What follows belongs to an exercise in optimizing a design on an open flow for small area and a short achievable clock period; a production flow would make more cautious choices. Function was checked by simulation only, so behaviour that the tests miss may differ from the original. Some runs may be left out. An edit can pass the tests and still lose a function that they never use.

**run.sh**
```bash
#!/bin/bash
# synth_recipe.tcl (not shown) runs the flow's synth.tcl, then flattens the netlist and writes it again
# the make line also repeats each setting of config.mk as NAME=value (left out here)
make -C /OpenROAD-flow-scripts/flow DESIGN_CONFIG=/design/flow/config.mk WORK_HOME=/design/flow/orfs CLKGATE_MAP_FILE= SYNTH_SCRIPT=/design/flow/synth_recipe.tcl finish
```
**config.mk**
```make
export PLATFORM = sky130hd
export DESIGN_NAME = single_cycle_alu_memory
export DESIGN_NICKNAME = single_cycle_alu_memory
export VERILOG_FILES = /design/flow/design.v
export SDC_FILE = /design/flow/constraint.sdc
export NUM_CORES = 4
export LEC_CHECK = 0
export CAP_MARGIN = 30
export CORE_MARGIN = 2
export CORE_UTILIZATION = 30
export SLEW_MARGIN = 30
```
**constraint.sdc**
```tcl
create_clock -name core_clock -period 35.0 [get_ports {clk}]
set_input_delay 7.0000 -clock core_clock [delete_from_list [all_inputs] [get_ports {clk}]]
set_output_delay 7.0000 -clock core_clock [all_outputs]
set_load 0.01 [all_outputs]
```
**design.v**
```verilog
module single_cycle_alu_memory (
    input clk, rst, start,
    input [1:0] op,                 
    input [1:0] mem_op,             
    input [7:0] addr,               
    input [7:0] in_a, in_b,         
    input [7:0] write_data,         
    output reg [15:0] result,       
    output reg error,               
    output reg done                 
);
    reg [7:0] memory [0:255];       
    always @(posedge clk or posedge rst) begin
        if (rst) begin
            result <= 0;
            error <= 0;
            done <= 0;
        end else if (start) begin
            done <= 0;
            error <= 0;
            if (mem_op == 2'b01) begin
                memory[addr] <= write_data;
                done <= 1;
            end else if (mem_op == 2'b10) begin
                result <= memory[addr];
                done <= 1;
            end else begin
                case (op)
                    2'b00: result <= in_a + in_b;                      
                    2'b01: result <= in_a - in_b;                      
                    2'b10: result <= in_a * in_b;                      
                    2'b11: begin
                        if (in_b != 0)
                            result <= in_a / in_b;                     
                        else begin
                            result <= 16'hFFFF;                        
                            error <= 1;
                        end
                    end
                    default: result <= 16'h0;
                endcase
                done <= 1;
            end
        end
    end
endmodule
```
### Signal wires on met1, run 1

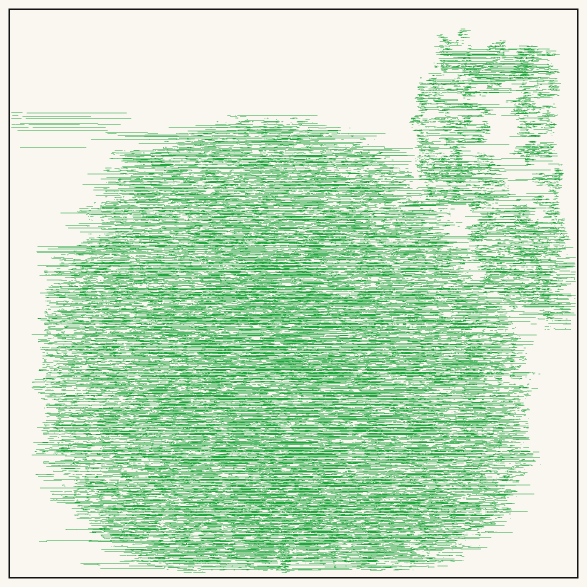
longest straight run = 192 µm
nets with wire on the layer = 6429
wire length on this layer = 183 mm
main direction = horizontal
share of all routed wire = 32%
GR Util met1: 42.2%
drt total wl: 572 mm
Via Count: 74200

### Met2 routing, run 1

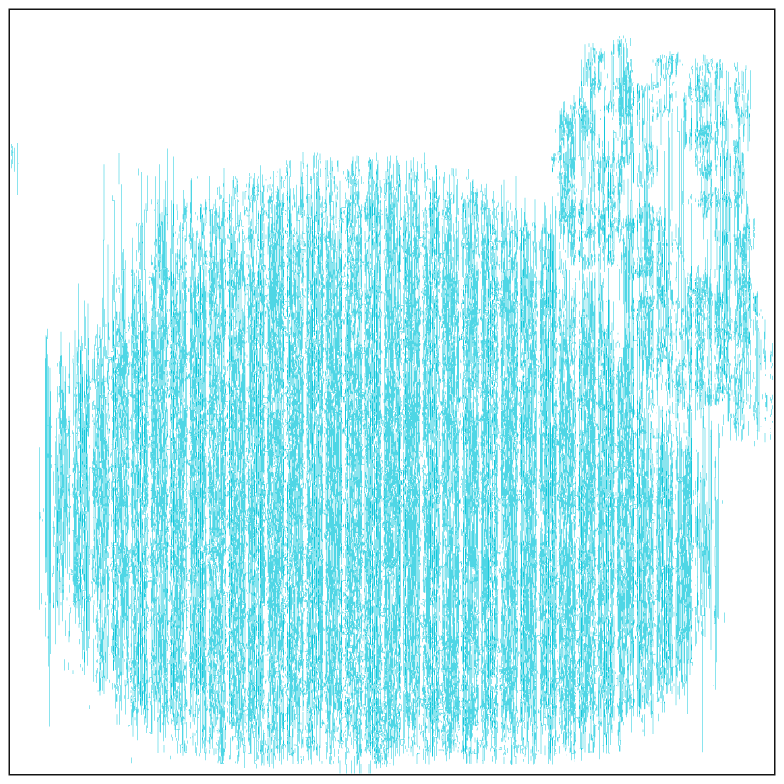
main direction = vertical
nets with wire on the layer = 5855
longest straight run = 216 µm
wire length on this layer = 214 mm
share of all routed wire = 37%

### The metal 3 layer, run 1

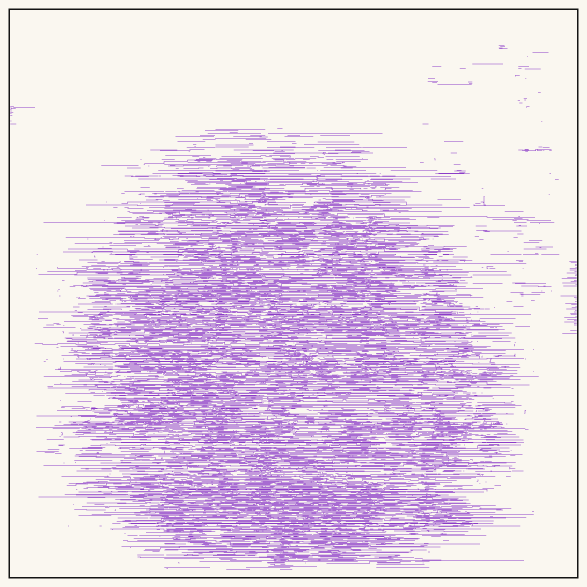
share of all routed wire = 19%
longest straight run = 358 µm
met3 Track Usage GR: 28.0%

==> flow_summary_export.csv, run 1 <==
group,metric,value,unit
synthesis,synth_top_family_by_area,"compound AO/OA/AOI/OAI gates",
synthesis,ys_seq_area_share,73.7,%
synthesis,yosys.area.top_type_share,73.2,%
cts,clock_path_buffers,3,
detailed_routing,dr.pass1.iters,12,
timing,maxSlewHeadroom,8.80,%
timing,finalSetupViolCount,0,
synthesis,synth-edff-count,2048,
placement,place_area,98700,µm²
cts,cts_buffers,210,
critical_path,crit_family,"compound AO/OA/AOI/OAI gates",
layout,final_nets,6627,
cts,cts_resized,0,
synthesis,synthSimpleGateAreaFrac,7.26,%
detailed_routing,detail_route.vias_per_cell,7.13,
min_path,min_from,"done$_DFFE_PP0P_",
detailed_routing,wl_per_cell,54.9,µm
critical_path,required,35.72,ns
min_path,holdPathEnd,"done$_DFFE_PP0P_",
floorplanning,die_h,533,µm
synthesis,syn_inst,5300,
synthesis,yosysMostFrequentCell,"edfxtp_1",
global_route,grt_use_met2,49.7,%
global_route,top_usage_layer,"met2",
global_route,antenna_found_initial,100,
placement,place_ws,0.246,ns
synthesis,synth.area.mux_share,0.496,%
layout,reg_top3,"memory x2048, result x16",
detailed_routing,drt_iter0_drc,17300,
layout,largest_reg_flops,2048,
layout,syn_to_final_growth,26.5,%
layout,area_dominant_class,"registers",
layout,regArea,61900,µm²
layout,nFillCells,25800,
layout,layout-drive-gt1-share,26.8,%
detailed_routing,wl_met2,214,mm
critical_path,max_stage_delay,0.49,ns
layout,n_all_inverters,109,
detailed_routing,wl_met3,110,mm
layout,clock_buffers,254,
layout,antennaDiodeCount,123,
critical_path,r2r_setup_slack,30.30,ns
synthesis,synth_area,84000,µm²
detailed_routing,m1WireLength,183,mm
placement,globalplace.congestion,1.17,
synthesis,syn_avg_cell_area,15.9,µm²
floorplanning,design.portCount,57,
placement,dp_cells,9876,
detailed_routing,highest_layer,"met5",
synthesis,synthArstFlopShare,0.871,%
floorplanning,core_area,279000,µm²
critical_path,cp_num_buf_inv,13,
status,status,"finished clean",
job,drv_cap,0,
critical_path,path_depth,132,
cts,clk_latency,0.95,ns
min_path,min_path_type,"reg -> reg",
timing,slew_viol_final,0,
synthesis,synth_commonest_cells,"edfxtp_1, nor2_1, a221oi_1, a22o_1, nor3_1",
synthesis,netlist-cell-type-count,98,
layout,top_register,"memory",
timing,hold_violations,0,
floorplanning,dieArea,284000,µm²
synthesis,synth_seq_cells,2066,
floorplanning,taps,3724,
global_route,grt-ovfl-total,0,
cts,cts_sinks,2066,
layout,design.seq.count,2066,
==> run 1 -> run 2 <==
==> design.v (replaced) <==
module single_cycle_alu_memory (
    input clk, rst, start,
    input [1:0] op,                 
    input [1:0] mem_op,             
    input [7:0] addr,               
    input [7:0] in_a, in_b,         
    input [7:0] write_data,         
    output reg [15:0] result,       
    output reg error,               
    output reg done                 
);
    reg [7:0] memory [0:255];
    wire is_wr  = (mem_op == 2'b01);
    wire is_rd  = (mem_op == 2'b10);
    wire is_alu = ~is_wr & ~is_rd;
    always @(posedge clk)
        if (start && !rst && is_wr)
            memory[addr] <= write_data;
    wire [7:0] rd_data = memory[addr];
    wire [9:0] b1 = {2'b0, in_b};
    wire [9:0] b2 = {1'b0, in_b, 1'b0};
    wire [9:0] b3 = b1 + b2;
    reg  [7:0] rem;
    reg  [7:0] quo;
    reg  [9:0] t;
    reg        c1, c2, c3;
    integer k;
    always @* begin
        rem = in_a;
        for (k = 3; k >= 0; k = k - 1) begin
            t  = {2'b0, rem} >> (2*k);
            c1 = t >= b1;
            c2 = t >= b2;
            c3 = t >= b3;
            quo[2*k+1] = c2;
            quo[2*k]   = c3 | (c1 & ~c2);
            if (c3)      rem = rem - (b3 << (2*k));
            else if (c2) rem = rem - (b2 << (2*k));
            else if (c1) rem = rem - (b1 << (2*k));
        end
    end
    wire b_zero = (in_b == 8'd0);
    reg [15:0] alu;
    always @* begin
        case (op)
            2'b00: alu = {8'd0, in_a} + {8'd0, in_b};
            2'b01: alu = {8'd0, in_a} - {8'd0, in_b};
            2'b10: alu = in_a * in_b;
            default: alu = b_zero ? 16'hFFFF : {8'd0, quo};
        endcase
    end
    always @(posedge clk or posedge rst) begin
        if (rst) begin
            result <= 16'd0;
            error  <= 1'b0;
            done   <= 1'b0;
        end else if (start) begin
            done  <= 1'b1;
            error <= is_alu & (op == 2'b11) & b_zero;
            if (is_rd)
                result <= {8'd0, rd_data};
            else if (is_alu)
                result <= alu;
        end
    end
endmodule
==> flow/run.sh (new file) <==
#!/bin/bash
set -euo pipefail
sed 's/"\${@:-finish}"/ADDER_MAP_FILE= "${@:-finish}"/' standard.sh > standard_nofa.sh
grep -q 'ADDER_MAP_FILE= ' standard_nofa.sh
for step in synth floorplan place cts route finish; do
    bash standard_nofa.sh $step > flow_$step.log 2>&1
done
==> standard.sh (new file) <==
#!/bin/bash
# synth_recipe.tcl (not shown) runs the flow's synth.tcl, then flattens the netlist and writes it again
# the make line also repeats each setting of config.mk as NAME=value (left out here)
make -C /OpenROAD-flow-scripts/flow DESIGN_CONFIG=/design/flow/config.mk WORK_HOME=/design/flow/orfs CLKGATE_MAP_FILE= SYNTH_SCRIPT=/design/flow/synth_recipe.tcl "${@:-finish}"
--- a/config.mk
+++ b/config.mk
@@ -9,3 +9,3 @@
 export CORE_MARGIN = 2
-export CORE_UTILIZATION = 30
+export CORE_UTILIZATION = 50
 export SLEW_MARGIN = 30
removed: run.sh
### Met2 routing, run 2

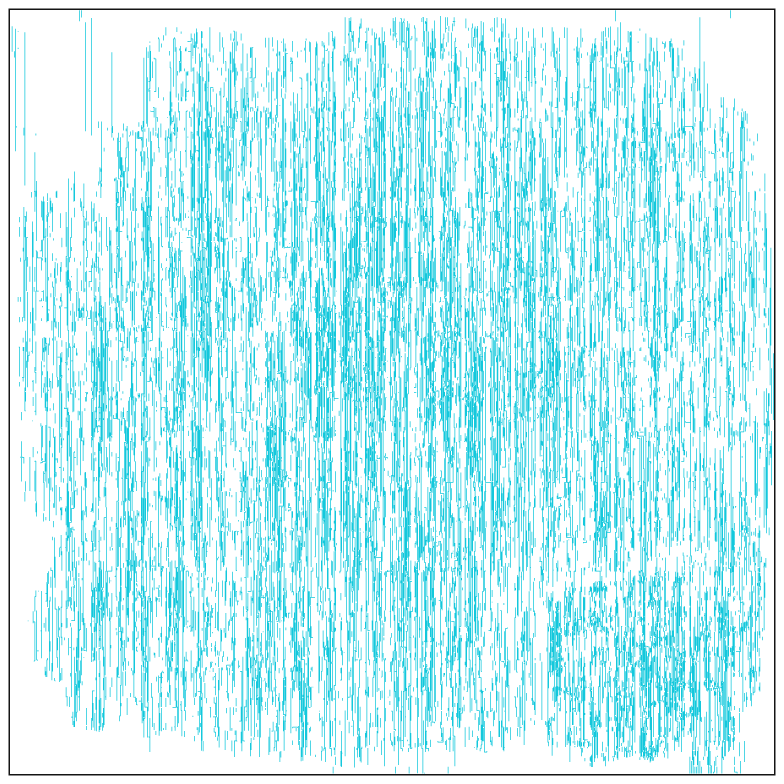
share of all routed wire = 49%
main direction = vertical
nets with wire on the layer = 3929
met2 usage: 40.3%
drt total wl: 217 mm
Via Count: 42300

==> flow_summary_export.csv, run 2 <==
group,metric,value,unit
status,status,"finished clean",
floorplanning,dieArea,173000,µm²
timing,finalSetupViolCount,0,
synthesis,synth_seq_cells,2066,
min_path,holdPathEnd,"done$_DFFE_PP0P_",
detailed_routing,wl_met3,15.4,mm
cts,clock_path_buffers,3,
cts,cts_sinks,2066,
timing,slew_viol_final,0,
job,drv_cap,0,
layout,area_dominant_class,"registers",
synthesis,yosys.area.top_type_share,72.5,%
detailed_routing,highest_layer,"met5",
layout,layout-drive-gt1-share,24.9,%
detailed_routing,drt_iter0_drc,5021,
synthesis,ys_seq_area_share,73.0,%
global_route,use_met1,36.7,%
floorplanning,core_area,169000,µm²
layout,regArea,61900,µm²
synthesis,synth.area.mux_share,17.7,%
floorplanning,die_h,416,µm
global_route,top_usage_layer,"met2",
layout,final_nets,4332,
placement,dp_cells,6298,
critical_path,cp_num_buf_inv,6,
placement,place_area,88000,µm²
placement,place_ws,21.14,ns
layout,top_register,"memory",
critical_path,max_stage_delay,0.86,ns
global_route,antenna_found_initial,12,
synthesis,syn_avg_cell_area,20.3,µm²
layout,syn_to_final_growth,11.7,%
synthesis,synthArstFlopShare,0.871,%
synthesis,syn_inst,4188,
critical_path,r2r_setup_slack,30.77,ns
synthesis,synth-edff-count,2048,
detailed_routing,detail_route.vias_per_cell,6.32,
cts,cts_buffers,209,
synthesis,synth_xor_area_share,1.31,%
detailed_routing,wl_met2,105,mm
detailed_routing,dr.pass1.iters,6,
detailed_routing,wl_per_cell,32.4,µm
synthesis,netlist-cell-type-count,91,
layout,n_all_inverters,36,
synthesis,synth_commonest_cells,"edfxtp_1, mux4_2, nor2_1, nand2_1, clkbuf_1",
layout,clock_buffers,259,
detailed_routing,m1WireLength,90.5,mm
global_route,grt-ovfl-total,0,
critical_path,crit_family,"buffers and inverters",
global_route,met3_usage,4.33,%
critical_path,path_depth,15,
min_path,min_from,"done$_DFFE_PP0P_",
timing,hold_ws,0.479,ns
synthesis,synthSimpleGateAreaFrac,3.43,%
min_path,min_path_type,"reg -> reg",
cts,cts_resized,0,
layout,largest_reg_flops,2048,
floorplanning,taps,2218,
floorplanning,design.portCount,57,
synthesis,synth_top_family_by_area,"multiplexers",
synthesis,synth_area,84800,µm²
critical_path,critPathMostFrequentCell,"buf_4",
### Signal wires on met4, run 2

The bar under the picture is 100 µm long.
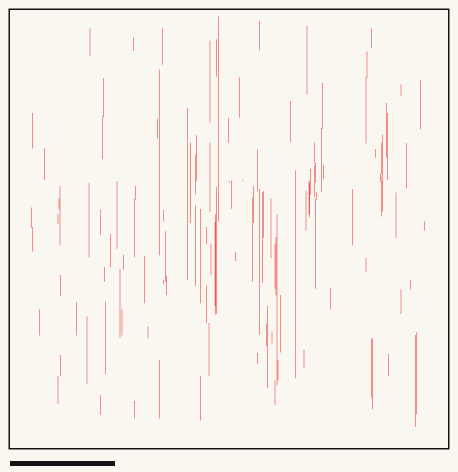
wire length on this layer = 5470 µm
longest straight run = 197 µm
nets with wire on the layer = 54
main direction = vertical
share of all routed wire = 2.5%

==> run 2 -> run 3 <==
--- a/design.v
+++ b/design.v
@@ -1 +1,15 @@
+module mem_hold (input we, input wen, input d, input q, output y);
+    assign y = (we & d) | (wen & q);
+endmodule
+module rd_aoi3 (input s0, d0, s1, d1, s2, d2, output y);
+    assign y = ~((s0 & d0) | (s1 & d1) | (s2 & d2));
+endmodule
+module row_ctl (input hn, ln, hw, hwn, l, output sel, we, wen);
+    assign sel = ~(hn | ln);
+    assign we  = ~(hwn | ln);
+    assign wen = ~(hw & l);
+endmodule
+module rd_or (input [85:0] xn, output y);
+    assign y = ~&xn;
+endmodule
 module single_cycle_alu_memory (
@@ -11,3 +25,2 @@
 );
-    reg [7:0] memory [0:255];
     wire is_wr  = (mem_op == 2'b01);
@@ -15,6 +28,37 @@
     wire is_alu = ~is_wr & ~is_rd;
-    always @(posedge clk)
-        if (start && !rst && is_wr)
-            memory[addr] <= write_data;
-    wire [7:0] rd_data = memory[addr];
+    wire wr_go = start & ~rst & is_wr;
+    wire [15:0] hi = 16'd1 << addr[7:4];
+    wire [15:0] lo = 16'd1 << addr[3:0];
+    wire [15:0] hiw = hi & {16{wr_go}};
+    wire [255:0] sel;
+    wire [255:0] we;
+    wire [255:0] wen;
+    wire [2047:0] bits;             
+    genvar r, b, g;
+    generate
+        for (r = 0; r < 256; r = r + 1) begin : row
+            reg [7:0] word;
+            wire [7:0] nxt;
+            row_ctl ctl (.hn(~hi[r/16]), .ln(~lo[r%16]), .hw(hiw[r/16]), .hwn(~hiw[r/16]),
+                         .l(lo[r%16]), .sel(sel[r]), .we(we[r]), .wen(wen[r]));
+            for (b = 0; b < 8; b = b + 1) begin : bt
+                mem_hold h (.we(we[r]), .wen(wen[r]), .d(write_data[b]), .q(word[b]), .y(nxt[b]));
+                assign bits[256*b + r] = word[b];
+            end
+            always @(posedge clk)
+                word <= nxt;
+        end
+    endgenerate
+    wire [7:0] rd_data;
+    generate
+        for (b = 0; b < 8; b = b + 1) begin : col
+            wire [85:0] xn;
+            for (g = 0; g < 85; g = g + 1) begin : grp
+                rd_aoi3 a (.s0(sel[3*g]), .d0(bits[256*b + 3*g]), .s1(sel[3*g+1]), .d1(bits[256*b + 3*g+1]),
+                           .s2(sel[3*g+2]), .d2(bits[256*b + 3*g+2]), .y(xn[g]));
+            end
+            assign xn[85] = ~(sel[255] & bits[256*b + 255]);
+            rd_or o (.xn(xn), .y(rd_data[b]));
+        end
+    endgenerate
     wire [9:0] b1 = {2'b0, in_b};
--- a/config.mk
+++ b/config.mk
@@ -10,2 +10,5 @@
 export CORE_UTILIZATION = 50
+export CTS_BUF_LIST = sky130_fd_sc_hd__clkbuf_8
 export SLEW_MARGIN = 30
+export SYNTH_HIERARCHICAL = 1
+export SYNTH_MINIMUM_KEEP_SIZE = 0
### The metal 3 layer, run 3

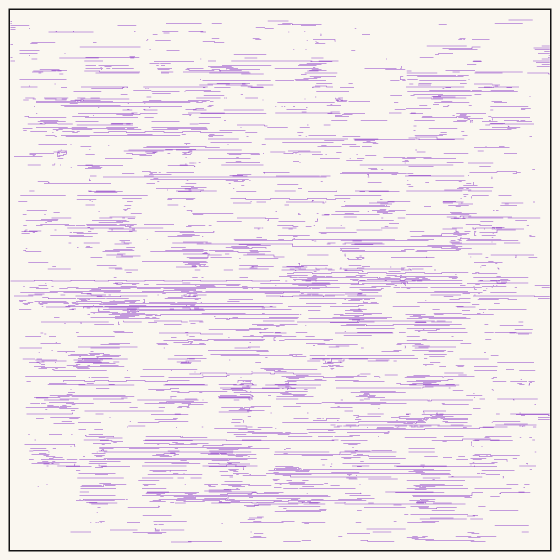
nets with wire on the layer = 1176
longest straight run = 163 µm
share of all routed wire = 11%
main direction = horizontal
met3 Track Usage GR: 7.84%
drt total wl: 288 mm
Via Count: 67800

==> flow_summary_export.csv, run 3 <==
group,metric,value,unit
timing,finalSetupViolCount,0,
min_path,holdPathEnd,"row[163].word[5]$_DFF_P_",
synthesis,synth-edff-count,0,
timing,fmax,81.1,MHz
job,drv_cap,0,
layout,largest_reg_flops,2048,
floorplanning,rows,143,
placement,dp_cells,8888,
global_route,grt_pass1_vias,63200,
floorplanning,dieArea,156000,µm²
layout,top_register,"row.word",
cts,cts_sinks,2066,
timing,fin_crit,12.33,ns
synthesis,synth_commonest_cells,"a22o_1, dfxtp_1, a222oi_1, nor2_1, nand2_1",
timing,tightest_slew,1.08,ns
synthesis,syn_inst,6767,
synthesis,synth_top_family_by_area,"compound AO/OA/AOI/OAI gates",
layout,antennaDiodeCount,5,
layout,multi_input_area_share,39.7,%
timing,grt_setup_unrepaired,"false",
synthesis,synthSimpleGateAreaFrac,7.97,%
status,status,"finished clean",
critical_path,cp_num_buf_inv,3,
layout,reg_top3,"row.word x2048, result x16",
critical_path,path_depth,18,
placement,place_ws,21.77,ns
timing,fin_ws,22.67,ns
layout,sh_seq_area,47.4,%
floorplanning,initial_utilization,50.4,%
detailed_routing,dr.pass1.iters,12,
global_route,top_usage_layer,"met2",
synthesis,syn_avg_cell_area,11.3,µm²
layout,clock_buffers,460,
timing,fin_tns_setup,0,ns
synthesis,synth_seq_cells,2066,
critical_path,crit_slowest_cell,"a21oi_1",
global_route,grt-ovfl-total,0,
synthesis,yosys.area.top_type_share,53.6,%
synthesis,synth_area,76500,µm²
global_route,antenna_found_initial,11,
critical_path,r2r_setup_slack,31.11,ns
critical_path,endpoint,"result[1]$_DFFE_PP0P_",
min_path,min_path_type,"reg -> reg",
synthesis,synthArstFlopShare,0.871,%
synthesis,yosysMostFrequentCell,"a22o_1",
floorplanning,taps,2030,
synthesis,synth_adder_area_share,0.579,%
cts,root_buffer,"clkbuf_8",
placement,hpwl,180,mm
detailed_routing,wl_per_cell,30.4,µm
min_path,min_from,"row[163].word[5]$_DFF_P_",
layout,final_area,87500,µm²
timing,maxSlewHeadroom,28.2,%
detailed_routing,m1WireLength,123,mm
layout,layout_common_cells,"a22o_1, dfxtp_1, a222oi_1",
detailed_routing,wl_met2,122,mm
detailed_routing,wl_met3,30.9,mm
detailed_routing,drt_iter0_drc,11400,
synthesis,yosysTopAreaCell,"dfxtp_1",
layout,layout-drive-gt1-share,9.20,%
layout,area_dominant_class,"registers",
timing,slew_viol_final,0,
critical_path,max_stage_delay,0.62,ns
floorplanning,design.portCount,57,
critical_path,critical_path_class,"in -> reg",
placement,globalplace.congestion,0.974,
layout,nFillCells,12900,
critical_path,startpoint,"in_b[3]",
synthesis,synth_compound_area_share,34.8,%
critical_path,ff2ff_path_depth,10,
cts,cts-hold-fix-buffers,0,
detailed_routing,remaining_drc_errors,0,
detailed_routing,highest_layer,"met5",
layout,multi_input_area,34700,µm²
floorplanning,die_h,395,µm
layout,syn_to_final_growth,14.3,%
detailed_routing,detail_route.vias_per_cell,7.15,
timing,hold_violations,0,
timing,hold_ws,0.469,ns
critical_path,crit_family,"compound AO/OA/AOI/OAI gates",
layout,nNonClkBuffers,157,
cts,clkTransAtPathRegs,0.06,ns
synthesis,synth.area.mux_share,0.188,%
layout,utilization,57.6,%
synthesis,ys_seq_area_share,54.2,%
layout,area_share_nonclk_buffers,1.60,%
critical_path,start_kind,"primary input",
critical_path,cp-end-kind,"register",
floorplanning,core_area,152000,µm²
cts,clk_latency,1.06,ns
layout,final_nets,7249,
layout,n_all_inverters,71,
timing,post-route-period-util,35.2,%
synthesis,synth_xor_area_share,1.59,%
global_route,use_met1,49.9,%
global_route,grt_first_pass_wirelength,421,mm
placement,place_area,80300,µm²
critical_path,cp_max_fo,32,
layout,fin_cells,9490,
critical_path,arrival,13.27,ns
cts,clock_path_buffers,4,
critical_path,r2r_start,"row[210].word[0]$_DFF_P_",
cts,cts_buffers,348,
cts,cts_resized,0,
synthesis,netlist-cell-type-count,90,
layout,regArea,41400,µm²
layout,final_common_cell,"a22o_1",
### Met2 routing, run 3

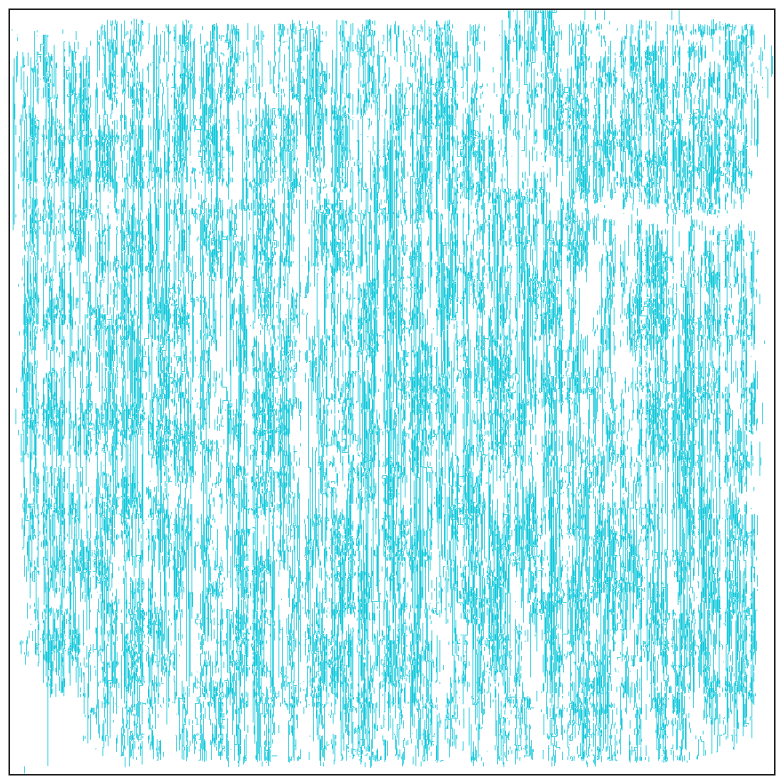
longest straight run = 141 µm
main direction = vertical
met2 usage: 50.6%

==> run 3 -> run 4 <==
--- a/config.mk
+++ b/config.mk
@@ -10,3 +10,3 @@
 export CORE_UTILIZATION = 50
-export CTS_BUF_LIST = sky130_fd_sc_hd__clkbuf_8
+export CTS_BUF_LIST = sky130_fd_sc_hd__clkbuf_4 sky130_fd_sc_hd__clkbuf_8
 export SLEW_MARGIN = 30
### The metal 3 layer, run 4

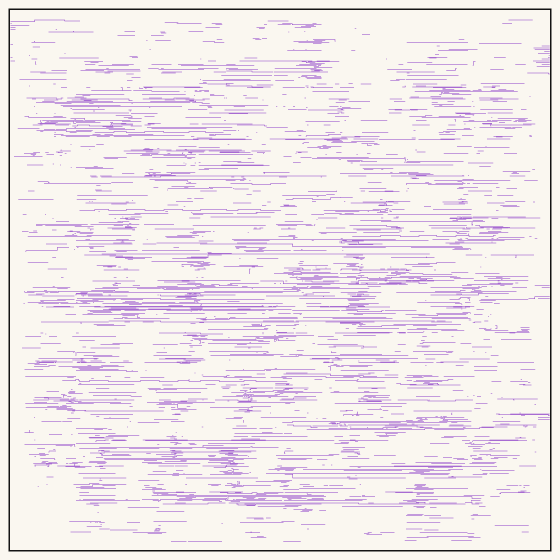
met3 Track Usage GR: 8.00%
drt total wl: 288 mm

==> flow_summary_export.csv, run 4 <==
group,metric,value,unit
global_route,antenna_found_initial,10,
synthesis,synth.area.top_cells,"dfxtp_1, a22o_1, a222oi_1",
layout,nFillCells,12900,
layout,utilization,57.8,%
timing,fin_crit,12.25,ns
cts,clock_path_buffers,4,
critical_path,r2r_setup_slack,31.11,ns
layout,n_all_inverters,71,
synthesis,yosys.area.top_type_share,53.6,%
timing,post-route-period-util,35.0,%
cts,clkTransAtPathRegs,0.06,ns
cts,clk_latency,1.05,ns
floorplanning,core_area,152000,µm²
layout,multi_input_gates,4566,
critical_path,reg2reg_to,"result[0]$_DFFE_PP0P_",
critical_path,crit_chain,"clkdlybuf4s50_1 > buf_4 > inv_1 > a221oi_1 > nor2_1 > a21oi_1 > a31oi_1 > o311a_1 > o221ai_1 > o221ai_1 > nand2_1 > o32ai_1 > or4_4 > and2_4 > maj3_2 > or4_4 > and3b_1 > o41ai_2",
placement,globalplace.congestion,0.974,
floorplanning,die_x,395,µm
timing,fmax,81.6,MHz
critical_path,arrival,13.20,ns
synthesis,synth-edff-count,0,
layout,fin_cells,9491,
placement,place_area,80300,µm²
timing,tightest_slew,1.10,ns
timing,fin_ws,22.75,ns
critical_path,startpoint,"in_b[3]",
min_path,hold_depth,1,
placement,dp_cells,8888,
critical_path,critical_path_class,"in -> reg",
synthesis,synth_area,76500,µm²
layout,nNonClkBuffers,157,
status,status,"finished clean",
global_route,grtUsageTotal,35.1,%
cts,post_cts_buffers,0,
critical_path,ff2ff_path_depth,10,
synthesis,synth.area.mux_share,0.188,%
timing,slew_viol_final,0,
critical_path,path_depth,18,
timing,hold_ws,0.469,ns
synthesis,synth_adder_area_share,0.579,%
synthesis,synth_compound_area_share,34.8,%
layout,area_share_nonclk_buffers,1.60,%
layout,layout-drive-gt1-share,10.4,%
floorplanning,taps,2030,
detailed_routing,drt_iter0_drc,11100,
synthesis,synthSimpleGateAreaFrac,7.97,%
timing,finalSetupViolCount,0,
layout,regArea,41400,µm²
timing,finClkSkew,0.0844,ns
synthesis,synth_seq_cells,2066,
min_path,holdPathEnd,"row[91].word[4]$_DFF_P_",
synthesis,syn_avg_cell_area,11.3,µm²
timing,fin_tns_setup,0,ns
cts,cts_max_level,5,
global_route,grt_start_max_net_pins,129,
critical_path,start_kind,"primary input",
layout,final_area,87800,µm²
layout,area_dominant_class,"registers",
placement,port_buffers,56,
critical_path,required,35.94,ns
placement,hpwl,180,mm
layout,multi_input_area_share,39.5,%
global_route,grt_first_pass_wirelength,421,mm
detailed_routing,wl_met3,31.4,mm
timing,grt_setup_unrepaired,"false",
synthesis,syn_inst,6767,
layout,antennaDiodeCount,6,
detailed_routing,wl_per_cell,30.4,µm
floorplanning,die_h,395,µm
min_path,min_from,"row[91].word[4]$_DFF_P_",
synthesis,synth_top_family_by_area,"compound AO/OA/AOI/OAI gates",
cts,cts-hold-fix-buffers,0,
synthesis,yosysWarnings,7,
global_route,grt-ovfl-total,0,
layout,clkCellAreaFrac,8.45,%
critical_path,max_stage_delay,0.61,ns
job,drv_cap,0,
cts,cts_buffers,348,
min_path,min_path_type,"reg -> reg",
cts,cts_tree,"yes",
critical_path,crit_slowest_cell,"a21oi_1",
critical_path,cp_num_buf_inv,3,
synthesis,synth_xor_area_share,1.59,%
synthesis,synthArstFlopShare,0.871,%
synthesis,synth_flop_cell,"dfxtp_1",
layout,sh_seq_area,47.2,%
layout,top_register,"row.word",
critical_path,r2r_start,"row[210].word[0]$_DFF_P_",
synthesis,ys_seq_area_share,54.2,%
layout,largest_reg_flops,2048,
floorplanning,dieArea,156000,µm²
synthesis,yosysTopAreaCell,"dfxtp_1",
synthesis,yosysMostFrequentCell,"a22o_1",
detailed_routing,remaining_drc_errors,0,
detailed_routing,detail_route.vias_per_cell,7.12,
layout,final_nets,7249,
layout,layout_common_cells,"a22o_1, dfxtp_1, a222oi_1",
timing,hold_violations,0,
layout,clock_buffers,549,
layout,design.seq.count,2066,
synthesis,synth_commonest_cells,"a22o_1, dfxtp_1, a222oi_1, nor2_1, nand2_1",
detailed_routing,m1WireLength,123,mm
cts,root_buffer,"clkbuf_8",
critical_path,cp_max_fo,32,
layout,syn_to_final_growth,14.7,%
critical_path,cp-end-kind,"register",
layout,reg_top3,"row.word x2048, result x16",
cts,cts_resized,0,
detailed_routing,wl_met2,121,mm
global_route,use_met1,49.8,%
detailed_routing,dr.pass1.iters,11,
global_route,top_usage_layer,"met2",
layout,multi_input_area,34700,µm²
floorplanning,design.portCount,57,
detailed_routing,postRouteAntennaNets,0,
timing,maxSlewHeadroom,26.4,%
layout,final_common_cell,"a22o_1",
synthesis,netlist-cell-type-count,90,
critical_path,endpoint,"result[1]$_DFFE_PP0P_",
floorplanning,initial_utilization,50.4,%
placement,place_ws,21.77,ns
detailed_routing,highest_layer,"met5",
cts,cts_sinks,2066,
global_route,grt_pass1_vias,63200,
floorplanning,rows,143,
critical_path,crit_family,"compound AO/OA/AOI/OAI gates",
### Met2 routing, run 4

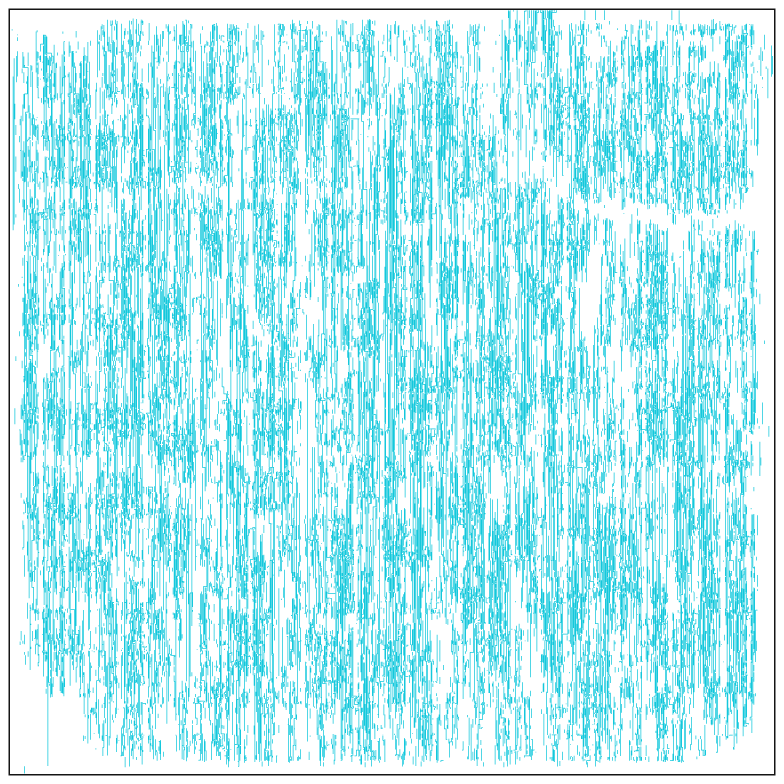
met2 usage: 50.6%
Via Count: 67600

==> run 4 -> run 5 <==
==> flow/run.sh (replaced) <==
#!/bin/bash
# The standard layout (standard.sh) with these changes, set in a copy of
# its config.mk:
#  - synthesis leaves full and half adders as plain logic for abc instead of
#    mapping them to the fa/ha cells first, so abc can optimise the
#    arithmetic for delay;
#  - if flow/abc.script exists, abc maps the logic with it instead of ORFS's
#    abc_speed.script (the rest of synthesis is unchanged);
#  - clock tree: sink clusters of up to 14 flip-flops driven by clkbuf_8 and no dummy
#    loads, instead of one clkbuf_16 per ~10 flip-flops;
#  - extra settings from flow/extra.mk, if present (here: ports buffered
#    with buf_4 instead of the delay cell buffer_ports picks by itself;
#    repair_timing asked for 26 ns of setup slack, so that it sizes and
#    buffers the worst paths although the 35 ns clock is met; with
#    TNS_END_PERCENT 0 in config.mk it works on the worst path only).
# Each make target's output goes to its own log in this folder.
set -euo pipefail
here=$(pwd)
cp config.mk flow_config.mk
cat >> flow_config.mk <<'EOC'
export ADDER_MAP_FILE =
export CTS_ARGS = -sink_clustering_enable -repair_clock_nets -dont_use_dummy_load -sink_clustering_size 14 -sink_clustering_max_diameter 55 -buf_list {sky130_fd_sc_hd__clkbuf_4 sky130_fd_sc_hd__clkbuf_8}
EOC
if [[ -f flow/extra.mk ]]; then cat flow/extra.mk >> flow_config.mk; fi
synth_script=$here/synth_recipe.tcl
if [[ -f flow/abc.script ]]; then
    sed "s#log_cmd abc {\*}\$abc_args#log_cmd abc {*}[lreplace \$abc_args 1 1 $here/flow/abc.script]#" \
        "$FLOW_HOME/scripts/synth.tcl" > synth_core.tcl
    grep -q "flow/abc.script" synth_core.tcl
    sed "s#\$::env(SCRIPTS_DIR)/synth.tcl#$here/synth_core.tcl#" synth_recipe.tcl > synth_mine.tcl
    grep -q "synth_core.tcl" synth_mine.tcl
    synth_script=$here/synth_mine.tcl
fi
sed -e "s#DESIGN_CONFIG=[^ ]*#DESIGN_CONFIG=$here/flow_config.mk#" \
    -e "s#SYNTH_SCRIPT=[^ ]*#SYNTH_SCRIPT=$synth_script#" standard.sh > standard_mine.sh
grep -q "DESIGN_CONFIG=$here/flow_config.mk" standard_mine.sh
for step in ${FLOW_STEPS:-synth floorplan place cts route finish}; do
    bash standard_mine.sh $step > flow_$step.log 2>&1
done
==> flow/abc.script (new file) <==
&get -n
&st
&dch
&nf
&st
&syn2
&if -g -K 6
&synch2
&nf
&st
&syn2
&if -g -K 6
&synch2
&nf
&st
&syn2
&if -g -K 6
&synch2
&nf
&st
&syn2
&if -g -K 6
&synch2
&nf
&st
&syn2
&if -g -K 6
&synch2
&nf
&st
&syn2
&if -g -K 6
&synch2
&nf
&st
&syn2
&if -g -K 6
&synch2
&nf
&st
&syn2
&if -g -K 6
&synch2
&nf
&st
&syn2
&if -g -K 6
&synch2
&nf
&st
&syn2
&if -g -K 6
&synch2
&nf
&st
&dch -f
&nf
&put
buffer -c
topo
stime -c
upsize -c
dnsize -c
==> flow/extra.mk (new file) <==
export BUFFER_PORTS_ARGS = -buffer_cell sky130_fd_sc_hd__buf_4
export SETUP_SLACK_MARGIN = 26
--- a/config.mk
+++ b/config.mk
@@ -10,3 +10,2 @@
 export CORE_UTILIZATION = 50
-export CTS_BUF_LIST = sky130_fd_sc_hd__clkbuf_4 sky130_fd_sc_hd__clkbuf_8
 export SLEW_MARGIN = 30
@@ -14 +13,2 @@
 export SYNTH_MINIMUM_KEEP_SIZE = 0
+export TNS_END_PERCENT = 0
### Track usage over the die, run 5

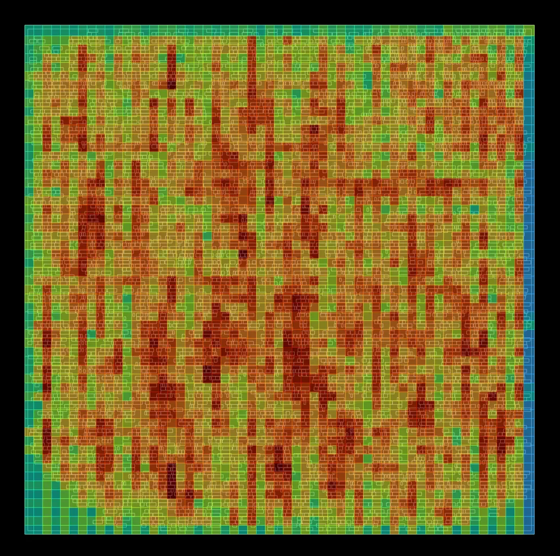
GRT Resource Usage Total: 35.6%
WL/cell: 32.0 µm
GR Util met1: 50.3%

==> flow_summary_export.csv, run 5 <==
group,metric,value,unit
detailed_routing,dr.pass1.iters,13,
layout,fin_cells,9126,
cts,clock_path_buffers,3,
floorplanning,taps,2030,
floorplanning,design.portCount,57,
critical_path,critical_path_class,"in -> reg",
min_path,hold_depth,1,
timing,fin_crit,10.48,ns
layout,syn_to_final_growth,10.1,%
detailed_routing,highest_layer,"met5",
global_route,grt_use_met2,51.8,%
timing,grt_setup_unrepaired,"true",
synthesis,synth-edff-count,0,
detailed_routing,remaining_drc_errors,0,
detailed_routing,wl_met3,31.7,mm
critical_path,cp_max_fo,20,
synthesis,synth_commonest_cells,"a22o_1, dfxtp_1, a222oi_1, nor2_1, nand2_1",
cts,post_cts_buffers,58,
synthesis,synth.area.mux_share,0.0918,%
layout,multi_input_gates,4583,
synthesis,yosys.area.top_type_share,53.7,%
timing,fin_ws,24.52,ns
placement,port_buffers,56,
layout,nNonClkBuffers,204,
critical_path,r2r_setup_slack,31.49,ns
synthesis,yosysTopAreaCell,"dfxtp_1",
status,status,"finished clean",
placement,globalplace.congestion,0.972,
synthesis,synthArstFlopShare,0.871,%
synthesis,synth_compound_area_share,35.0,%
synthesis,yosysMostFrequentCell,"a22o_1",
cts,cts_max_level,4,
layout,area_share_nonclk_buffers,2.58,%
placement,place_area,79800,µm²
floorplanning,die_h,395,µm
synthesis,syn_avg_cell_area,11.3,µm²
timing,finClkSkew,0.0985,ns
critical_path,reg2reg_to,"result[2]$_DFFE_PP0P_",
layout,layout-drive-gt1-share,7.55,%
timing,fmax,95.4,MHz
layout,final_common_cell,"a22o_1",
cts,root_buffer,"clkbuf_8",
synthesis,synth_adder_area_share,0.277,%
cts,clkTransAtPathRegs,0.08,ns
cts,clk_latency,0.95,ns
min_path,holdPathEnd,"done$_DFFE_PP0P_",
critical_path,required,35.83,ns
synthesis,synth_seq_cells,2066,
timing,post-route-period-util,30.0,%
job,drv_cap,0,
global_route,met3_usage,7.54,%
critical_path,cp-end-kind,"register",
synthesis,syn_inst,6764,
layout,clkCellAreaFrac,2.93,%
layout,top_register,"row.word",
critical_path,r2r_start,"row[201].word[2]$_DFF_P_",
floorplanning,dieArea,156000,µm²
floorplanning,initial_utilization,50.3,%
critical_path,startpoint,"addr[3]",
detailed_routing,postRouteAntennaNets,0,
detailed_routing,detail_route.vias_per_cell,7.38,
min_path,min_path_type,"reg -> reg",
critical_path,endpoint,"result[2]$_DFFE_PP0P_",
layout,layout_common_cells,"a22o_1, dfxtp_1, a222oi_1",
placement,hpwl,181,mm
layout,reg_top3,"row.word x2048, result x16",
layout,nFillCells,13300,
critical_path,crit_slowest_cell,"nor4_1",
critical_path,cp_num_buf_inv,2,
critical_path,ff2ff_path_depth,7,
cts,cts_resized,120,
layout,sh_seq_area,49.3,%
layout,antennaDiodeCount,13,
floorplanning,die_x,395,µm
timing,hold_violations,0,
critical_path,crit_chain,"buf_4 > nor2b_1 > nand2_2 > buf_6 > nor2_1 > a222oi_1 > nand4_1 > nor4_1 > nand4_1 > or4_1 > o22ai_1 > a21oi_1",
synthesis,synth_area,76300,µm²
timing,maxSlewHeadroom,29.6,%
detailed_routing,drt_iter0_drc,11200,
cts,cts_buffers,179,
timing,finalSetupViolCount,0,
synthesis,synth_flop_cell,"dfxtp_1",
synthesis,synthSimpleGateAreaFrac,8.46,%
global_route,grt-ovfl-total,0,
floorplanning,core_area,152000,µm²
synthesis,netlist-cell-type-count,91,
detailed_routing,wl_met2,122,mm
critical_path,start_kind,"primary input",
critical_path,path_depth,12,
timing,fin_tns_setup,0,ns
layout,clock_buffers,179,
layout,design.seq.count,2066,
critical_path,max_stage_delay,0.93,ns
synthesis,synth_xor_area_share,1.25,%
placement,dp_cells,8853,
timing,hold_ws,0.464,ns
synthesis,yosysWarnings,7,
layout,largest_reg_flops,2048,
layout,final_nets,7124,
global_route,antenna_found_initial,20,
global_route,grt_first_pass_wirelength,424,mm
timing,tightest_slew,1.06,ns
layout,area_dominant_class,"registers",
layout,utilization,55.4,%
detailed_routing,m1WireLength,124,mm
cts,cts_sinks,2066,
synthesis,synth.area.top_cells,"dfxtp_1, a22o_1, a222oi_1",
critical_path,arrival,11.31,ns
synthesis,ys_seq_area_share,54.3,%
floorplanning,rows,143,
timing,slew_viol_final,0,
cts,cts_tree,"yes",
layout,regArea,41400,µm²
layout,final_area,84000,µm²
placement,place_ws,22.80,ns
synthesis,synth_top_family_by_area,"compound AO/OA/AOI/OAI gates",
critical_path,crit_family,"simple AND/OR/NAND/NOR gates",
cts,cts-hold-fix-buffers,0,
global_route,top_usage_layer,"met2",
min_path,min_from,"done$_DFFE_PP0P_",
global_route,grt_start_max_net_pins,137,
### Signal wires on met1, run 5

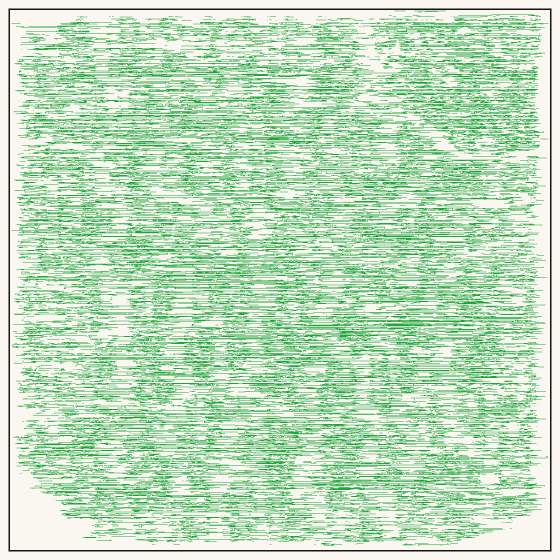
share of all routed wire = 42%
nets with wire on the layer = 6989
longest straight run = 123 µm
drt total wl: 292 mm
Via Count: 67400

==> run 5 -> run 6 <==
--- a/flow/run.sh
+++ b/flow/run.sh
@@ -14,3 +14,4 @@
 #    buffers the worst paths although the 35 ns clock is met; with
-#    TNS_END_PERCENT 0 in config.mk it works on the worst path only).
+#    TNS_END_PERCENT 0 in config.mk it works on the worst path only;
+#    the slow or4 cells are not used).
 # Each make target's output goes to its own log in this folder.
--- a/flow/extra.mk
+++ b/flow/extra.mk
@@ -2 +2,2 @@
 export SETUP_SLACK_MARGIN = 26
+export DONT_USE_CELLS += sky130_fd_sc_hd__or4_1 sky130_fd_sc_hd__or4_2 sky130_fd_sc_hd__or4_4 sky130_fd_sc_hd__or4b_1 sky130_fd_sc_hd__or4b_2 sky130_fd_sc_hd__or4b_4 sky130_fd_sc_hd__or4bb_1 sky130_fd_sc_hd__or4bb_2 sky130_fd_sc_hd__or4bb_4
### Signal wires on met1, run 6

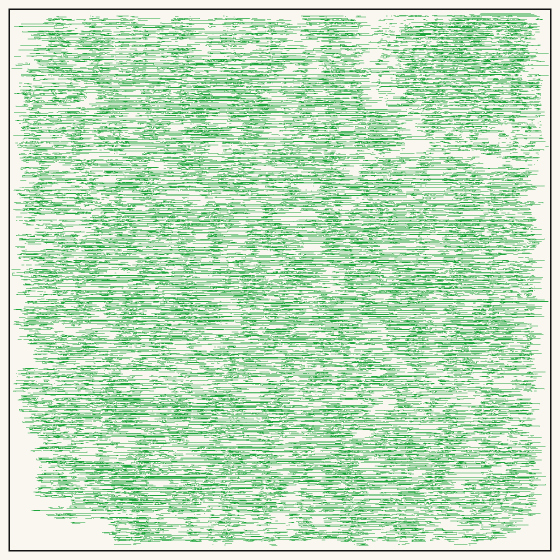
nets with wire on the layer = 6990
share of all routed wire = 42%
main direction = horizontal
longest straight run = 106 µm

==> flow_summary_export.csv, run 6 <==
group,metric,value,unit
timing,hold_ws,0.471,ns
timing,fin_crit,10.09,ns
timing,post-route-period-util,28.8,%
timing,finalSetupViolCount,0,
placement,dp_cells,8847,
layout,syn_to_final_growth,10.7,%
layout,nFillCells,13200,
synthesis,yosysMostFrequentCell,"a22o_1",
detailed_routing,postRouteAntennaNets,0,
floorplanning,die_x,395,µm
synthesis,netlist-cell-type-count,96,
synthesis,synthSimpleGateAreaFrac,8.36,%
cts,clock_path_buffers,3,
timing,fin_tns_setup,0,ns
synthesis,yosysWarnings,7,
critical_path,start_kind,"primary input",
global_route,grtUsageTotal,35.2,%
synthesis,synth_xor_area_share,1.24,%
global_route,met3_usage,7.34,%
layout,largest_reg_flops,2048,
detailed_routing,wl_per_cell,32.0,µm
critical_path,startpoint,"addr[2]",
floorplanning,core_area,152000,µm²
global_route,use_met1,49.9,%
critical_path,arrival,10.87,ns
synthesis,synth_commonest_cells,"a22o_1, dfxtp_1, a222oi_1, nor2_1, nand2_1",
layout,regArea,41400,µm²
layout,clkCellAreaFrac,2.93,%
cts,root_buffer,"clkbuf_8",
critical_path,max_stage_delay,0.96,ns
synthesis,ys_seq_area_share,54.3,%
layout,utilization,55.7,%
cts,cts_tree,"yes",
min_path,hold_depth,1,
layout,area_dominant_class,"registers",
critical_path,path_depth,12,
cts,cts-hold-fix-buffers,0,
placement,hpwl,182,mm
timing,maxSlewHeadroom,23.3,%
synthesis,syn_inst,6757,
floorplanning,taps,2030,
placement,globalplace.congestion,0.995,
layout,final_nets,7120,
floorplanning,die_h,395,µm
detailed_routing,wl_met3,30.9,mm
synthesis,synth.area.top_cells,"dfxtp_1, a22o_1, a222oi_1",
min_path,holdPathEnd,"row[64].word[5]$_DFF_P_",
detailed_routing,highest_layer,"met5",
cts,clk_latency,0.93,ns
floorplanning,initial_utilization,50.3,%
status,status,"finished clean",
detailed_routing,drt_iter0_drc,11400,
min_path,min_from,"row[64].word[5]$_DFF_P_",
layout,sh_seq_area,49.1,%
cts,cts_buffers,180,
cts,post_cts_buffers,51,
layout,multi_input_gates,4574,
critical_path,crit_slowest_cell,"nor4_1",
timing,hold_violations,0,
cts,cts_resized,178,
global_route,top_usage_layer,"met2",
critical_path,endpoint,"result[3]$_DFFE_PP0P_",
critical_path,crit_family,"simple AND/OR/NAND/NOR gates",
critical_path,reg2reg_to,"result[0]$_DFFE_PP0P_",
layout,area_share_nonclk_buffers,2.83,%
critical_path,critical_path_class,"in -> reg",
critical_path,cp_num_buf_inv,2,
placement,place_ws,22.95,ns
critical_path,r2r_setup_slack,31.73,ns
min_path,min_path_type,"reg -> reg",
detailed_routing,wl_met2,124,mm
critical_path,r2r_start,"row[144].word[0]$_DFF_P_",
layout,fin_cells,9114,
layout,layout_common_cells,"a22o_1, dfxtp_1, a222oi_1",
job,drv_cap,0,
synthesis,synth_compound_area_share,35.1,%
timing,fmax,99.1,MHz
timing,fin_ws,24.91,ns
placement,place_area,79900,µm²
layout,antennaDiodeCount,5,
layout,final_common_cell,"a22o_1",
timing,tightest_slew,1.15,ns
synthesis,synth_adder_area_share,0.251,%
cts,clkTransAtPathRegs,0.07,ns
synthesis,synth_area,76300,µm²
cts,cts_max_level,4,
detailed_routing,detail_route.vias_per_cell,7.37,
critical_path,cp-end-kind,"register",
layout,layout-drive-gt1-share,8.15,%
global_route,grt_start_max_net_pins,120,
layout,design.seq.count,2066,
layout,reg_top3,"row.word x2048, result x16",
layout,nNonClkBuffers,205,
global_route,grt-ovfl-total,0,
timing,finClkSkew,0.108,ns
synthesis,synth-edff-count,0,
cts,cts_sinks,2066,
synthesis,synth.area.mux_share,0.105,%
global_route,antenna_found_initial,9,
global_route,grt_first_pass_wirelength,421,mm
synthesis,yosysTopAreaCell,"dfxtp_1",
### Met2 routing, run 6

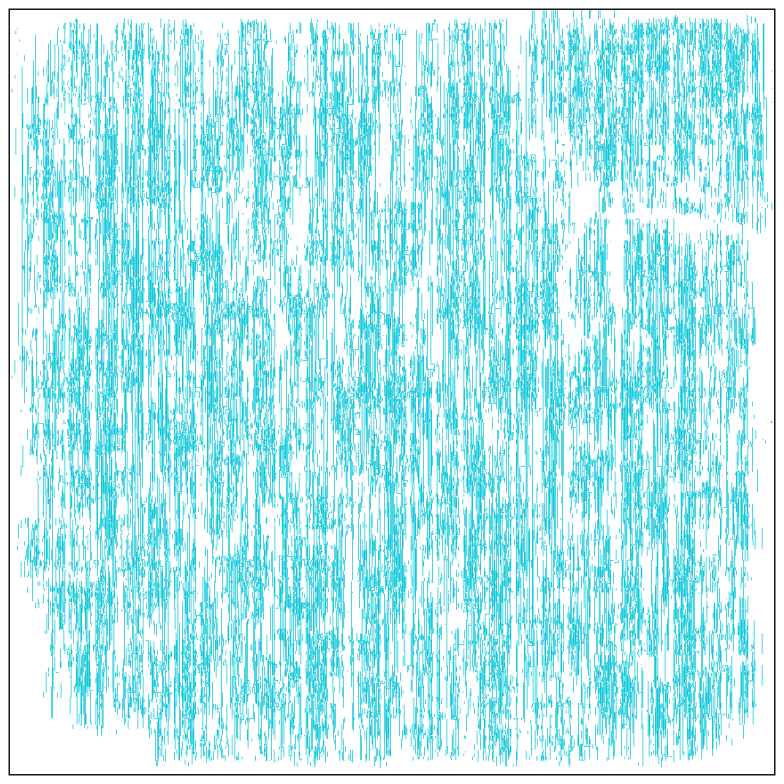
met2 usage: 51.9%
drt total wl: 292 mm
Via Count: 67200

==> run 6 -> run 7 <==
--- a/config.mk
+++ b/config.mk
@@ -9,3 +9,3 @@
 export CORE_MARGIN = 2
-export CORE_UTILIZATION = 50
+export CORE_UTILIZATION = 62
 export SLEW_MARGIN = 30
### Signal wires on met4, run 7

The bar under the picture is 100 µm long.
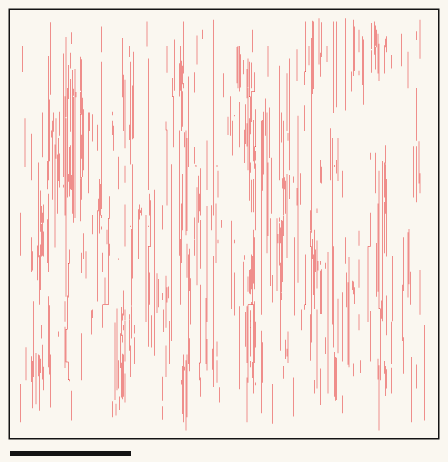
Via Count: 68200
drt total wl: 280 mm

==> flow_summary_export.csv, run 7 <==
group,metric,value,unit
cts,clock_path_buffers,3,
detailed_routing,drt_iter0_drc,13900,
min_path,min_path_type,"reg -> reg",
synthesis,netlist-cell-type-count,96,
layout,fin_cells,8717,
global_route,met3_usage,11.4,%
min_path,min_from,"done$_DFFE_PP0P_",
cts,post_cts_buffers,43,
layout,syn_to_final_growth,9.61,%
timing,hold_violations,0,
synthesis,yosysMostFrequentCell,"a22o_1",
layout,design.seq.count,2066,
timing,hold_ws,0.473,ns
detailed_routing,wl_met2,116,mm
floorplanning,die_x,355,µm
critical_path,start_kind,"primary input",
layout,largest_reg_flops,2048,
layout,multi_input_gates,4576,
layout,final_common_cell,"a22o_1",
synthesis,synth_area,76300,µm²
placement,hpwl,171,mm
status,status,"finished clean",
cts,cts-hold-fix-buffers,0,
timing,fin_tns_setup,0,ns
min_path,holdPathEnd,"done$_DFFE_PP0P_",
critical_path,reg2reg_to,"result[0]$_DFFE_PP0P_",
critical_path,cp-end-kind,"register",
min_path,hold_depth,1,
floorplanning,taps,1625,
layout,reg_top3,"row.word x2048, result x16",
placement,globalplace.congestion,1.02,
layout,layout-drive-gt1-share,7.67,%
timing,maxSlewHeadroom,20.3,%
critical_path,startpoint,"addr[2]",
cts,root_buffer,"clkbuf_8",
timing,finClkSkew,0.0936,ns
global_route,grt-ovfl-total,0,
placement,place_area,79400,µm²
timing,fin_ws,24.81,ns
critical_path,critical_path_class,"in -> reg",
detailed_routing,detail_route.vias_per_cell,7.83,
synthesis,yosysTopAreaCell,"dfxtp_1",
placement,place_ws,23.07,ns
layout,area_dominant_class,"registers",
global_route,use_met1,57.5,%
layout,utilization,68.6,%
synthesis,synth.area.mux_share,0.105,%
global_route,antenna_found_initial,10,
global_route,grtUsageTotal,42.2,%
layout,nNonClkBuffers,218,
layout,layout_common_cells,"a22o_1, dfxtp_1, a222oi_1",
critical_path,r2r_setup_slack,31.75,ns
layout,sh_seq_area,49.6,%
critical_path,cp_num_buf_inv,2,
cts,cts_sinks,2066,
floorplanning,initial_utilization,62.6,%
critical_path,crit_slowest_cell,"nor4_2",
layout,clkCellAreaFrac,2.88,%
layout,regArea,41400,µm²
job,drv_cap,0,
cts,clk_latency,0.95,ns
critical_path,endpoint,"result[5]$_DFFE_PP0P_",
global_route,top_usage_layer,"met2",
detailed_routing,postRouteAntennaNets,0,
detailed_routing,wl_per_cell,32.1,µm
timing,fmax,98.1,MHz
timing,tightest_slew,1.19,ns
cts,cts_resized,148,
timing,finalSetupViolCount,0,
synthesis,synth_commonest_cells,"a22o_1, dfxtp_1, a222oi_1, nor2_1, nand2_1",
detailed_routing,highest_layer,"met5",
cts,cts_tree,"yes",
cts,cts_buffers,175,
layout,final_nets,7130,
critical_path,max_stage_delay,0.99,ns
critical_path,crit_family,"simple AND/OR/NAND/NOR gates",
layout,antennaDiodeCount,3,
cts,clkTransAtPathRegs,0.08,ns
timing,post-route-period-util,29.1,%
synthesis,synthSimpleGateAreaFrac,8.36,%
critical_path,arrival,10.92,ns
synthesis,synth_adder_area_share,0.251,%
global_route,grt_start_max_net_pins,152,
synthesis,ys_seq_area_share,54.3,%
floorplanning,core_area,122000,µm²
synthesis,synth_compound_area_share,35.1,%
### The metal 3 layer, run 7

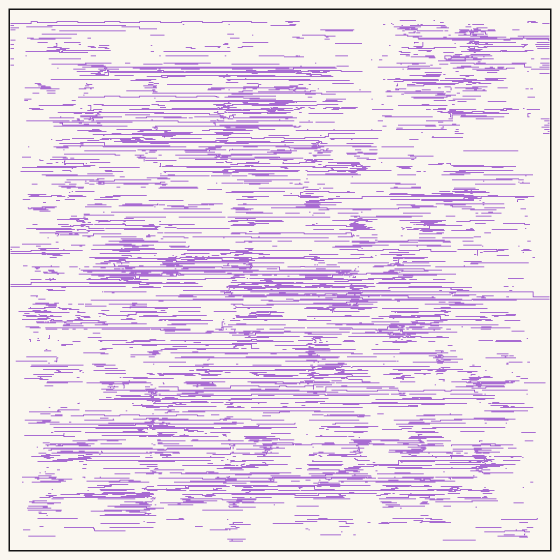
main direction = horizontal
longest straight run = 169 µm
share of all routed wire = 14%
nets with wire on the layer = 1378

==> run 7 -> run 8 <==
--- a/flow/run.sh
+++ b/flow/run.sh
@@ -12,5 +12,5 @@
 #    with buf_4 instead of the delay cell buffer_ports picks by itself;
-#    repair_timing asked for 26 ns of setup slack, so that it sizes and
-#    buffers the worst paths although the 35 ns clock is met; with
-#    TNS_END_PERCENT 0 in config.mk it works on the worst path only;
+#    repair_timing asked for 25.5 ns of setup slack, so that it sizes and
+#    buffers the critical paths although the 35 ns clock is met; it
+#    works on every endpoint with less slack than that;
 #    the slow or4 cells are not used).
==> flow/extra.mk (replaced) <==
export BUFFER_PORTS_ARGS = -buffer_cell sky130_fd_sc_hd__buf_4
export SETUP_SLACK_MARGIN = 25.5
export DONT_USE_CELLS += sky130_fd_sc_hd__or4_1 sky130_fd_sc_hd__or4_2 sky130_fd_sc_hd__or4_4 sky130_fd_sc_hd__or4b_1 sky130_fd_sc_hd__or4b_2 sky130_fd_sc_hd__or4b_4 sky130_fd_sc_hd__or4bb_1 sky130_fd_sc_hd__or4bb_2 sky130_fd_sc_hd__or4bb_4
--- a/config.mk
+++ b/config.mk
@@ -9,3 +9,3 @@
 export CORE_MARGIN = 2
-export CORE_UTILIZATION = 62
+export CORE_UTILIZATION = 50
 export SLEW_MARGIN = 30
@@ -13,2 +13,2 @@
 export SYNTH_MINIMUM_KEEP_SIZE = 0
-export TNS_END_PERCENT = 0
+export TNS_END_PERCENT = 100
### Signal wires on met1, run 8

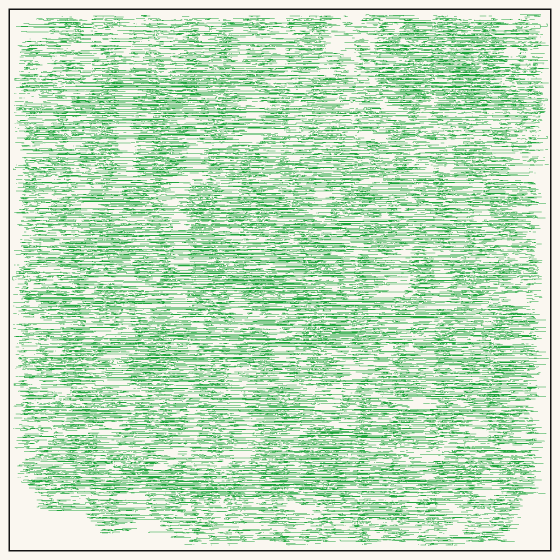
Via Count: 67800
GR Util met1: 50.2%
drt total wl: 295 mm

==> flow_summary_export.csv, run 8 <==
group,metric,value,unit
status,status,"finished clean",
global_route,met3_usage,7.31,%
floorplanning,core_area,152000,µm²
critical_path,cp_num_buf_inv,2,
cts,cts_sinks,2066,
layout,fin_cells,9136,
critical_path,critical_path_class,"in -> reg",
detailed_routing,wl_per_cell,32.3,µm
critical_path,reg2reg_to,"result[0]$_DFFE_PP0P_",
synthesis,ys_seq_area_share,54.3,%
layout,design.seq.count,2066,
layout,antennaDiodeCount,5,
detailed_routing,drt_iter0_drc,11200,
timing,finalSetupViolCount,0,
synthesis,yosysMostFrequentCell,"a22o_1",
synthesis,synth.area.mux_share,0.105,%
placement,hpwl,178,mm
detailed_routing,detail_route.vias_per_cell,7.42,
global_route,grt_start_max_net_pins,121,
layout,syn_to_final_growth,11.5,%
synthesis,yosysTopAreaCell,"dfxtp_1",
critical_path,cp-end-kind,"register",
global_route,grtUsageTotal,35.4,%
timing,finClkSkew,0.0757,ns
timing,fmax,98.8,MHz
placement,globalplace.congestion,0.979,
critical_path,crit_family,"simple AND/OR/NAND/NOR gates",
placement,place_ws,22.92,ns
timing,fin_tns_setup,0,ns
critical_path,arrival,10.89,ns
job,drv_cap,0,
detailed_routing,wl_met2,125,mm
critical_path,start_kind,"primary input",
min_path,min_path_type,"reg -> reg",
cts,post_cts_buffers,53,
cts,cts_resized,209,
layout,nNonClkBuffers,229,
timing,tightest_slew,1.13,ns
synthesis,synth_area,76300,µm²
critical_path,startpoint,"addr[1]",
cts,cts_buffers,177,
critical_path,r2r_setup_slack,31.73,ns
layout,multi_input_gates,4575,
cts,clock_path_buffers,3,
layout,largest_reg_flops,2048,
floorplanning,taps,2030,
min_path,holdPathEnd,"row[53].word[5]$_DFF_P_",
layout,area_dominant_class,"registers",
timing,maxSlewHeadroom,24.2,%
min_path,min_from,"row[53].word[5]$_DFF_P_",
layout,clkCellAreaFrac,2.86,%
layout,final_common_cell,"a22o_1",
detailed_routing,highest_layer,"met5",
critical_path,endpoint,"result[0]$_DFFE_PP0P_",
floorplanning,initial_utilization,50.3,%
global_route,antenna_found_initial,13,
### Met2 routing, run 8

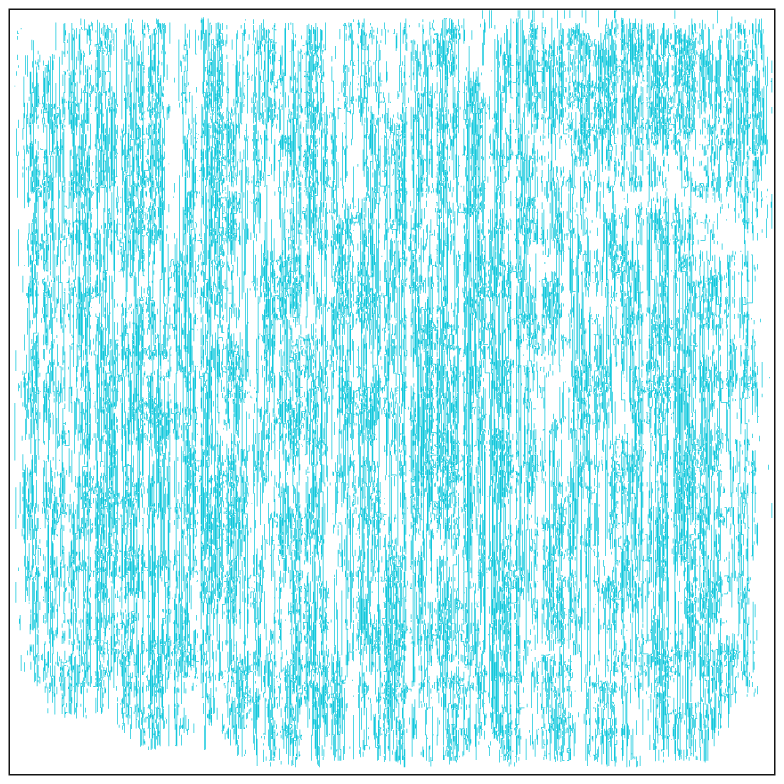
share of all routed wire = 42%
main direction = vertical
met2 usage: 52.1%

==> run 8 -> run 9 <==
--- a/flow/run.sh
+++ b/flow/run.sh
@@ -8,3 +8,3 @@
 #    abc_speed.script (the rest of synthesis is unchanged);
-#  - clock tree: sink clusters of up to 14 flip-flops driven by clkbuf_8 and no dummy
+#  - clock tree: sink clusters of up to 16 flip-flops driven by clkbuf_8 and no dummy
 #    loads, instead of one clkbuf_16 per ~10 flip-flops;
@@ -12,6 +12,6 @@
 #    with buf_4 instead of the delay cell buffer_ports picks by itself;
-#    repair_timing asked for 25.5 ns of setup slack, so that it sizes and
-#    buffers the critical paths although the 35 ns clock is met; it
-#    works on every endpoint with less slack than that;
-#    the slow or4 cells are not used).
+#    repair_timing asked for 26 ns of setup slack, so that it sizes and
+#    buffers the worst paths although the 35 ns clock is met; with
+#    TNS_END_PERCENT 0 in config.mk it works on the worst path only;
+#    the slow or4 and nor4 cells are not used).
 # Each make target's output goes to its own log in this folder.
@@ -22,3 +22,3 @@
 export ADDER_MAP_FILE =
-export CTS_ARGS = -sink_clustering_enable -repair_clock_nets -dont_use_dummy_load -sink_clustering_size 14 -sink_clustering_max_diameter 55 -buf_list {sky130_fd_sc_hd__clkbuf_4 sky130_fd_sc_hd__clkbuf_8}
+export CTS_ARGS = -sink_clustering_enable -repair_clock_nets -dont_use_dummy_load -sink_clustering_size 16 -sink_clustering_max_diameter 60 -buf_list {sky130_fd_sc_hd__clkbuf_4 sky130_fd_sc_hd__clkbuf_8}
 EOC
==> flow/extra.mk (replaced) <==
export BUFFER_PORTS_ARGS = -buffer_cell sky130_fd_sc_hd__buf_4
export SETUP_SLACK_MARGIN = 26
export DONT_USE_CELLS += sky130_fd_sc_hd__or4_1 sky130_fd_sc_hd__or4_2 sky130_fd_sc_hd__or4_4 sky130_fd_sc_hd__or4b_1 sky130_fd_sc_hd__or4b_2 sky130_fd_sc_hd__or4b_4 sky130_fd_sc_hd__or4bb_1 sky130_fd_sc_hd__or4bb_2 sky130_fd_sc_hd__or4bb_4 sky130_fd_sc_hd__nor4_1 sky130_fd_sc_hd__nor4_2 sky130_fd_sc_hd__nor4_4 sky130_fd_sc_hd__nor4b_1 sky130_fd_sc_hd__nor4b_2 sky130_fd_sc_hd__nor4b_4 sky130_fd_sc_hd__nor4bb_1 sky130_fd_sc_hd__nor4bb_2 sky130_fd_sc_hd__nor4bb_4
--- a/config.mk
+++ b/config.mk
@@ -13,2 +13,2 @@
 export SYNTH_MINIMUM_KEEP_SIZE = 0
-export TNS_END_PERCENT = 100
+export TNS_END_PERCENT = 0
### The metal 3 layer, run 9

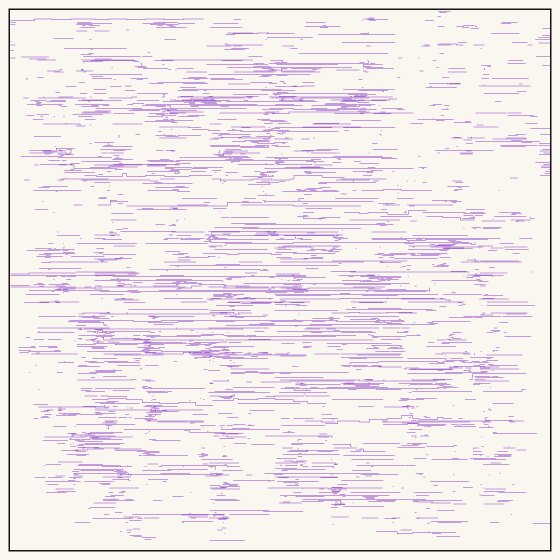
main direction = horizontal
wire length on this layer = 30.0 mm
nets with wire on the layer = 1167
longest straight run = 197 µm
share of all routed wire = 11%
drt total wl: 286 mm
met3 Track Usage GR: 7.69%

==> flow_summary_export.csv, run 9 <==
group,metric,value,unit
status,status,"finished clean",
layout,nNonClkBuffers,145,
detailed_routing,postRouteAntennaNets,0,
floorplanning,rows,143,
cts,cts_sinks,2066,
global_route,grt_pass1_vias,61500,
layout,syn_to_final_growth,8.16,%
timing,fin_crit,10.64,ns
placement,place_area,79700,µm²
layout,largest_reg_flops,2048,
synthesis,yosysWarnings,7,
global_route,grt_first_pass_wirelength,416,mm
detailed_routing,detail_route.vias_per_cell,7.32,
layout,clkCellAreaFrac,2.64,%
detailed_routing,dr.pass1.iters,13,
placement,place_ws,23.11,ns
layout,fin_cells,9082,
synthesis,synth_flop_cell,"dfxtp_1",
critical_path,startpoint,"addr[4]",
layout,utilization,54.3,%
layout,antennaDiodeCount,11,
critical_path,r2r_setup_slack,31.63,ns
critical_path,path_depth,14,
synthesis,synth_seq_cells,2066,
synthesis,synth_compound_area_share,34.8,%
synthesis,synthArstFlopShare,0.871,%
synthesis,synth-edff-count,0,
floorplanning,design.portCount,57,
cts,cts_resized,48,
critical_path,crit_slowest_cell,"nand3_1",
floorplanning,taps,2030,
detailed_routing,wl_met3,30.0,mm
placement,hpwl,176,mm
synthesis,synth.area.mux_share,0.0804,%
timing,fin_ws,24.36,ns
floorplanning,die_x,394,µm
floorplanning,die_h,394,µm
cts,cts_buffers,158,
cts,clkTransAtPathRegs,0.09,ns
cts,cts_tree,"yes",
critical_path,crit_chain,"buf_4 > nor2b_1 > buf_4 > nand3_1 > nor2_1 > a222oi_1 > nand4_1 > nor2_2 > nand4_1 > or3_4 > a211oi_1 > nand3_1 > nor3_2 > a221oi_2",
critical_path,cp_max_fo,16,
synthesis,yosysTopAreaCell,"dfxtp_1",
global_route,antenna_found_initial,22,
floorplanning,initial_utilization,50.2,%
critical_path,required,35.79,ns
critical_path,ff2ff_path_depth,9,
timing,hold_ws,0.476,ns
timing,post-route-period-util,30.4,%
layout,clock_buffers,158,
synthesis,synth_adder_area_share,0.289,%
detailed_routing,vias,66500,
layout,final_area,82400,µm²
floorplanning,dieArea,156000,µm²
layout,final_nets,7082,
synthesis,syn_inst,6802,
min_path,min_from,"row[99].word[5]$_DFF_P_",
synthesis,synth_xor_area_share,1.33,%
critical_path,r2r_start,"row[132].word[0]$_DFF_P_",
critical_path,cp_num_buf_inv,2,
synthesis,netlist-cell-type-count,84,
layout,layout_common_cells,"a22o_1, dfxtp_1, a222oi_1",
timing,finClkSkew,0.105,ns
layout,area_share_nonclk_buffers,1.62,%
job,drv_cap,0,
synthesis,synthSimpleGateAreaFrac,8.53,%
critical_path,arrival,11.43,ns
min_path,hold_depth,1,
timing,grt_setup_unrepaired,"true",
layout,nFillCells,13400,
critical_path,critical_path_class,"in -> reg",
timing,fmax,94.0,MHz
layout,layout-drive-gt1-share,5.78,%
synthesis,synth_commonest_cells,"a22o_1, dfxtp_1, nor2_1, a222oi_1, nand2_1",
timing,tightest_slew,1.19,ns
timing,hold_violations,0,
cts,post_cts_buffers,18,
layout,multi_input_area_share,42.1,%
detailed_routing,highest_layer,"met5",
cts,clock_path_buffers,3,
synthesis,synth_top_family_by_area,"compound AO/OA/AOI/OAI gates",
cts,root_buffer,"clkbuf_8",
timing,maxSlewHeadroom,20.5,%
synthesis,synth_area,76200,µm²
placement,dp_cells,8884,
layout,top_register,"row.word",
critical_path,endpoint,"result[0]$_DFFE_PP0P_",
global_route,grt-ovfl-total,0,
cts,cts_max_level,4,
layout,regArea,41400,µm²
critical_path,start_kind,"primary input",
critical_path,crit_family,"simple AND/OR/NAND/NOR gates",
global_route,top_usage_layer,"met2",
critical_path,reg2reg_to,"result[0]$_DFFE_PP0P_",
min_path,holdPathEnd,"row[99].word[5]$_DFF_P_",
critical_path,max_stage_delay,0.68,ns
global_route,grt_start_max_net_pins,136,
placement,port_buffers,56,
layout,multi_input_area,34700,µm²
timing,slew_viol_final,0,
layout,reg_top3,"row.word x2048, result x16",
layout,multi_input_gates,4619,
global_route,grt_use_met2,50.5,%
detailed_routing,wl_met2,120,mm
timing,finalSetupViolCount,0,
global_route,use_met1,48.9,%
critical_path,cp-end-kind,"register",
timing,fin_tns_setup,0,ns
layout,design.seq.count,2066,
detailed_routing,drt_iter0_drc,11700,
detailed_routing,m1WireLength,121,mm
detailed_routing,remaining_drc_errors,0,
cts,clk_latency,0.91,ns
synthesis,ys_seq_area_share,54.4,%
placement,globalplace.congestion,0.958,
synthesis,yosys.area.top_type_share,53.8,%
layout,n_all_inverters,53,
min_path,min_path_type,"reg -> reg",
synthesis,yosysMostFrequentCell,"a22o_1",
layout,area_dominant_class,"registers",
cts,cts-hold-fix-buffers,0,
layout,sh_seq_area,50.3,%
floorplanning,core_area,152000,µm²
synthesis,synth.area.top_cells,"dfxtp_1, a22o_1, a222oi_1",
synthesis,syn_avg_cell_area,11.2,µm²
layout,final_common_cell,"a22o_1",
### Track usage over the die, run 9

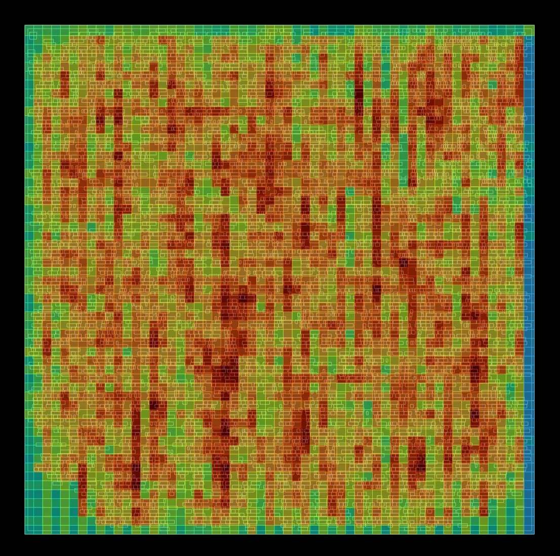
GRT Resource Usage Total: 34.8%
WL/cell: 31.5 µm

==> run 9 -> run 10 <==
--- a/config.mk
+++ b/config.mk
@@ -7,6 +7,6 @@
 export LEC_CHECK = 0
-export CAP_MARGIN = 30
+export CAP_MARGIN = 15
 export CORE_MARGIN = 2
 export CORE_UTILIZATION = 50
-export SLEW_MARGIN = 30
+export SLEW_MARGIN = 15
 export SYNTH_HIERARCHICAL = 1
### Met2 routing, run 10

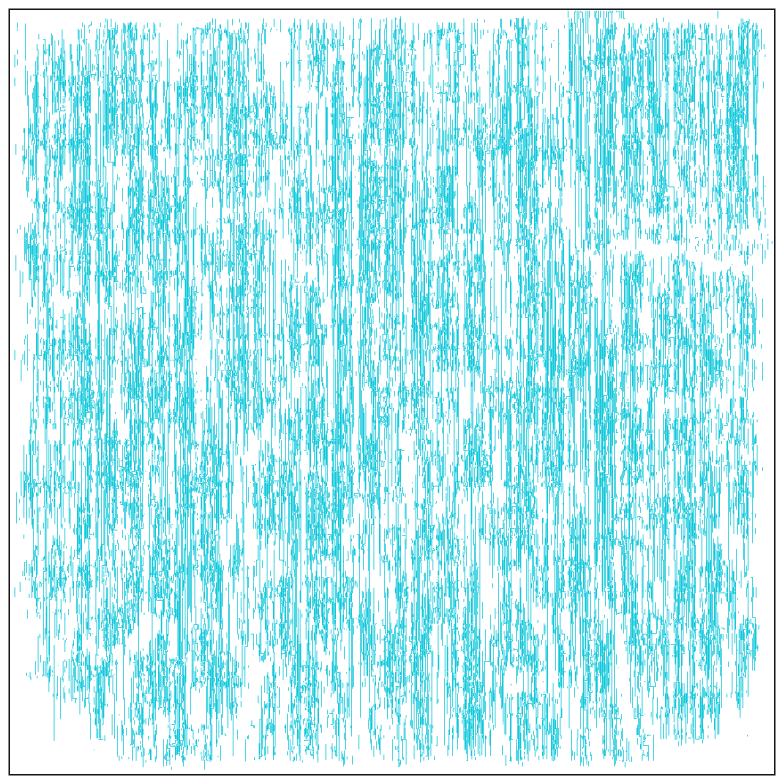
wire length on this layer = 119 mm
share of all routed wire = 42%
longest straight run = 123 µm
nets with wire on the layer = 6200
main direction = vertical
drt total wl: 286 mm
met2 usage: 50.7%

==> flow_summary_export.csv, run 10 <==
group,metric,value,unit
synthesis,synth-edff-count,0,
synthesis,synth_commonest_cells,"a22o_1, dfxtp_1, nor2_1, a222oi_1, nand2_1",
detailed_routing,m1WireLength,121,mm
synthesis,synthArstFlopShare,0.871,%
critical_path,startpoint,"addr[2]",
synthesis,synth.area.top_cells,"dfxtp_1, a22o_1, a222oi_1",
global_route,grt-ovfl-total,0,
layout,reg_top3,"row.word x2048, result x16",
layout,sh_seq_area,50.4,%
layout,regArea,41400,µm²
layout,multi_input_area_share,42.1,%
global_route,met3_usage,7.78,%
detailed_routing,highest_layer,"met5",
cts,root_buffer,"clkbuf_8",
critical_path,cp_num_buf_inv,2,
status,status,"finished clean",
critical_path,cp_max_fo,19,
critical_path,start_kind,"primary input",
placement,place_ws,23.09,ns
floorplanning,dieArea,156000,µm²
layout,largest_reg_flops,2048,
min_path,min_from,"row[253].word[4]$_DFF_P_",
floorplanning,taps,2030,
timing,post-route-period-util,30.7,%
global_route,grt_pass1_vias,61800,
detailed_routing,drt_iter0_drc,11400,
cts,cts_resized,54,
timing,hold_ws,0.473,ns
critical_path,cp-end-kind,"register",
cts,cts_max_level,4,
cts,cts_buffers,158,
layout,nNonClkBuffers,138,
layout,top_register,"row.word",
layout,final_area,82300,µm²
global_route,top_usage_layer,"met2",
critical_path,critical_path_class,"in -> reg",
synthesis,yosysWarnings,7,
timing,slew_viol_final,0,
critical_path,crit_family,"simple AND/OR/NAND/NOR gates",
synthesis,synth_flop_cell,"dfxtp_1",
critical_path,crit_chain,"buf_4 > nor2b_1 > nand2_4 > buf_6 > nor2_1 > a222oi_1 > nand4_1 > nor2_1 > nand4_1 > or3_4 > a211oi_1 > nand3_1 > nor3_2 > a221oi_2",
layout,n_all_inverters,53,
synthesis,synth_seq_cells,2066,
floorplanning,die_x,394,µm
global_route,use_met1,49.1,%
detailed_routing,remaining_drc_errors,0,
critical_path,endpoint,"result[0]$_DFFE_PP0P_",
critical_path,r2r_setup_slack,31.47,ns
timing,fmax,93.1,MHz
placement,hpwl,176,mm
layout,clock_buffers,158,
timing,finalSetupViolCount,0,
floorplanning,rows,143,
layout,final_nets,7075,
layout,fin_cells,9075,
global_route,grtUsageTotal,34.9,%
critical_path,arrival,11.41,ns
synthesis,synth_adder_area_share,0.289,%
synthesis,yosysTopAreaCell,"dfxtp_1",
timing,maxSlewHeadroom,15.2,%
critical_path,path_depth,14,
global_route,antenna_found_initial,18,
detailed_routing,detail_route.vias_per_cell,7.28,
placement,globalplace.congestion,0.958,
synthesis,syn_inst,6802,
timing,fin_crit,10.74,ns
cts,clock_path_buffers,3,
floorplanning,design.portCount,57,
min_path,hold_depth,1,
layout,design.seq.count,2066,
synthesis,syn_avg_cell_area,11.2,µm²
critical_path,required,35.67,ns
critical_path,r2r_start,"row[132].word[0]$_DFF_P_",
cts,cts_tree,"yes",
detailed_routing,wl_met2,119,mm
global_route,grt_start_max_net_pins,136,
min_path,holdPathEnd,"row[253].word[4]$_DFF_P_",
detailed_routing,wl_per_cell,31.5,µm
critical_path,max_stage_delay,0.60,ns
cts,clkTransAtPathRegs,0.08,ns
timing,fin_ws,24.26,ns
layout,area_dominant_class,"registers",
layout,utilization,54.2,%
layout,final_common_cell,"a22o_1",
synthesis,yosys.area.top_type_share,53.8,%
detailed_routing,postRouteAntennaNets,0,
layout,layout-drive-gt1-share,5.62,%
cts,post_cts_buffers,18,
layout,area_share_nonclk_buffers,1.52,%
global_route,grt_first_pass_wirelength,417,mm
floorplanning,core_area,152000,µm²
placement,dp_cells,8883,
cts,cts-hold-fix-buffers,0,
critical_path,reg2reg_to,"result[0]$_DFFE_PP0P_",
cts,cts_sinks,2066,
floorplanning,initial_utilization,50.2,%
detailed_routing,wl_met3,30.1,mm
timing,hold_violations,0,
placement,place_area,79600,µm²
critical_path,ff2ff_path_depth,9,
### Signal wires on met4, run 10

The bar under the picture is 100 µm long.
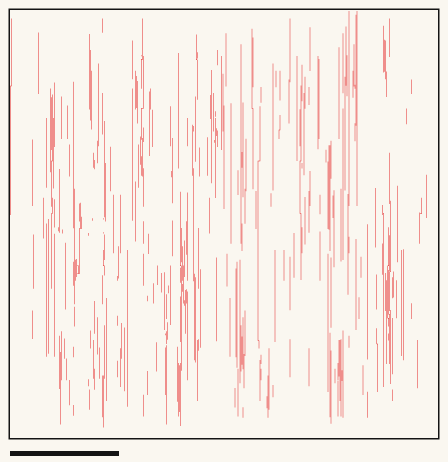
main direction = vertical
nets with wire on the layer = 198
longest straight run = 184 µm
wire length on this layer = 14700 µm
share of all routed wire = 5.1%
Via Count: 66100

==> run 10 -> run 11 <==
--- a/design.v
+++ b/design.v
@@ -11,4 +11,29 @@
 endmodule
-module rd_or (input [85:0] xn, output y);
-    assign y = ~&xn;
+module rd_nand4 (input a, b, c, d, output y);
+    assign y = ~(a & b & c & d);
+endmodule
+module rd_nor2 (input a, b, output y);
+    assign y = ~(a | b);
+endmodule
+module rd_nor3 (input a, b, c, output y);
+    assign y = ~(a | b | c);
+endmodule
+module rd_or (input [85:0] xn, output yn);
+    wire [87:0] x = {2'b11, xn};
+    wire [21:0] l1;
+    wire [10:0] l2;
+    wire [2:0]  l3;
+    genvar i;
+    generate
+        for (i = 0; i < 22; i = i + 1) begin : g1
+            rd_nand4 n (.a(x[4*i]), .b(x[4*i+1]), .c(x[4*i+2]), .d(x[4*i+3]), .y(l1[i]));
+        end
+        for (i = 0; i < 11; i = i + 1) begin : g2
+            rd_nor2 n (.a(l1[2*i]), .b(l1[2*i+1]), .y(l2[i]));
+        end
+    endgenerate
+    rd_nand4 n30 (.a(l2[0]), .b(l2[1]), .c(l2[2]),  .d(l2[3]), .y(l3[0]));
+    rd_nand4 n31 (.a(l2[4]), .b(l2[5]), .c(l2[6]),  .d(l2[7]), .y(l3[1]));
+    rd_nand4 n32 (.a(l2[8]), .b(l2[9]), .c(l2[10]), .d(1'b1),  .y(l3[2]));
+    rd_nor3 n4 (.a(l3[0]), .b(l3[1]), .c(l3[2]), .y(yn));
 endmodule
@@ -51,3 +76,4 @@
     endgenerate
-    wire [7:0] rd_data;
+    wire [7:0] rd_data_n;
+    wire [7:0] rd_data = ~rd_data_n;
     generate
@@ -60,3 +86,3 @@
             assign xn[85] = ~(sel[255] & bits[256*b + 255]);
-            rd_or o (.xn(xn), .y(rd_data[b]));
+            rd_or o (.xn(xn), .yn(rd_data_n[b]));
         end
--- a/flow/run.sh
+++ b/flow/run.sh
@@ -15,3 +15,3 @@
 #    TNS_END_PERCENT 0 in config.mk it works on the worst path only;
-#    the slow or4 and nor4 cells are not used).
+#    the slow or4 cells are not used).
 # Each make target's output goes to its own log in this folder.
==> flow/extra.mk (replaced) <==
export BUFFER_PORTS_ARGS = -buffer_cell sky130_fd_sc_hd__buf_4
export SETUP_SLACK_MARGIN = 26
export DONT_USE_CELLS += sky130_fd_sc_hd__or4_1 sky130_fd_sc_hd__or4_2 sky130_fd_sc_hd__or4_4 sky130_fd_sc_hd__or4b_1 sky130_fd_sc_hd__or4b_2 sky130_fd_sc_hd__or4b_4 sky130_fd_sc_hd__or4bb_1 sky130_fd_sc_hd__or4bb_2 sky130_fd_sc_hd__or4bb_4
--- a/config.mk
+++ b/config.mk
@@ -7,6 +7,6 @@
 export LEC_CHECK = 0
-export CAP_MARGIN = 15
+export CAP_MARGIN = 30
 export CORE_MARGIN = 2
 export CORE_UTILIZATION = 50
-export SLEW_MARGIN = 15
+export SLEW_MARGIN = 30
 export SYNTH_HIERARCHICAL = 1
### Signal wires on met4, run 11

The bar under the picture is 100 µm long.
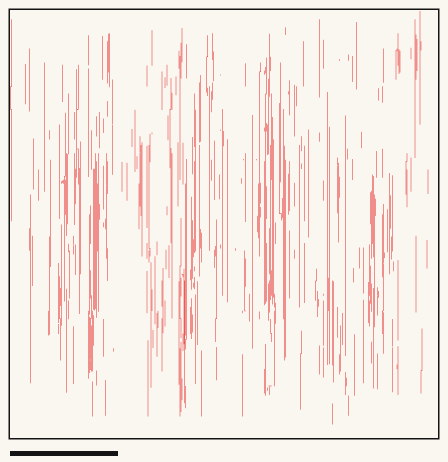
share of all routed wire = 5.8%
longest straight run = 252 µm
nets with wire on the layer = 228

==> flow_summary_export.csv, run 11 <==
group,metric,value,unit
global_route,grt_start_max_net_pins,140,
layout,n_all_inverters,48,
critical_path,cp-end-kind,"register",
critical_path,ff2ff_path_depth,11,
timing,fin_crit,10.21,ns
synthesis,synth_commonest_cells,"a22o_1, dfxtp_1, a222oi_1, nor2_1, nand2_1",
detailed_routing,wl_met3,33.8,mm
cts,cts_buffers,159,
floorplanning,rows,143,
layout,area_share_nonclk_buffers,3.35,%
layout,utilization,55.8,%
critical_path,path_depth,17,
global_route,met3_usage,8.55,%
timing,fmax,97.9,MHz
placement,place_ws,23.08,ns
layout,final_nets,7209,
cts,cts_sinks,2066,
layout,final_common_cell,"a22o_1",
critical_path,max_stage_delay,0.46,ns
synthesis,synth_seq_cells,2066,
critical_path,reg2reg_to,"result[0]$_DFFE_PP0P_",
floorplanning,initial_utilization,50.4,%
critical_path,cp_max_fo,12,
detailed_routing,drt_iter0_drc,11500,
synthesis,synth-edff-count,0,
layout,nNonClkBuffers,236,
timing,maxSlewHeadroom,25.4,%
placement,hpwl,178,mm
timing,slew_viol_final,0,
cts,cts_tree,"yes",
cts,cts-hold-fix-buffers,0,
min_path,holdPathEnd,"done$_DFFE_PP0P_",
cts,cts_max_level,4,
synthesis,yosysTopAreaCell,"dfxtp_1",
detailed_routing,wl_per_cell,32.7,µm
status,status,"finished clean",
global_route,grtUsageTotal,36.1,%
layout,clock_buffers,159,
floorplanning,core_area,152000,µm²
layout,fin_cells,9206,
layout,layout-drive-gt1-share,8.08,%
layout,reg_top3,"row.word x2048, result x16",
critical_path,startpoint,"addr[0]",
cts,post_cts_buffers,60,
min_path,min_from,"done$_DFFE_PP0P_",
placement,place_area,80000,µm²
global_route,grt_pass1_vias,62700,
critical_path,required,35.76,ns
detailed_routing,wl_met2,126,mm
cts,clkTransAtPathRegs,0.09,ns
synthesis,yosys.area.top_type_share,53.6,%
placement,dp_cells,8919,
floorplanning,design.portCount,57,
cts,clock_path_buffers,3,
timing,hold_ws,0.471,ns
detailed_routing,highest_layer,"met5",
layout,top_register,"row.word",
global_route,grt_use_met2,52.6,%
floorplanning,die_x,395,µm
critical_path,endpoint,"result[0]$_DFFE_PP0P_",
detailed_routing,detail_route.vias_per_cell,7.35,
global_route,grt_first_pass_wirelength,429,mm
### Signal wires on met1, run 11

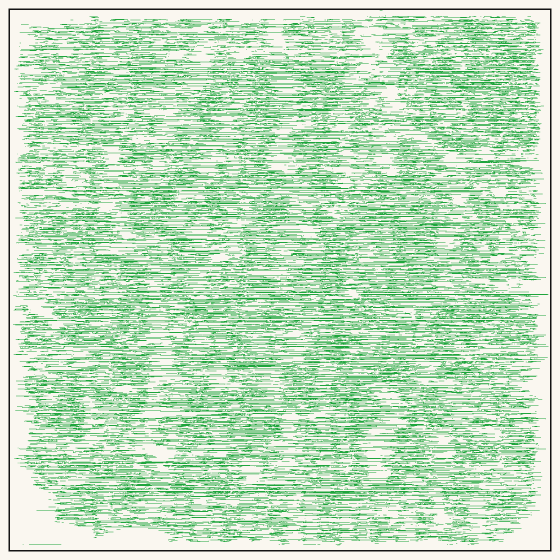
drt total wl: 301 mm
GR Util met1: 49.6%
Via Count: 67700

==> run 11 -> run 12 <==
--- a/flow/run.sh
+++ b/flow/run.sh
@@ -8,3 +8,3 @@
 #    abc_speed.script (the rest of synthesis is unchanged);
-#  - clock tree: sink clusters of up to 16 flip-flops driven by clkbuf_8 and no dummy
+#  - clock tree: sink clusters of up to 14 flip-flops driven by clkbuf_8 and no dummy
 #    loads, instead of one clkbuf_16 per ~10 flip-flops;
@@ -22,3 +22,3 @@
 export ADDER_MAP_FILE =
-export CTS_ARGS = -sink_clustering_enable -repair_clock_nets -dont_use_dummy_load -sink_clustering_size 16 -sink_clustering_max_diameter 60 -buf_list {sky130_fd_sc_hd__clkbuf_4 sky130_fd_sc_hd__clkbuf_8}
+export CTS_ARGS = -sink_clustering_enable -repair_clock_nets -dont_use_dummy_load -sink_clustering_size 14 -sink_clustering_max_diameter 55 -buf_list {sky130_fd_sc_hd__clkbuf_4 sky130_fd_sc_hd__clkbuf_8}
 EOC
### Track usage over the die, run 12

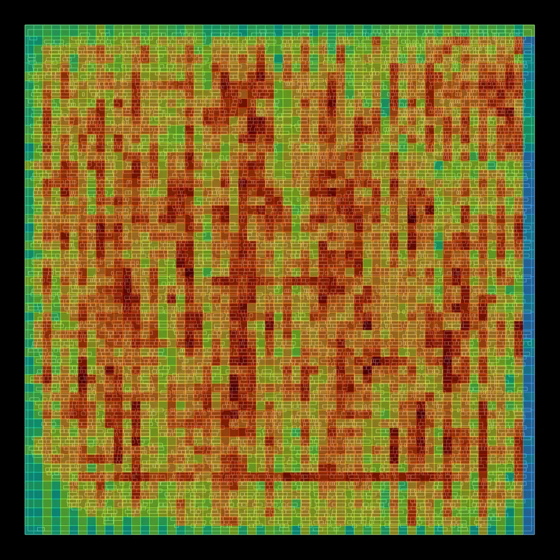
GR peak layer: met2
met2 usage: 52.7%
GRT Resource Usage Total: 36.2%
GR Util met1: 49.7%
final core occ: 55.8%

==> flow_summary_export.csv, run 12 <==
group,metric,value,unit
critical_path,cp_max_fo,8,
detailed_routing,wl_met2,125,mm
critical_path,startpoint,"addr[3]",
critical_path,reg2reg_to,"result[0]$_DFFE_PP0P_",
cts,clkTransAtPathRegs,0.08,ns
layout,design.seq.count,2066,
critical_path,ff2ff_path_depth,11,
layout,final_nets,7214,
detailed_routing,drt_iter0_drc,11200,
synthesis,synth-edff-count,0,
timing,slew_viol_final,0,
layout,area_share_nonclk_buffers,3.04,%
cts,cts_buffers,178,
layout,reg_top3,"row.word x2048, result x16",
layout,fin_cells,9204,
detailed_routing,m1WireLength,122,mm
synthesis,synth_seq_cells,2066,
status,status,"finished clean",
placement,hpwl,178,mm
synthesis,yosysTopAreaCell,"dfxtp_1",
layout,layout-drive-gt1-share,8.04,%
layout,top_register,"row.word",
floorplanning,design.portCount,57,
timing,hold_violations,0,
layout,nNonClkBuffers,221,
floorplanning,dieArea,156000,µm²
placement,place_ws,23.08,ns
layout,clock_buffers,178,
timing,maxSlewHeadroom,25.6,%
detailed_routing,wl_met3,33.0,mm
detailed_routing,detail_route.vias_per_cell,7.32,
cts,cts_tree,"yes",
placement,dp_cells,8919,
floorplanning,core_area,152000,µm²
timing,fmax,98.3,MHz
layout,nFillCells,13000,
placement,place_area,80000,µm²
cts,cts_max_level,4,
cts,cts-hold-fix-buffers,0,
critical_path,path_depth,17,
synthesis,yosysWarnings,7,
timing,hold_ws,0.467,ns
critical_path,max_stage_delay,0.58,ns
critical_path,required,35.78,ns
cts,cts_sinks,2066,
detailed_routing,remaining_drc_errors,0,
detailed_routing,postRouteAntennaNets,0,
layout,n_all_inverters,48,
min_path,min_from,"done$_DFFE_PP0P_",
synthesis,synth_commonest_cells,"a22o_1, dfxtp_1, a222oi_1, nor2_1, nand2_1",
floorplanning,initial_utilization,50.4,%
timing,finClkSkew,0.107,ns
detailed_routing,highest_layer,"met5",
global_route,grt_pass1_vias,63000,
detailed_routing,wl_per_cell,32.4,µm
layout,final_common_cell,"a22o_1",
floorplanning,rows,143,
synthesis,yosys.area.top_type_share,53.6,%
global_route,met3_usage,8.43,%
### Signal wires on met4, run 12

The bar under the picture is 100 µm long.
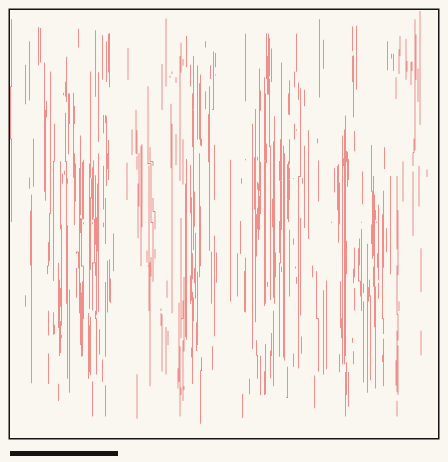
drt total wl: 298 mm
Via Count: 67400

==> run 12 -> run 13 <==
--- a/design.v
+++ b/design.v
@@ -1,3 +1,3 @@
-module mem_hold (input we, input wen, input d, input q, output y);
-    assign y = (we & d) | (wen & q);
+module mem_hold (input act, input actn, input d, input q, output y);
+    assign y = (act & d) | (actn & q);
 endmodule
@@ -6,34 +6,8 @@
 endmodule
-module row_ctl (input hn, ln, hw, hwn, l, output sel, we, wen);
-    assign sel = ~(hn | ln);
-    assign we  = ~(hwn | ln);
-    assign wen = ~(hw & l);
+module row_ctl (input hn, ln, h, l, output act, actn);
+    assign act  = ~(hn | ln);
+    assign actn = ~(h & l);
 endmodule
-module rd_nand4 (input a, b, c, d, output y);
-    assign y = ~(a & b & c & d);
-endmodule
-module rd_nor2 (input a, b, output y);
-    assign y = ~(a | b);
-endmodule
-module rd_nor3 (input a, b, c, output y);
-    assign y = ~(a | b | c);
-endmodule
-module rd_or (input [85:0] xn, output yn);
-    wire [87:0] x = {2'b11, xn};
-    wire [21:0] l1;
-    wire [10:0] l2;
-    wire [2:0]  l3;
-    genvar i;
-    generate
-        for (i = 0; i < 22; i = i + 1) begin : g1
-            rd_nand4 n (.a(x[4*i]), .b(x[4*i+1]), .c(x[4*i+2]), .d(x[4*i+3]), .y(l1[i]));
-        end
-        for (i = 0; i < 11; i = i + 1) begin : g2
-            rd_nor2 n (.a(l1[2*i]), .b(l1[2*i+1]), .y(l2[i]));
-        end
-    endgenerate
-    rd_nand4 n30 (.a(l2[0]), .b(l2[1]), .c(l2[2]),  .d(l2[3]), .y(l3[0]));
-    rd_nand4 n31 (.a(l2[4]), .b(l2[5]), .c(l2[6]),  .d(l2[7]), .y(l3[1]));
-    rd_nand4 n32 (.a(l2[8]), .b(l2[9]), .c(l2[10]), .d(1'b1),  .y(l3[2]));
-    rd_nor3 n4 (.a(l3[0]), .b(l3[1]), .c(l3[2]), .y(yn));
+module rd_or (input [85:0] xn, output y);
+    assign y = ~&xn;
 endmodule
@@ -53,9 +27,12 @@
     wire is_alu = ~is_wr & ~is_rd;
-    wire wr_go = start & ~rst & is_wr;
+    wire go    = start & ~rst;
+    wire wr_go = go & is_wr;
+    wire rd_go = go & is_rd;
     wire [15:0] hi = 16'd1 << addr[7:4];
     wire [15:0] lo = 16'd1 << addr[3:0];
-    wire [15:0] hiw = hi & {16{wr_go}};
-    wire [255:0] sel;
-    wire [255:0] we;
-    wire [255:0] wen;
+    wire [15:0] hia = hi & {16{wr_go | rd_go}};
+    wire [255:0] act;
+    wire [255:0] actn;
+    wire [7:0] rd_data;
+    wire [7:0] col_d = wr_go ? write_data : rd_data;
     wire [2047:0] bits;             
@@ -66,6 +43,6 @@
             wire [7:0] nxt;
-            row_ctl ctl (.hn(~hi[r/16]), .ln(~lo[r%16]), .hw(hiw[r/16]), .hwn(~hiw[r/16]),
-                         .l(lo[r%16]), .sel(sel[r]), .we(we[r]), .wen(wen[r]));
+            row_ctl ctl (.hn(~hia[r/16]), .ln(~lo[r%16]), .h(hia[r/16]), .l(lo[r%16]),
+                         .act(act[r]), .actn(actn[r]));
             for (b = 0; b < 8; b = b + 1) begin : bt
-                mem_hold h (.we(we[r]), .wen(wen[r]), .d(write_data[b]), .q(word[b]), .y(nxt[b]));
+                mem_hold h (.act(act[r]), .actn(actn[r]), .d(col_d[b]), .q(word[b]), .y(nxt[b]));
                 assign bits[256*b + r] = word[b];
@@ -76,4 +53,2 @@
     endgenerate
-    wire [7:0] rd_data_n;
-    wire [7:0] rd_data = ~rd_data_n;
     generate
@@ -82,7 +57,7 @@
             for (g = 0; g < 85; g = g + 1) begin : grp
-                rd_aoi3 a (.s0(sel[3*g]), .d0(bits[256*b + 3*g]), .s1(sel[3*g+1]), .d1(bits[256*b + 3*g+1]),
-                           .s2(sel[3*g+2]), .d2(bits[256*b + 3*g+2]), .y(xn[g]));
+                rd_aoi3 a (.s0(act[3*g]), .d0(bits[256*b + 3*g]), .s1(act[3*g+1]), .d1(bits[256*b + 3*g+1]),
+                           .s2(act[3*g+2]), .d2(bits[256*b + 3*g+2]), .y(xn[g]));
             end
-            assign xn[85] = ~(sel[255] & bits[256*b + 255]);
-            rd_or o (.xn(xn), .yn(rd_data_n[b]));
+            assign xn[85] = ~(act[255] & bits[256*b + 255]);
+            rd_or o (.xn(xn), .y(rd_data[b]));
         end
--- a/flow/run.sh
+++ b/flow/run.sh
@@ -14,4 +14,3 @@
 #    buffers the worst paths although the 35 ns clock is met; with
-#    TNS_END_PERCENT 0 in config.mk it works on the worst path only;
-#    the slow or4 cells are not used).
+#    TNS_END_PERCENT 0 in config.mk it works on the worst path only).
 # Each make target's output goes to its own log in this folder.
==> flow/extra.mk (replaced) <==
export BUFFER_PORTS_ARGS = -buffer_cell sky130_fd_sc_hd__buf_4
export SETUP_SLACK_MARGIN = 26
### Signal wires on met1, run 13

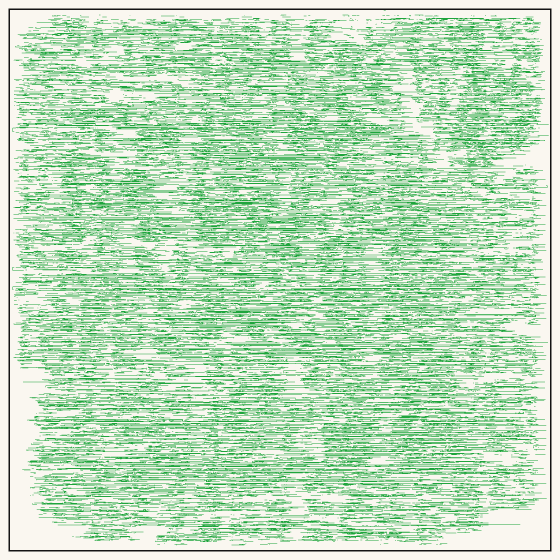
longest straight run = 130 µm
share of all routed wire = 42%
wire length on this layer = 123 mm
main direction = horizontal
GR Util met1: 50.5%
Via Count: 66100
drt total wl: 292 mm

==> flow_summary_export.csv, run 13 <==
group,metric,value,unit
detailed_routing,remaining_drc_errors,0,
layout,sh_seq_area,48.0,%
layout,multi_input_area_share,40.4,%
synthesis,yosysTopAreaCell,"dfxtp_1",
global_route,top_usage_layer,"met2",
synthesis,synth_flop_cell,"dfxtp_1",
global_route,grt_pass1_vias,59300,
placement,dp_cells,8806,
floorplanning,rows,142,
cts,cts-hold-fix-buffers,0,
status,status,"finished clean",
global_route,grt_use_met2,51.9,%
cts,cts_buffers,178,
synthesis,synth-edff-count,0,
synthesis,synth.area.mux_share,0.148,%
timing,fin_ws,23.80,ns
min_path,hold_depth,1,
min_path,holdPathEnd,"row[64].word[0]$_DFF_P_",
placement,hpwl,156,mm
cts,clkTransAtPathRegs,0.08,ns
detailed_routing,wl_met3,30.7,mm
timing,slew_viol_final,0,
layout,area_share_nonclk_buffers,5.58,%
detailed_routing,drt_iter0_drc,11100,
critical_path,arrival,11.99,ns
global_route,grt_start_max_net_pins,89,
synthesis,syn_avg_cell_area,11.6,µm²
layout,fin_cells,9162,
layout,layout-drive-gt1-share,12.2,%
synthesis,synth_xor_area_share,1.34,%
synthesis,synth_top_family_by_area,"compound AO/OA/AOI/OAI gates",
detailed_routing,highest_layer,"met5",
critical_path,reg2reg_to,"row[173].word[7]$_DFF_P_",
min_path,min_from,"row[64].word[0]$_DFF_P_",
layout,multi_input_area,34900,µm²
cts,cts_sinks,2066,
layout,multi_input_gates,4346,
critical_path,crit_slowest_cell,"or4_4",
cts,root_buffer,"clkbuf_8",
detailed_routing,detail_route.vias_per_cell,7.21,
layout,nFillCells,12700,
detailed_routing,wl_met2,125,mm
layout,top_register,"row.word",
detailed_routing,m1WireLength,123,mm
synthesis,yosys.area.top_type_share,54.5,%
timing,post-route-period-util,32.0,%
min_path,min_path_type,"reg -> reg",
layout,clkCellAreaFrac,2.84,%
global_route,grt-ovfl-total,0,
floorplanning,dieArea,153000,µm²
layout,syn_to_final_growth,14.9,%
layout,nNonClkBuffers,497,
layout,final_nets,7183,
placement,globalplace.congestion,0.890,
layout,layout_common_cells,"a22o_1, dfxtp_1, a222oi_1",
critical_path,cp_num_buf_inv,5,
layout,regArea,41400,µm²
synthesis,yosysMostFrequentCell,"a22o_1",
timing,fin_tns_setup,0,ns
timing,maxSlewHeadroom,24.4,%
synthesis,synth_commonest_cells,"a22o_1, dfxtp_1, a222oi_1, nand2_1, nor2_1",
critical_path,cp_max_fo,74,
layout,antennaDiodeCount,4,
placement,place_ws,20.62,ns
timing,fmax,89.3,MHz
critical_path,crit_family,"simple AND/OR/NAND/NOR gates",
floorplanning,core_area,150000,µm²
placement,port_buffers,56,
floorplanning,die_x,392,µm
synthesis,synth_seq_cells,2066,
timing,fin_crit,11.20,ns
layout,area_dominant_class,"registers",
timing,hold_ws,0.471,ns
detailed_routing,postRouteAntennaNets,0,
floorplanning,design.portCount,57,
timing,hold_violations,0,
synthesis,netlist-cell-type-count,85,
synthesis,yosysWarnings,7,
cts,cts_tree,"yes",
critical_path,endpoint,"row[183].word[4]$_DFF_P_",
layout,reg_top3,"row.word x2048, result x16",
timing,finClkSkew,0.146,ns
critical_path,cp-end-kind,"register",
synthesis,synth_area,75200,µm²
critical_path,max_stage_delay,0.70,ns
cts,clock_path_buffers,3,
synthesis,synthSimpleGateAreaFrac,7.08,%
critical_path,startpoint,"mem_op[1]",
timing,finalSetupViolCount,0,
critical_path,path_depth,18,
placement,place_area,80500,µm²
critical_path,r2r_setup_slack,30.77,ns
floorplanning,taps,2016,
critical_path,ff2ff_path_depth,9,
critical_path,crit_chain,"buf_8 > xnor2_4 > or2_4 > nor2_1 > and2_4 > nand2_4 > buf_12 > nor2_4 > buf_6 > buf_4 > a222oi_1 > nand4_1 > nor4_4 > nand4_1 > or4_4 > mux2_8 > buf_12 > a22o_1",
floorplanning,initial_utilization,50.3,%
critical_path,required,35.79,ns
synthesis,synth_compound_area_share,35.5,%
layout,final_common_cell,"a22o_1",
synthesis,synthArstFlopShare,0.871,%
global_route,antenna_found_initial,16,
layout,n_all_inverters,55,
layout,clock_buffers,178,
cts,cts_max_level,4,
synthesis,synth.area.top_cells,"dfxtp_1, a22o_1, a222oi_1",
layout,design.seq.count,2066,
timing,tightest_slew,1.13,ns
critical_path,r2r_start,"row[93].word[7]$_DFF_P_",
job,drv_cap,0,
### Track usage over the die, run 13

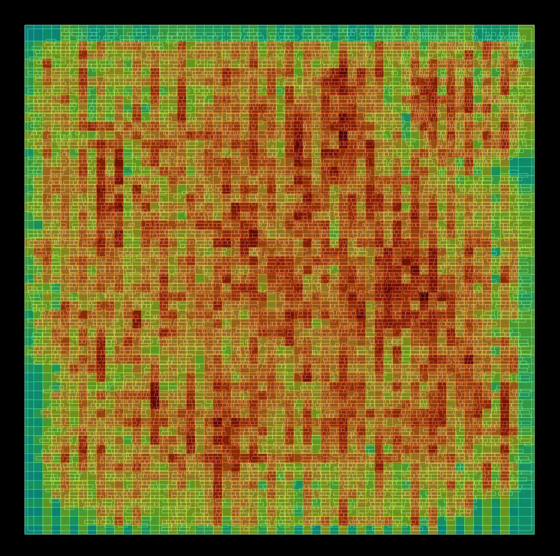
GRT Resource Usage Total: 35.4%
met3 Track Usage GR: 7.33%
final core occ: 57.7%
WL/cell: 31.9 µm

## what the ideal ports hide
In the flow no input, the clock included, has a driving cell. The finished layouts below were timed again as built, in two steps. Step 1 sets driving cells, clkbuf_16 on the clock port and buf_2 on the other inputs (assumed; they add their load-dependent delay and slew). Step 2 also shifts input and output timing later by t, the mid clock arrival at the registers, as if the neighbouring blocks saw the same clock. Three values: ideal ports, drivers, drivers and shift; two values: the first two.
run | shift t [ns] | slack for setup (ns) | pins driven straight from the clock port
run 1 | 1.008 | 1.935 / 2.009 / 1.001 | 1
run 2 | 0.923 | 22.077 / 22.118 / 21.195 | 1
run 3 | 1.094 | 22.672 / 22.716 / 21.622 | 1
run 4 | 1.107 | 22.748 / 22.802 / 21.695 | 1
run 5 | 0.984 | 24.515 / 24.566 / 23.581 | 1
run 6 | 0.970 | 24.911 / 24.923 / 23.953 | 1
run 7 | 0.983 | 24.807 / 24.741 / 23.758 | 1
run 8 | 0.970 | 24.880 / 24.894 / 23.924 | 1
run 9 | 0.971 | 24.360 / 24.294 / 23.323 | 1
run 10 | 0.945 | 24.261 / 24.195 / 23.250 | 1
run 11 | 0.964 | 24.788 / 24.803 / 23.840 | 1
run 12 | 0.996 | 24.829 / 24.863 / 23.866 | 1
run 13 | 0.953 | 23.799 / 23.816 / 22.863 | 1
After both steps every run listed still meets setup and hold. The setup slack of run 4, which loses most, moves by +0.054 ns with the drivers and by -1.053 ns with both steps.
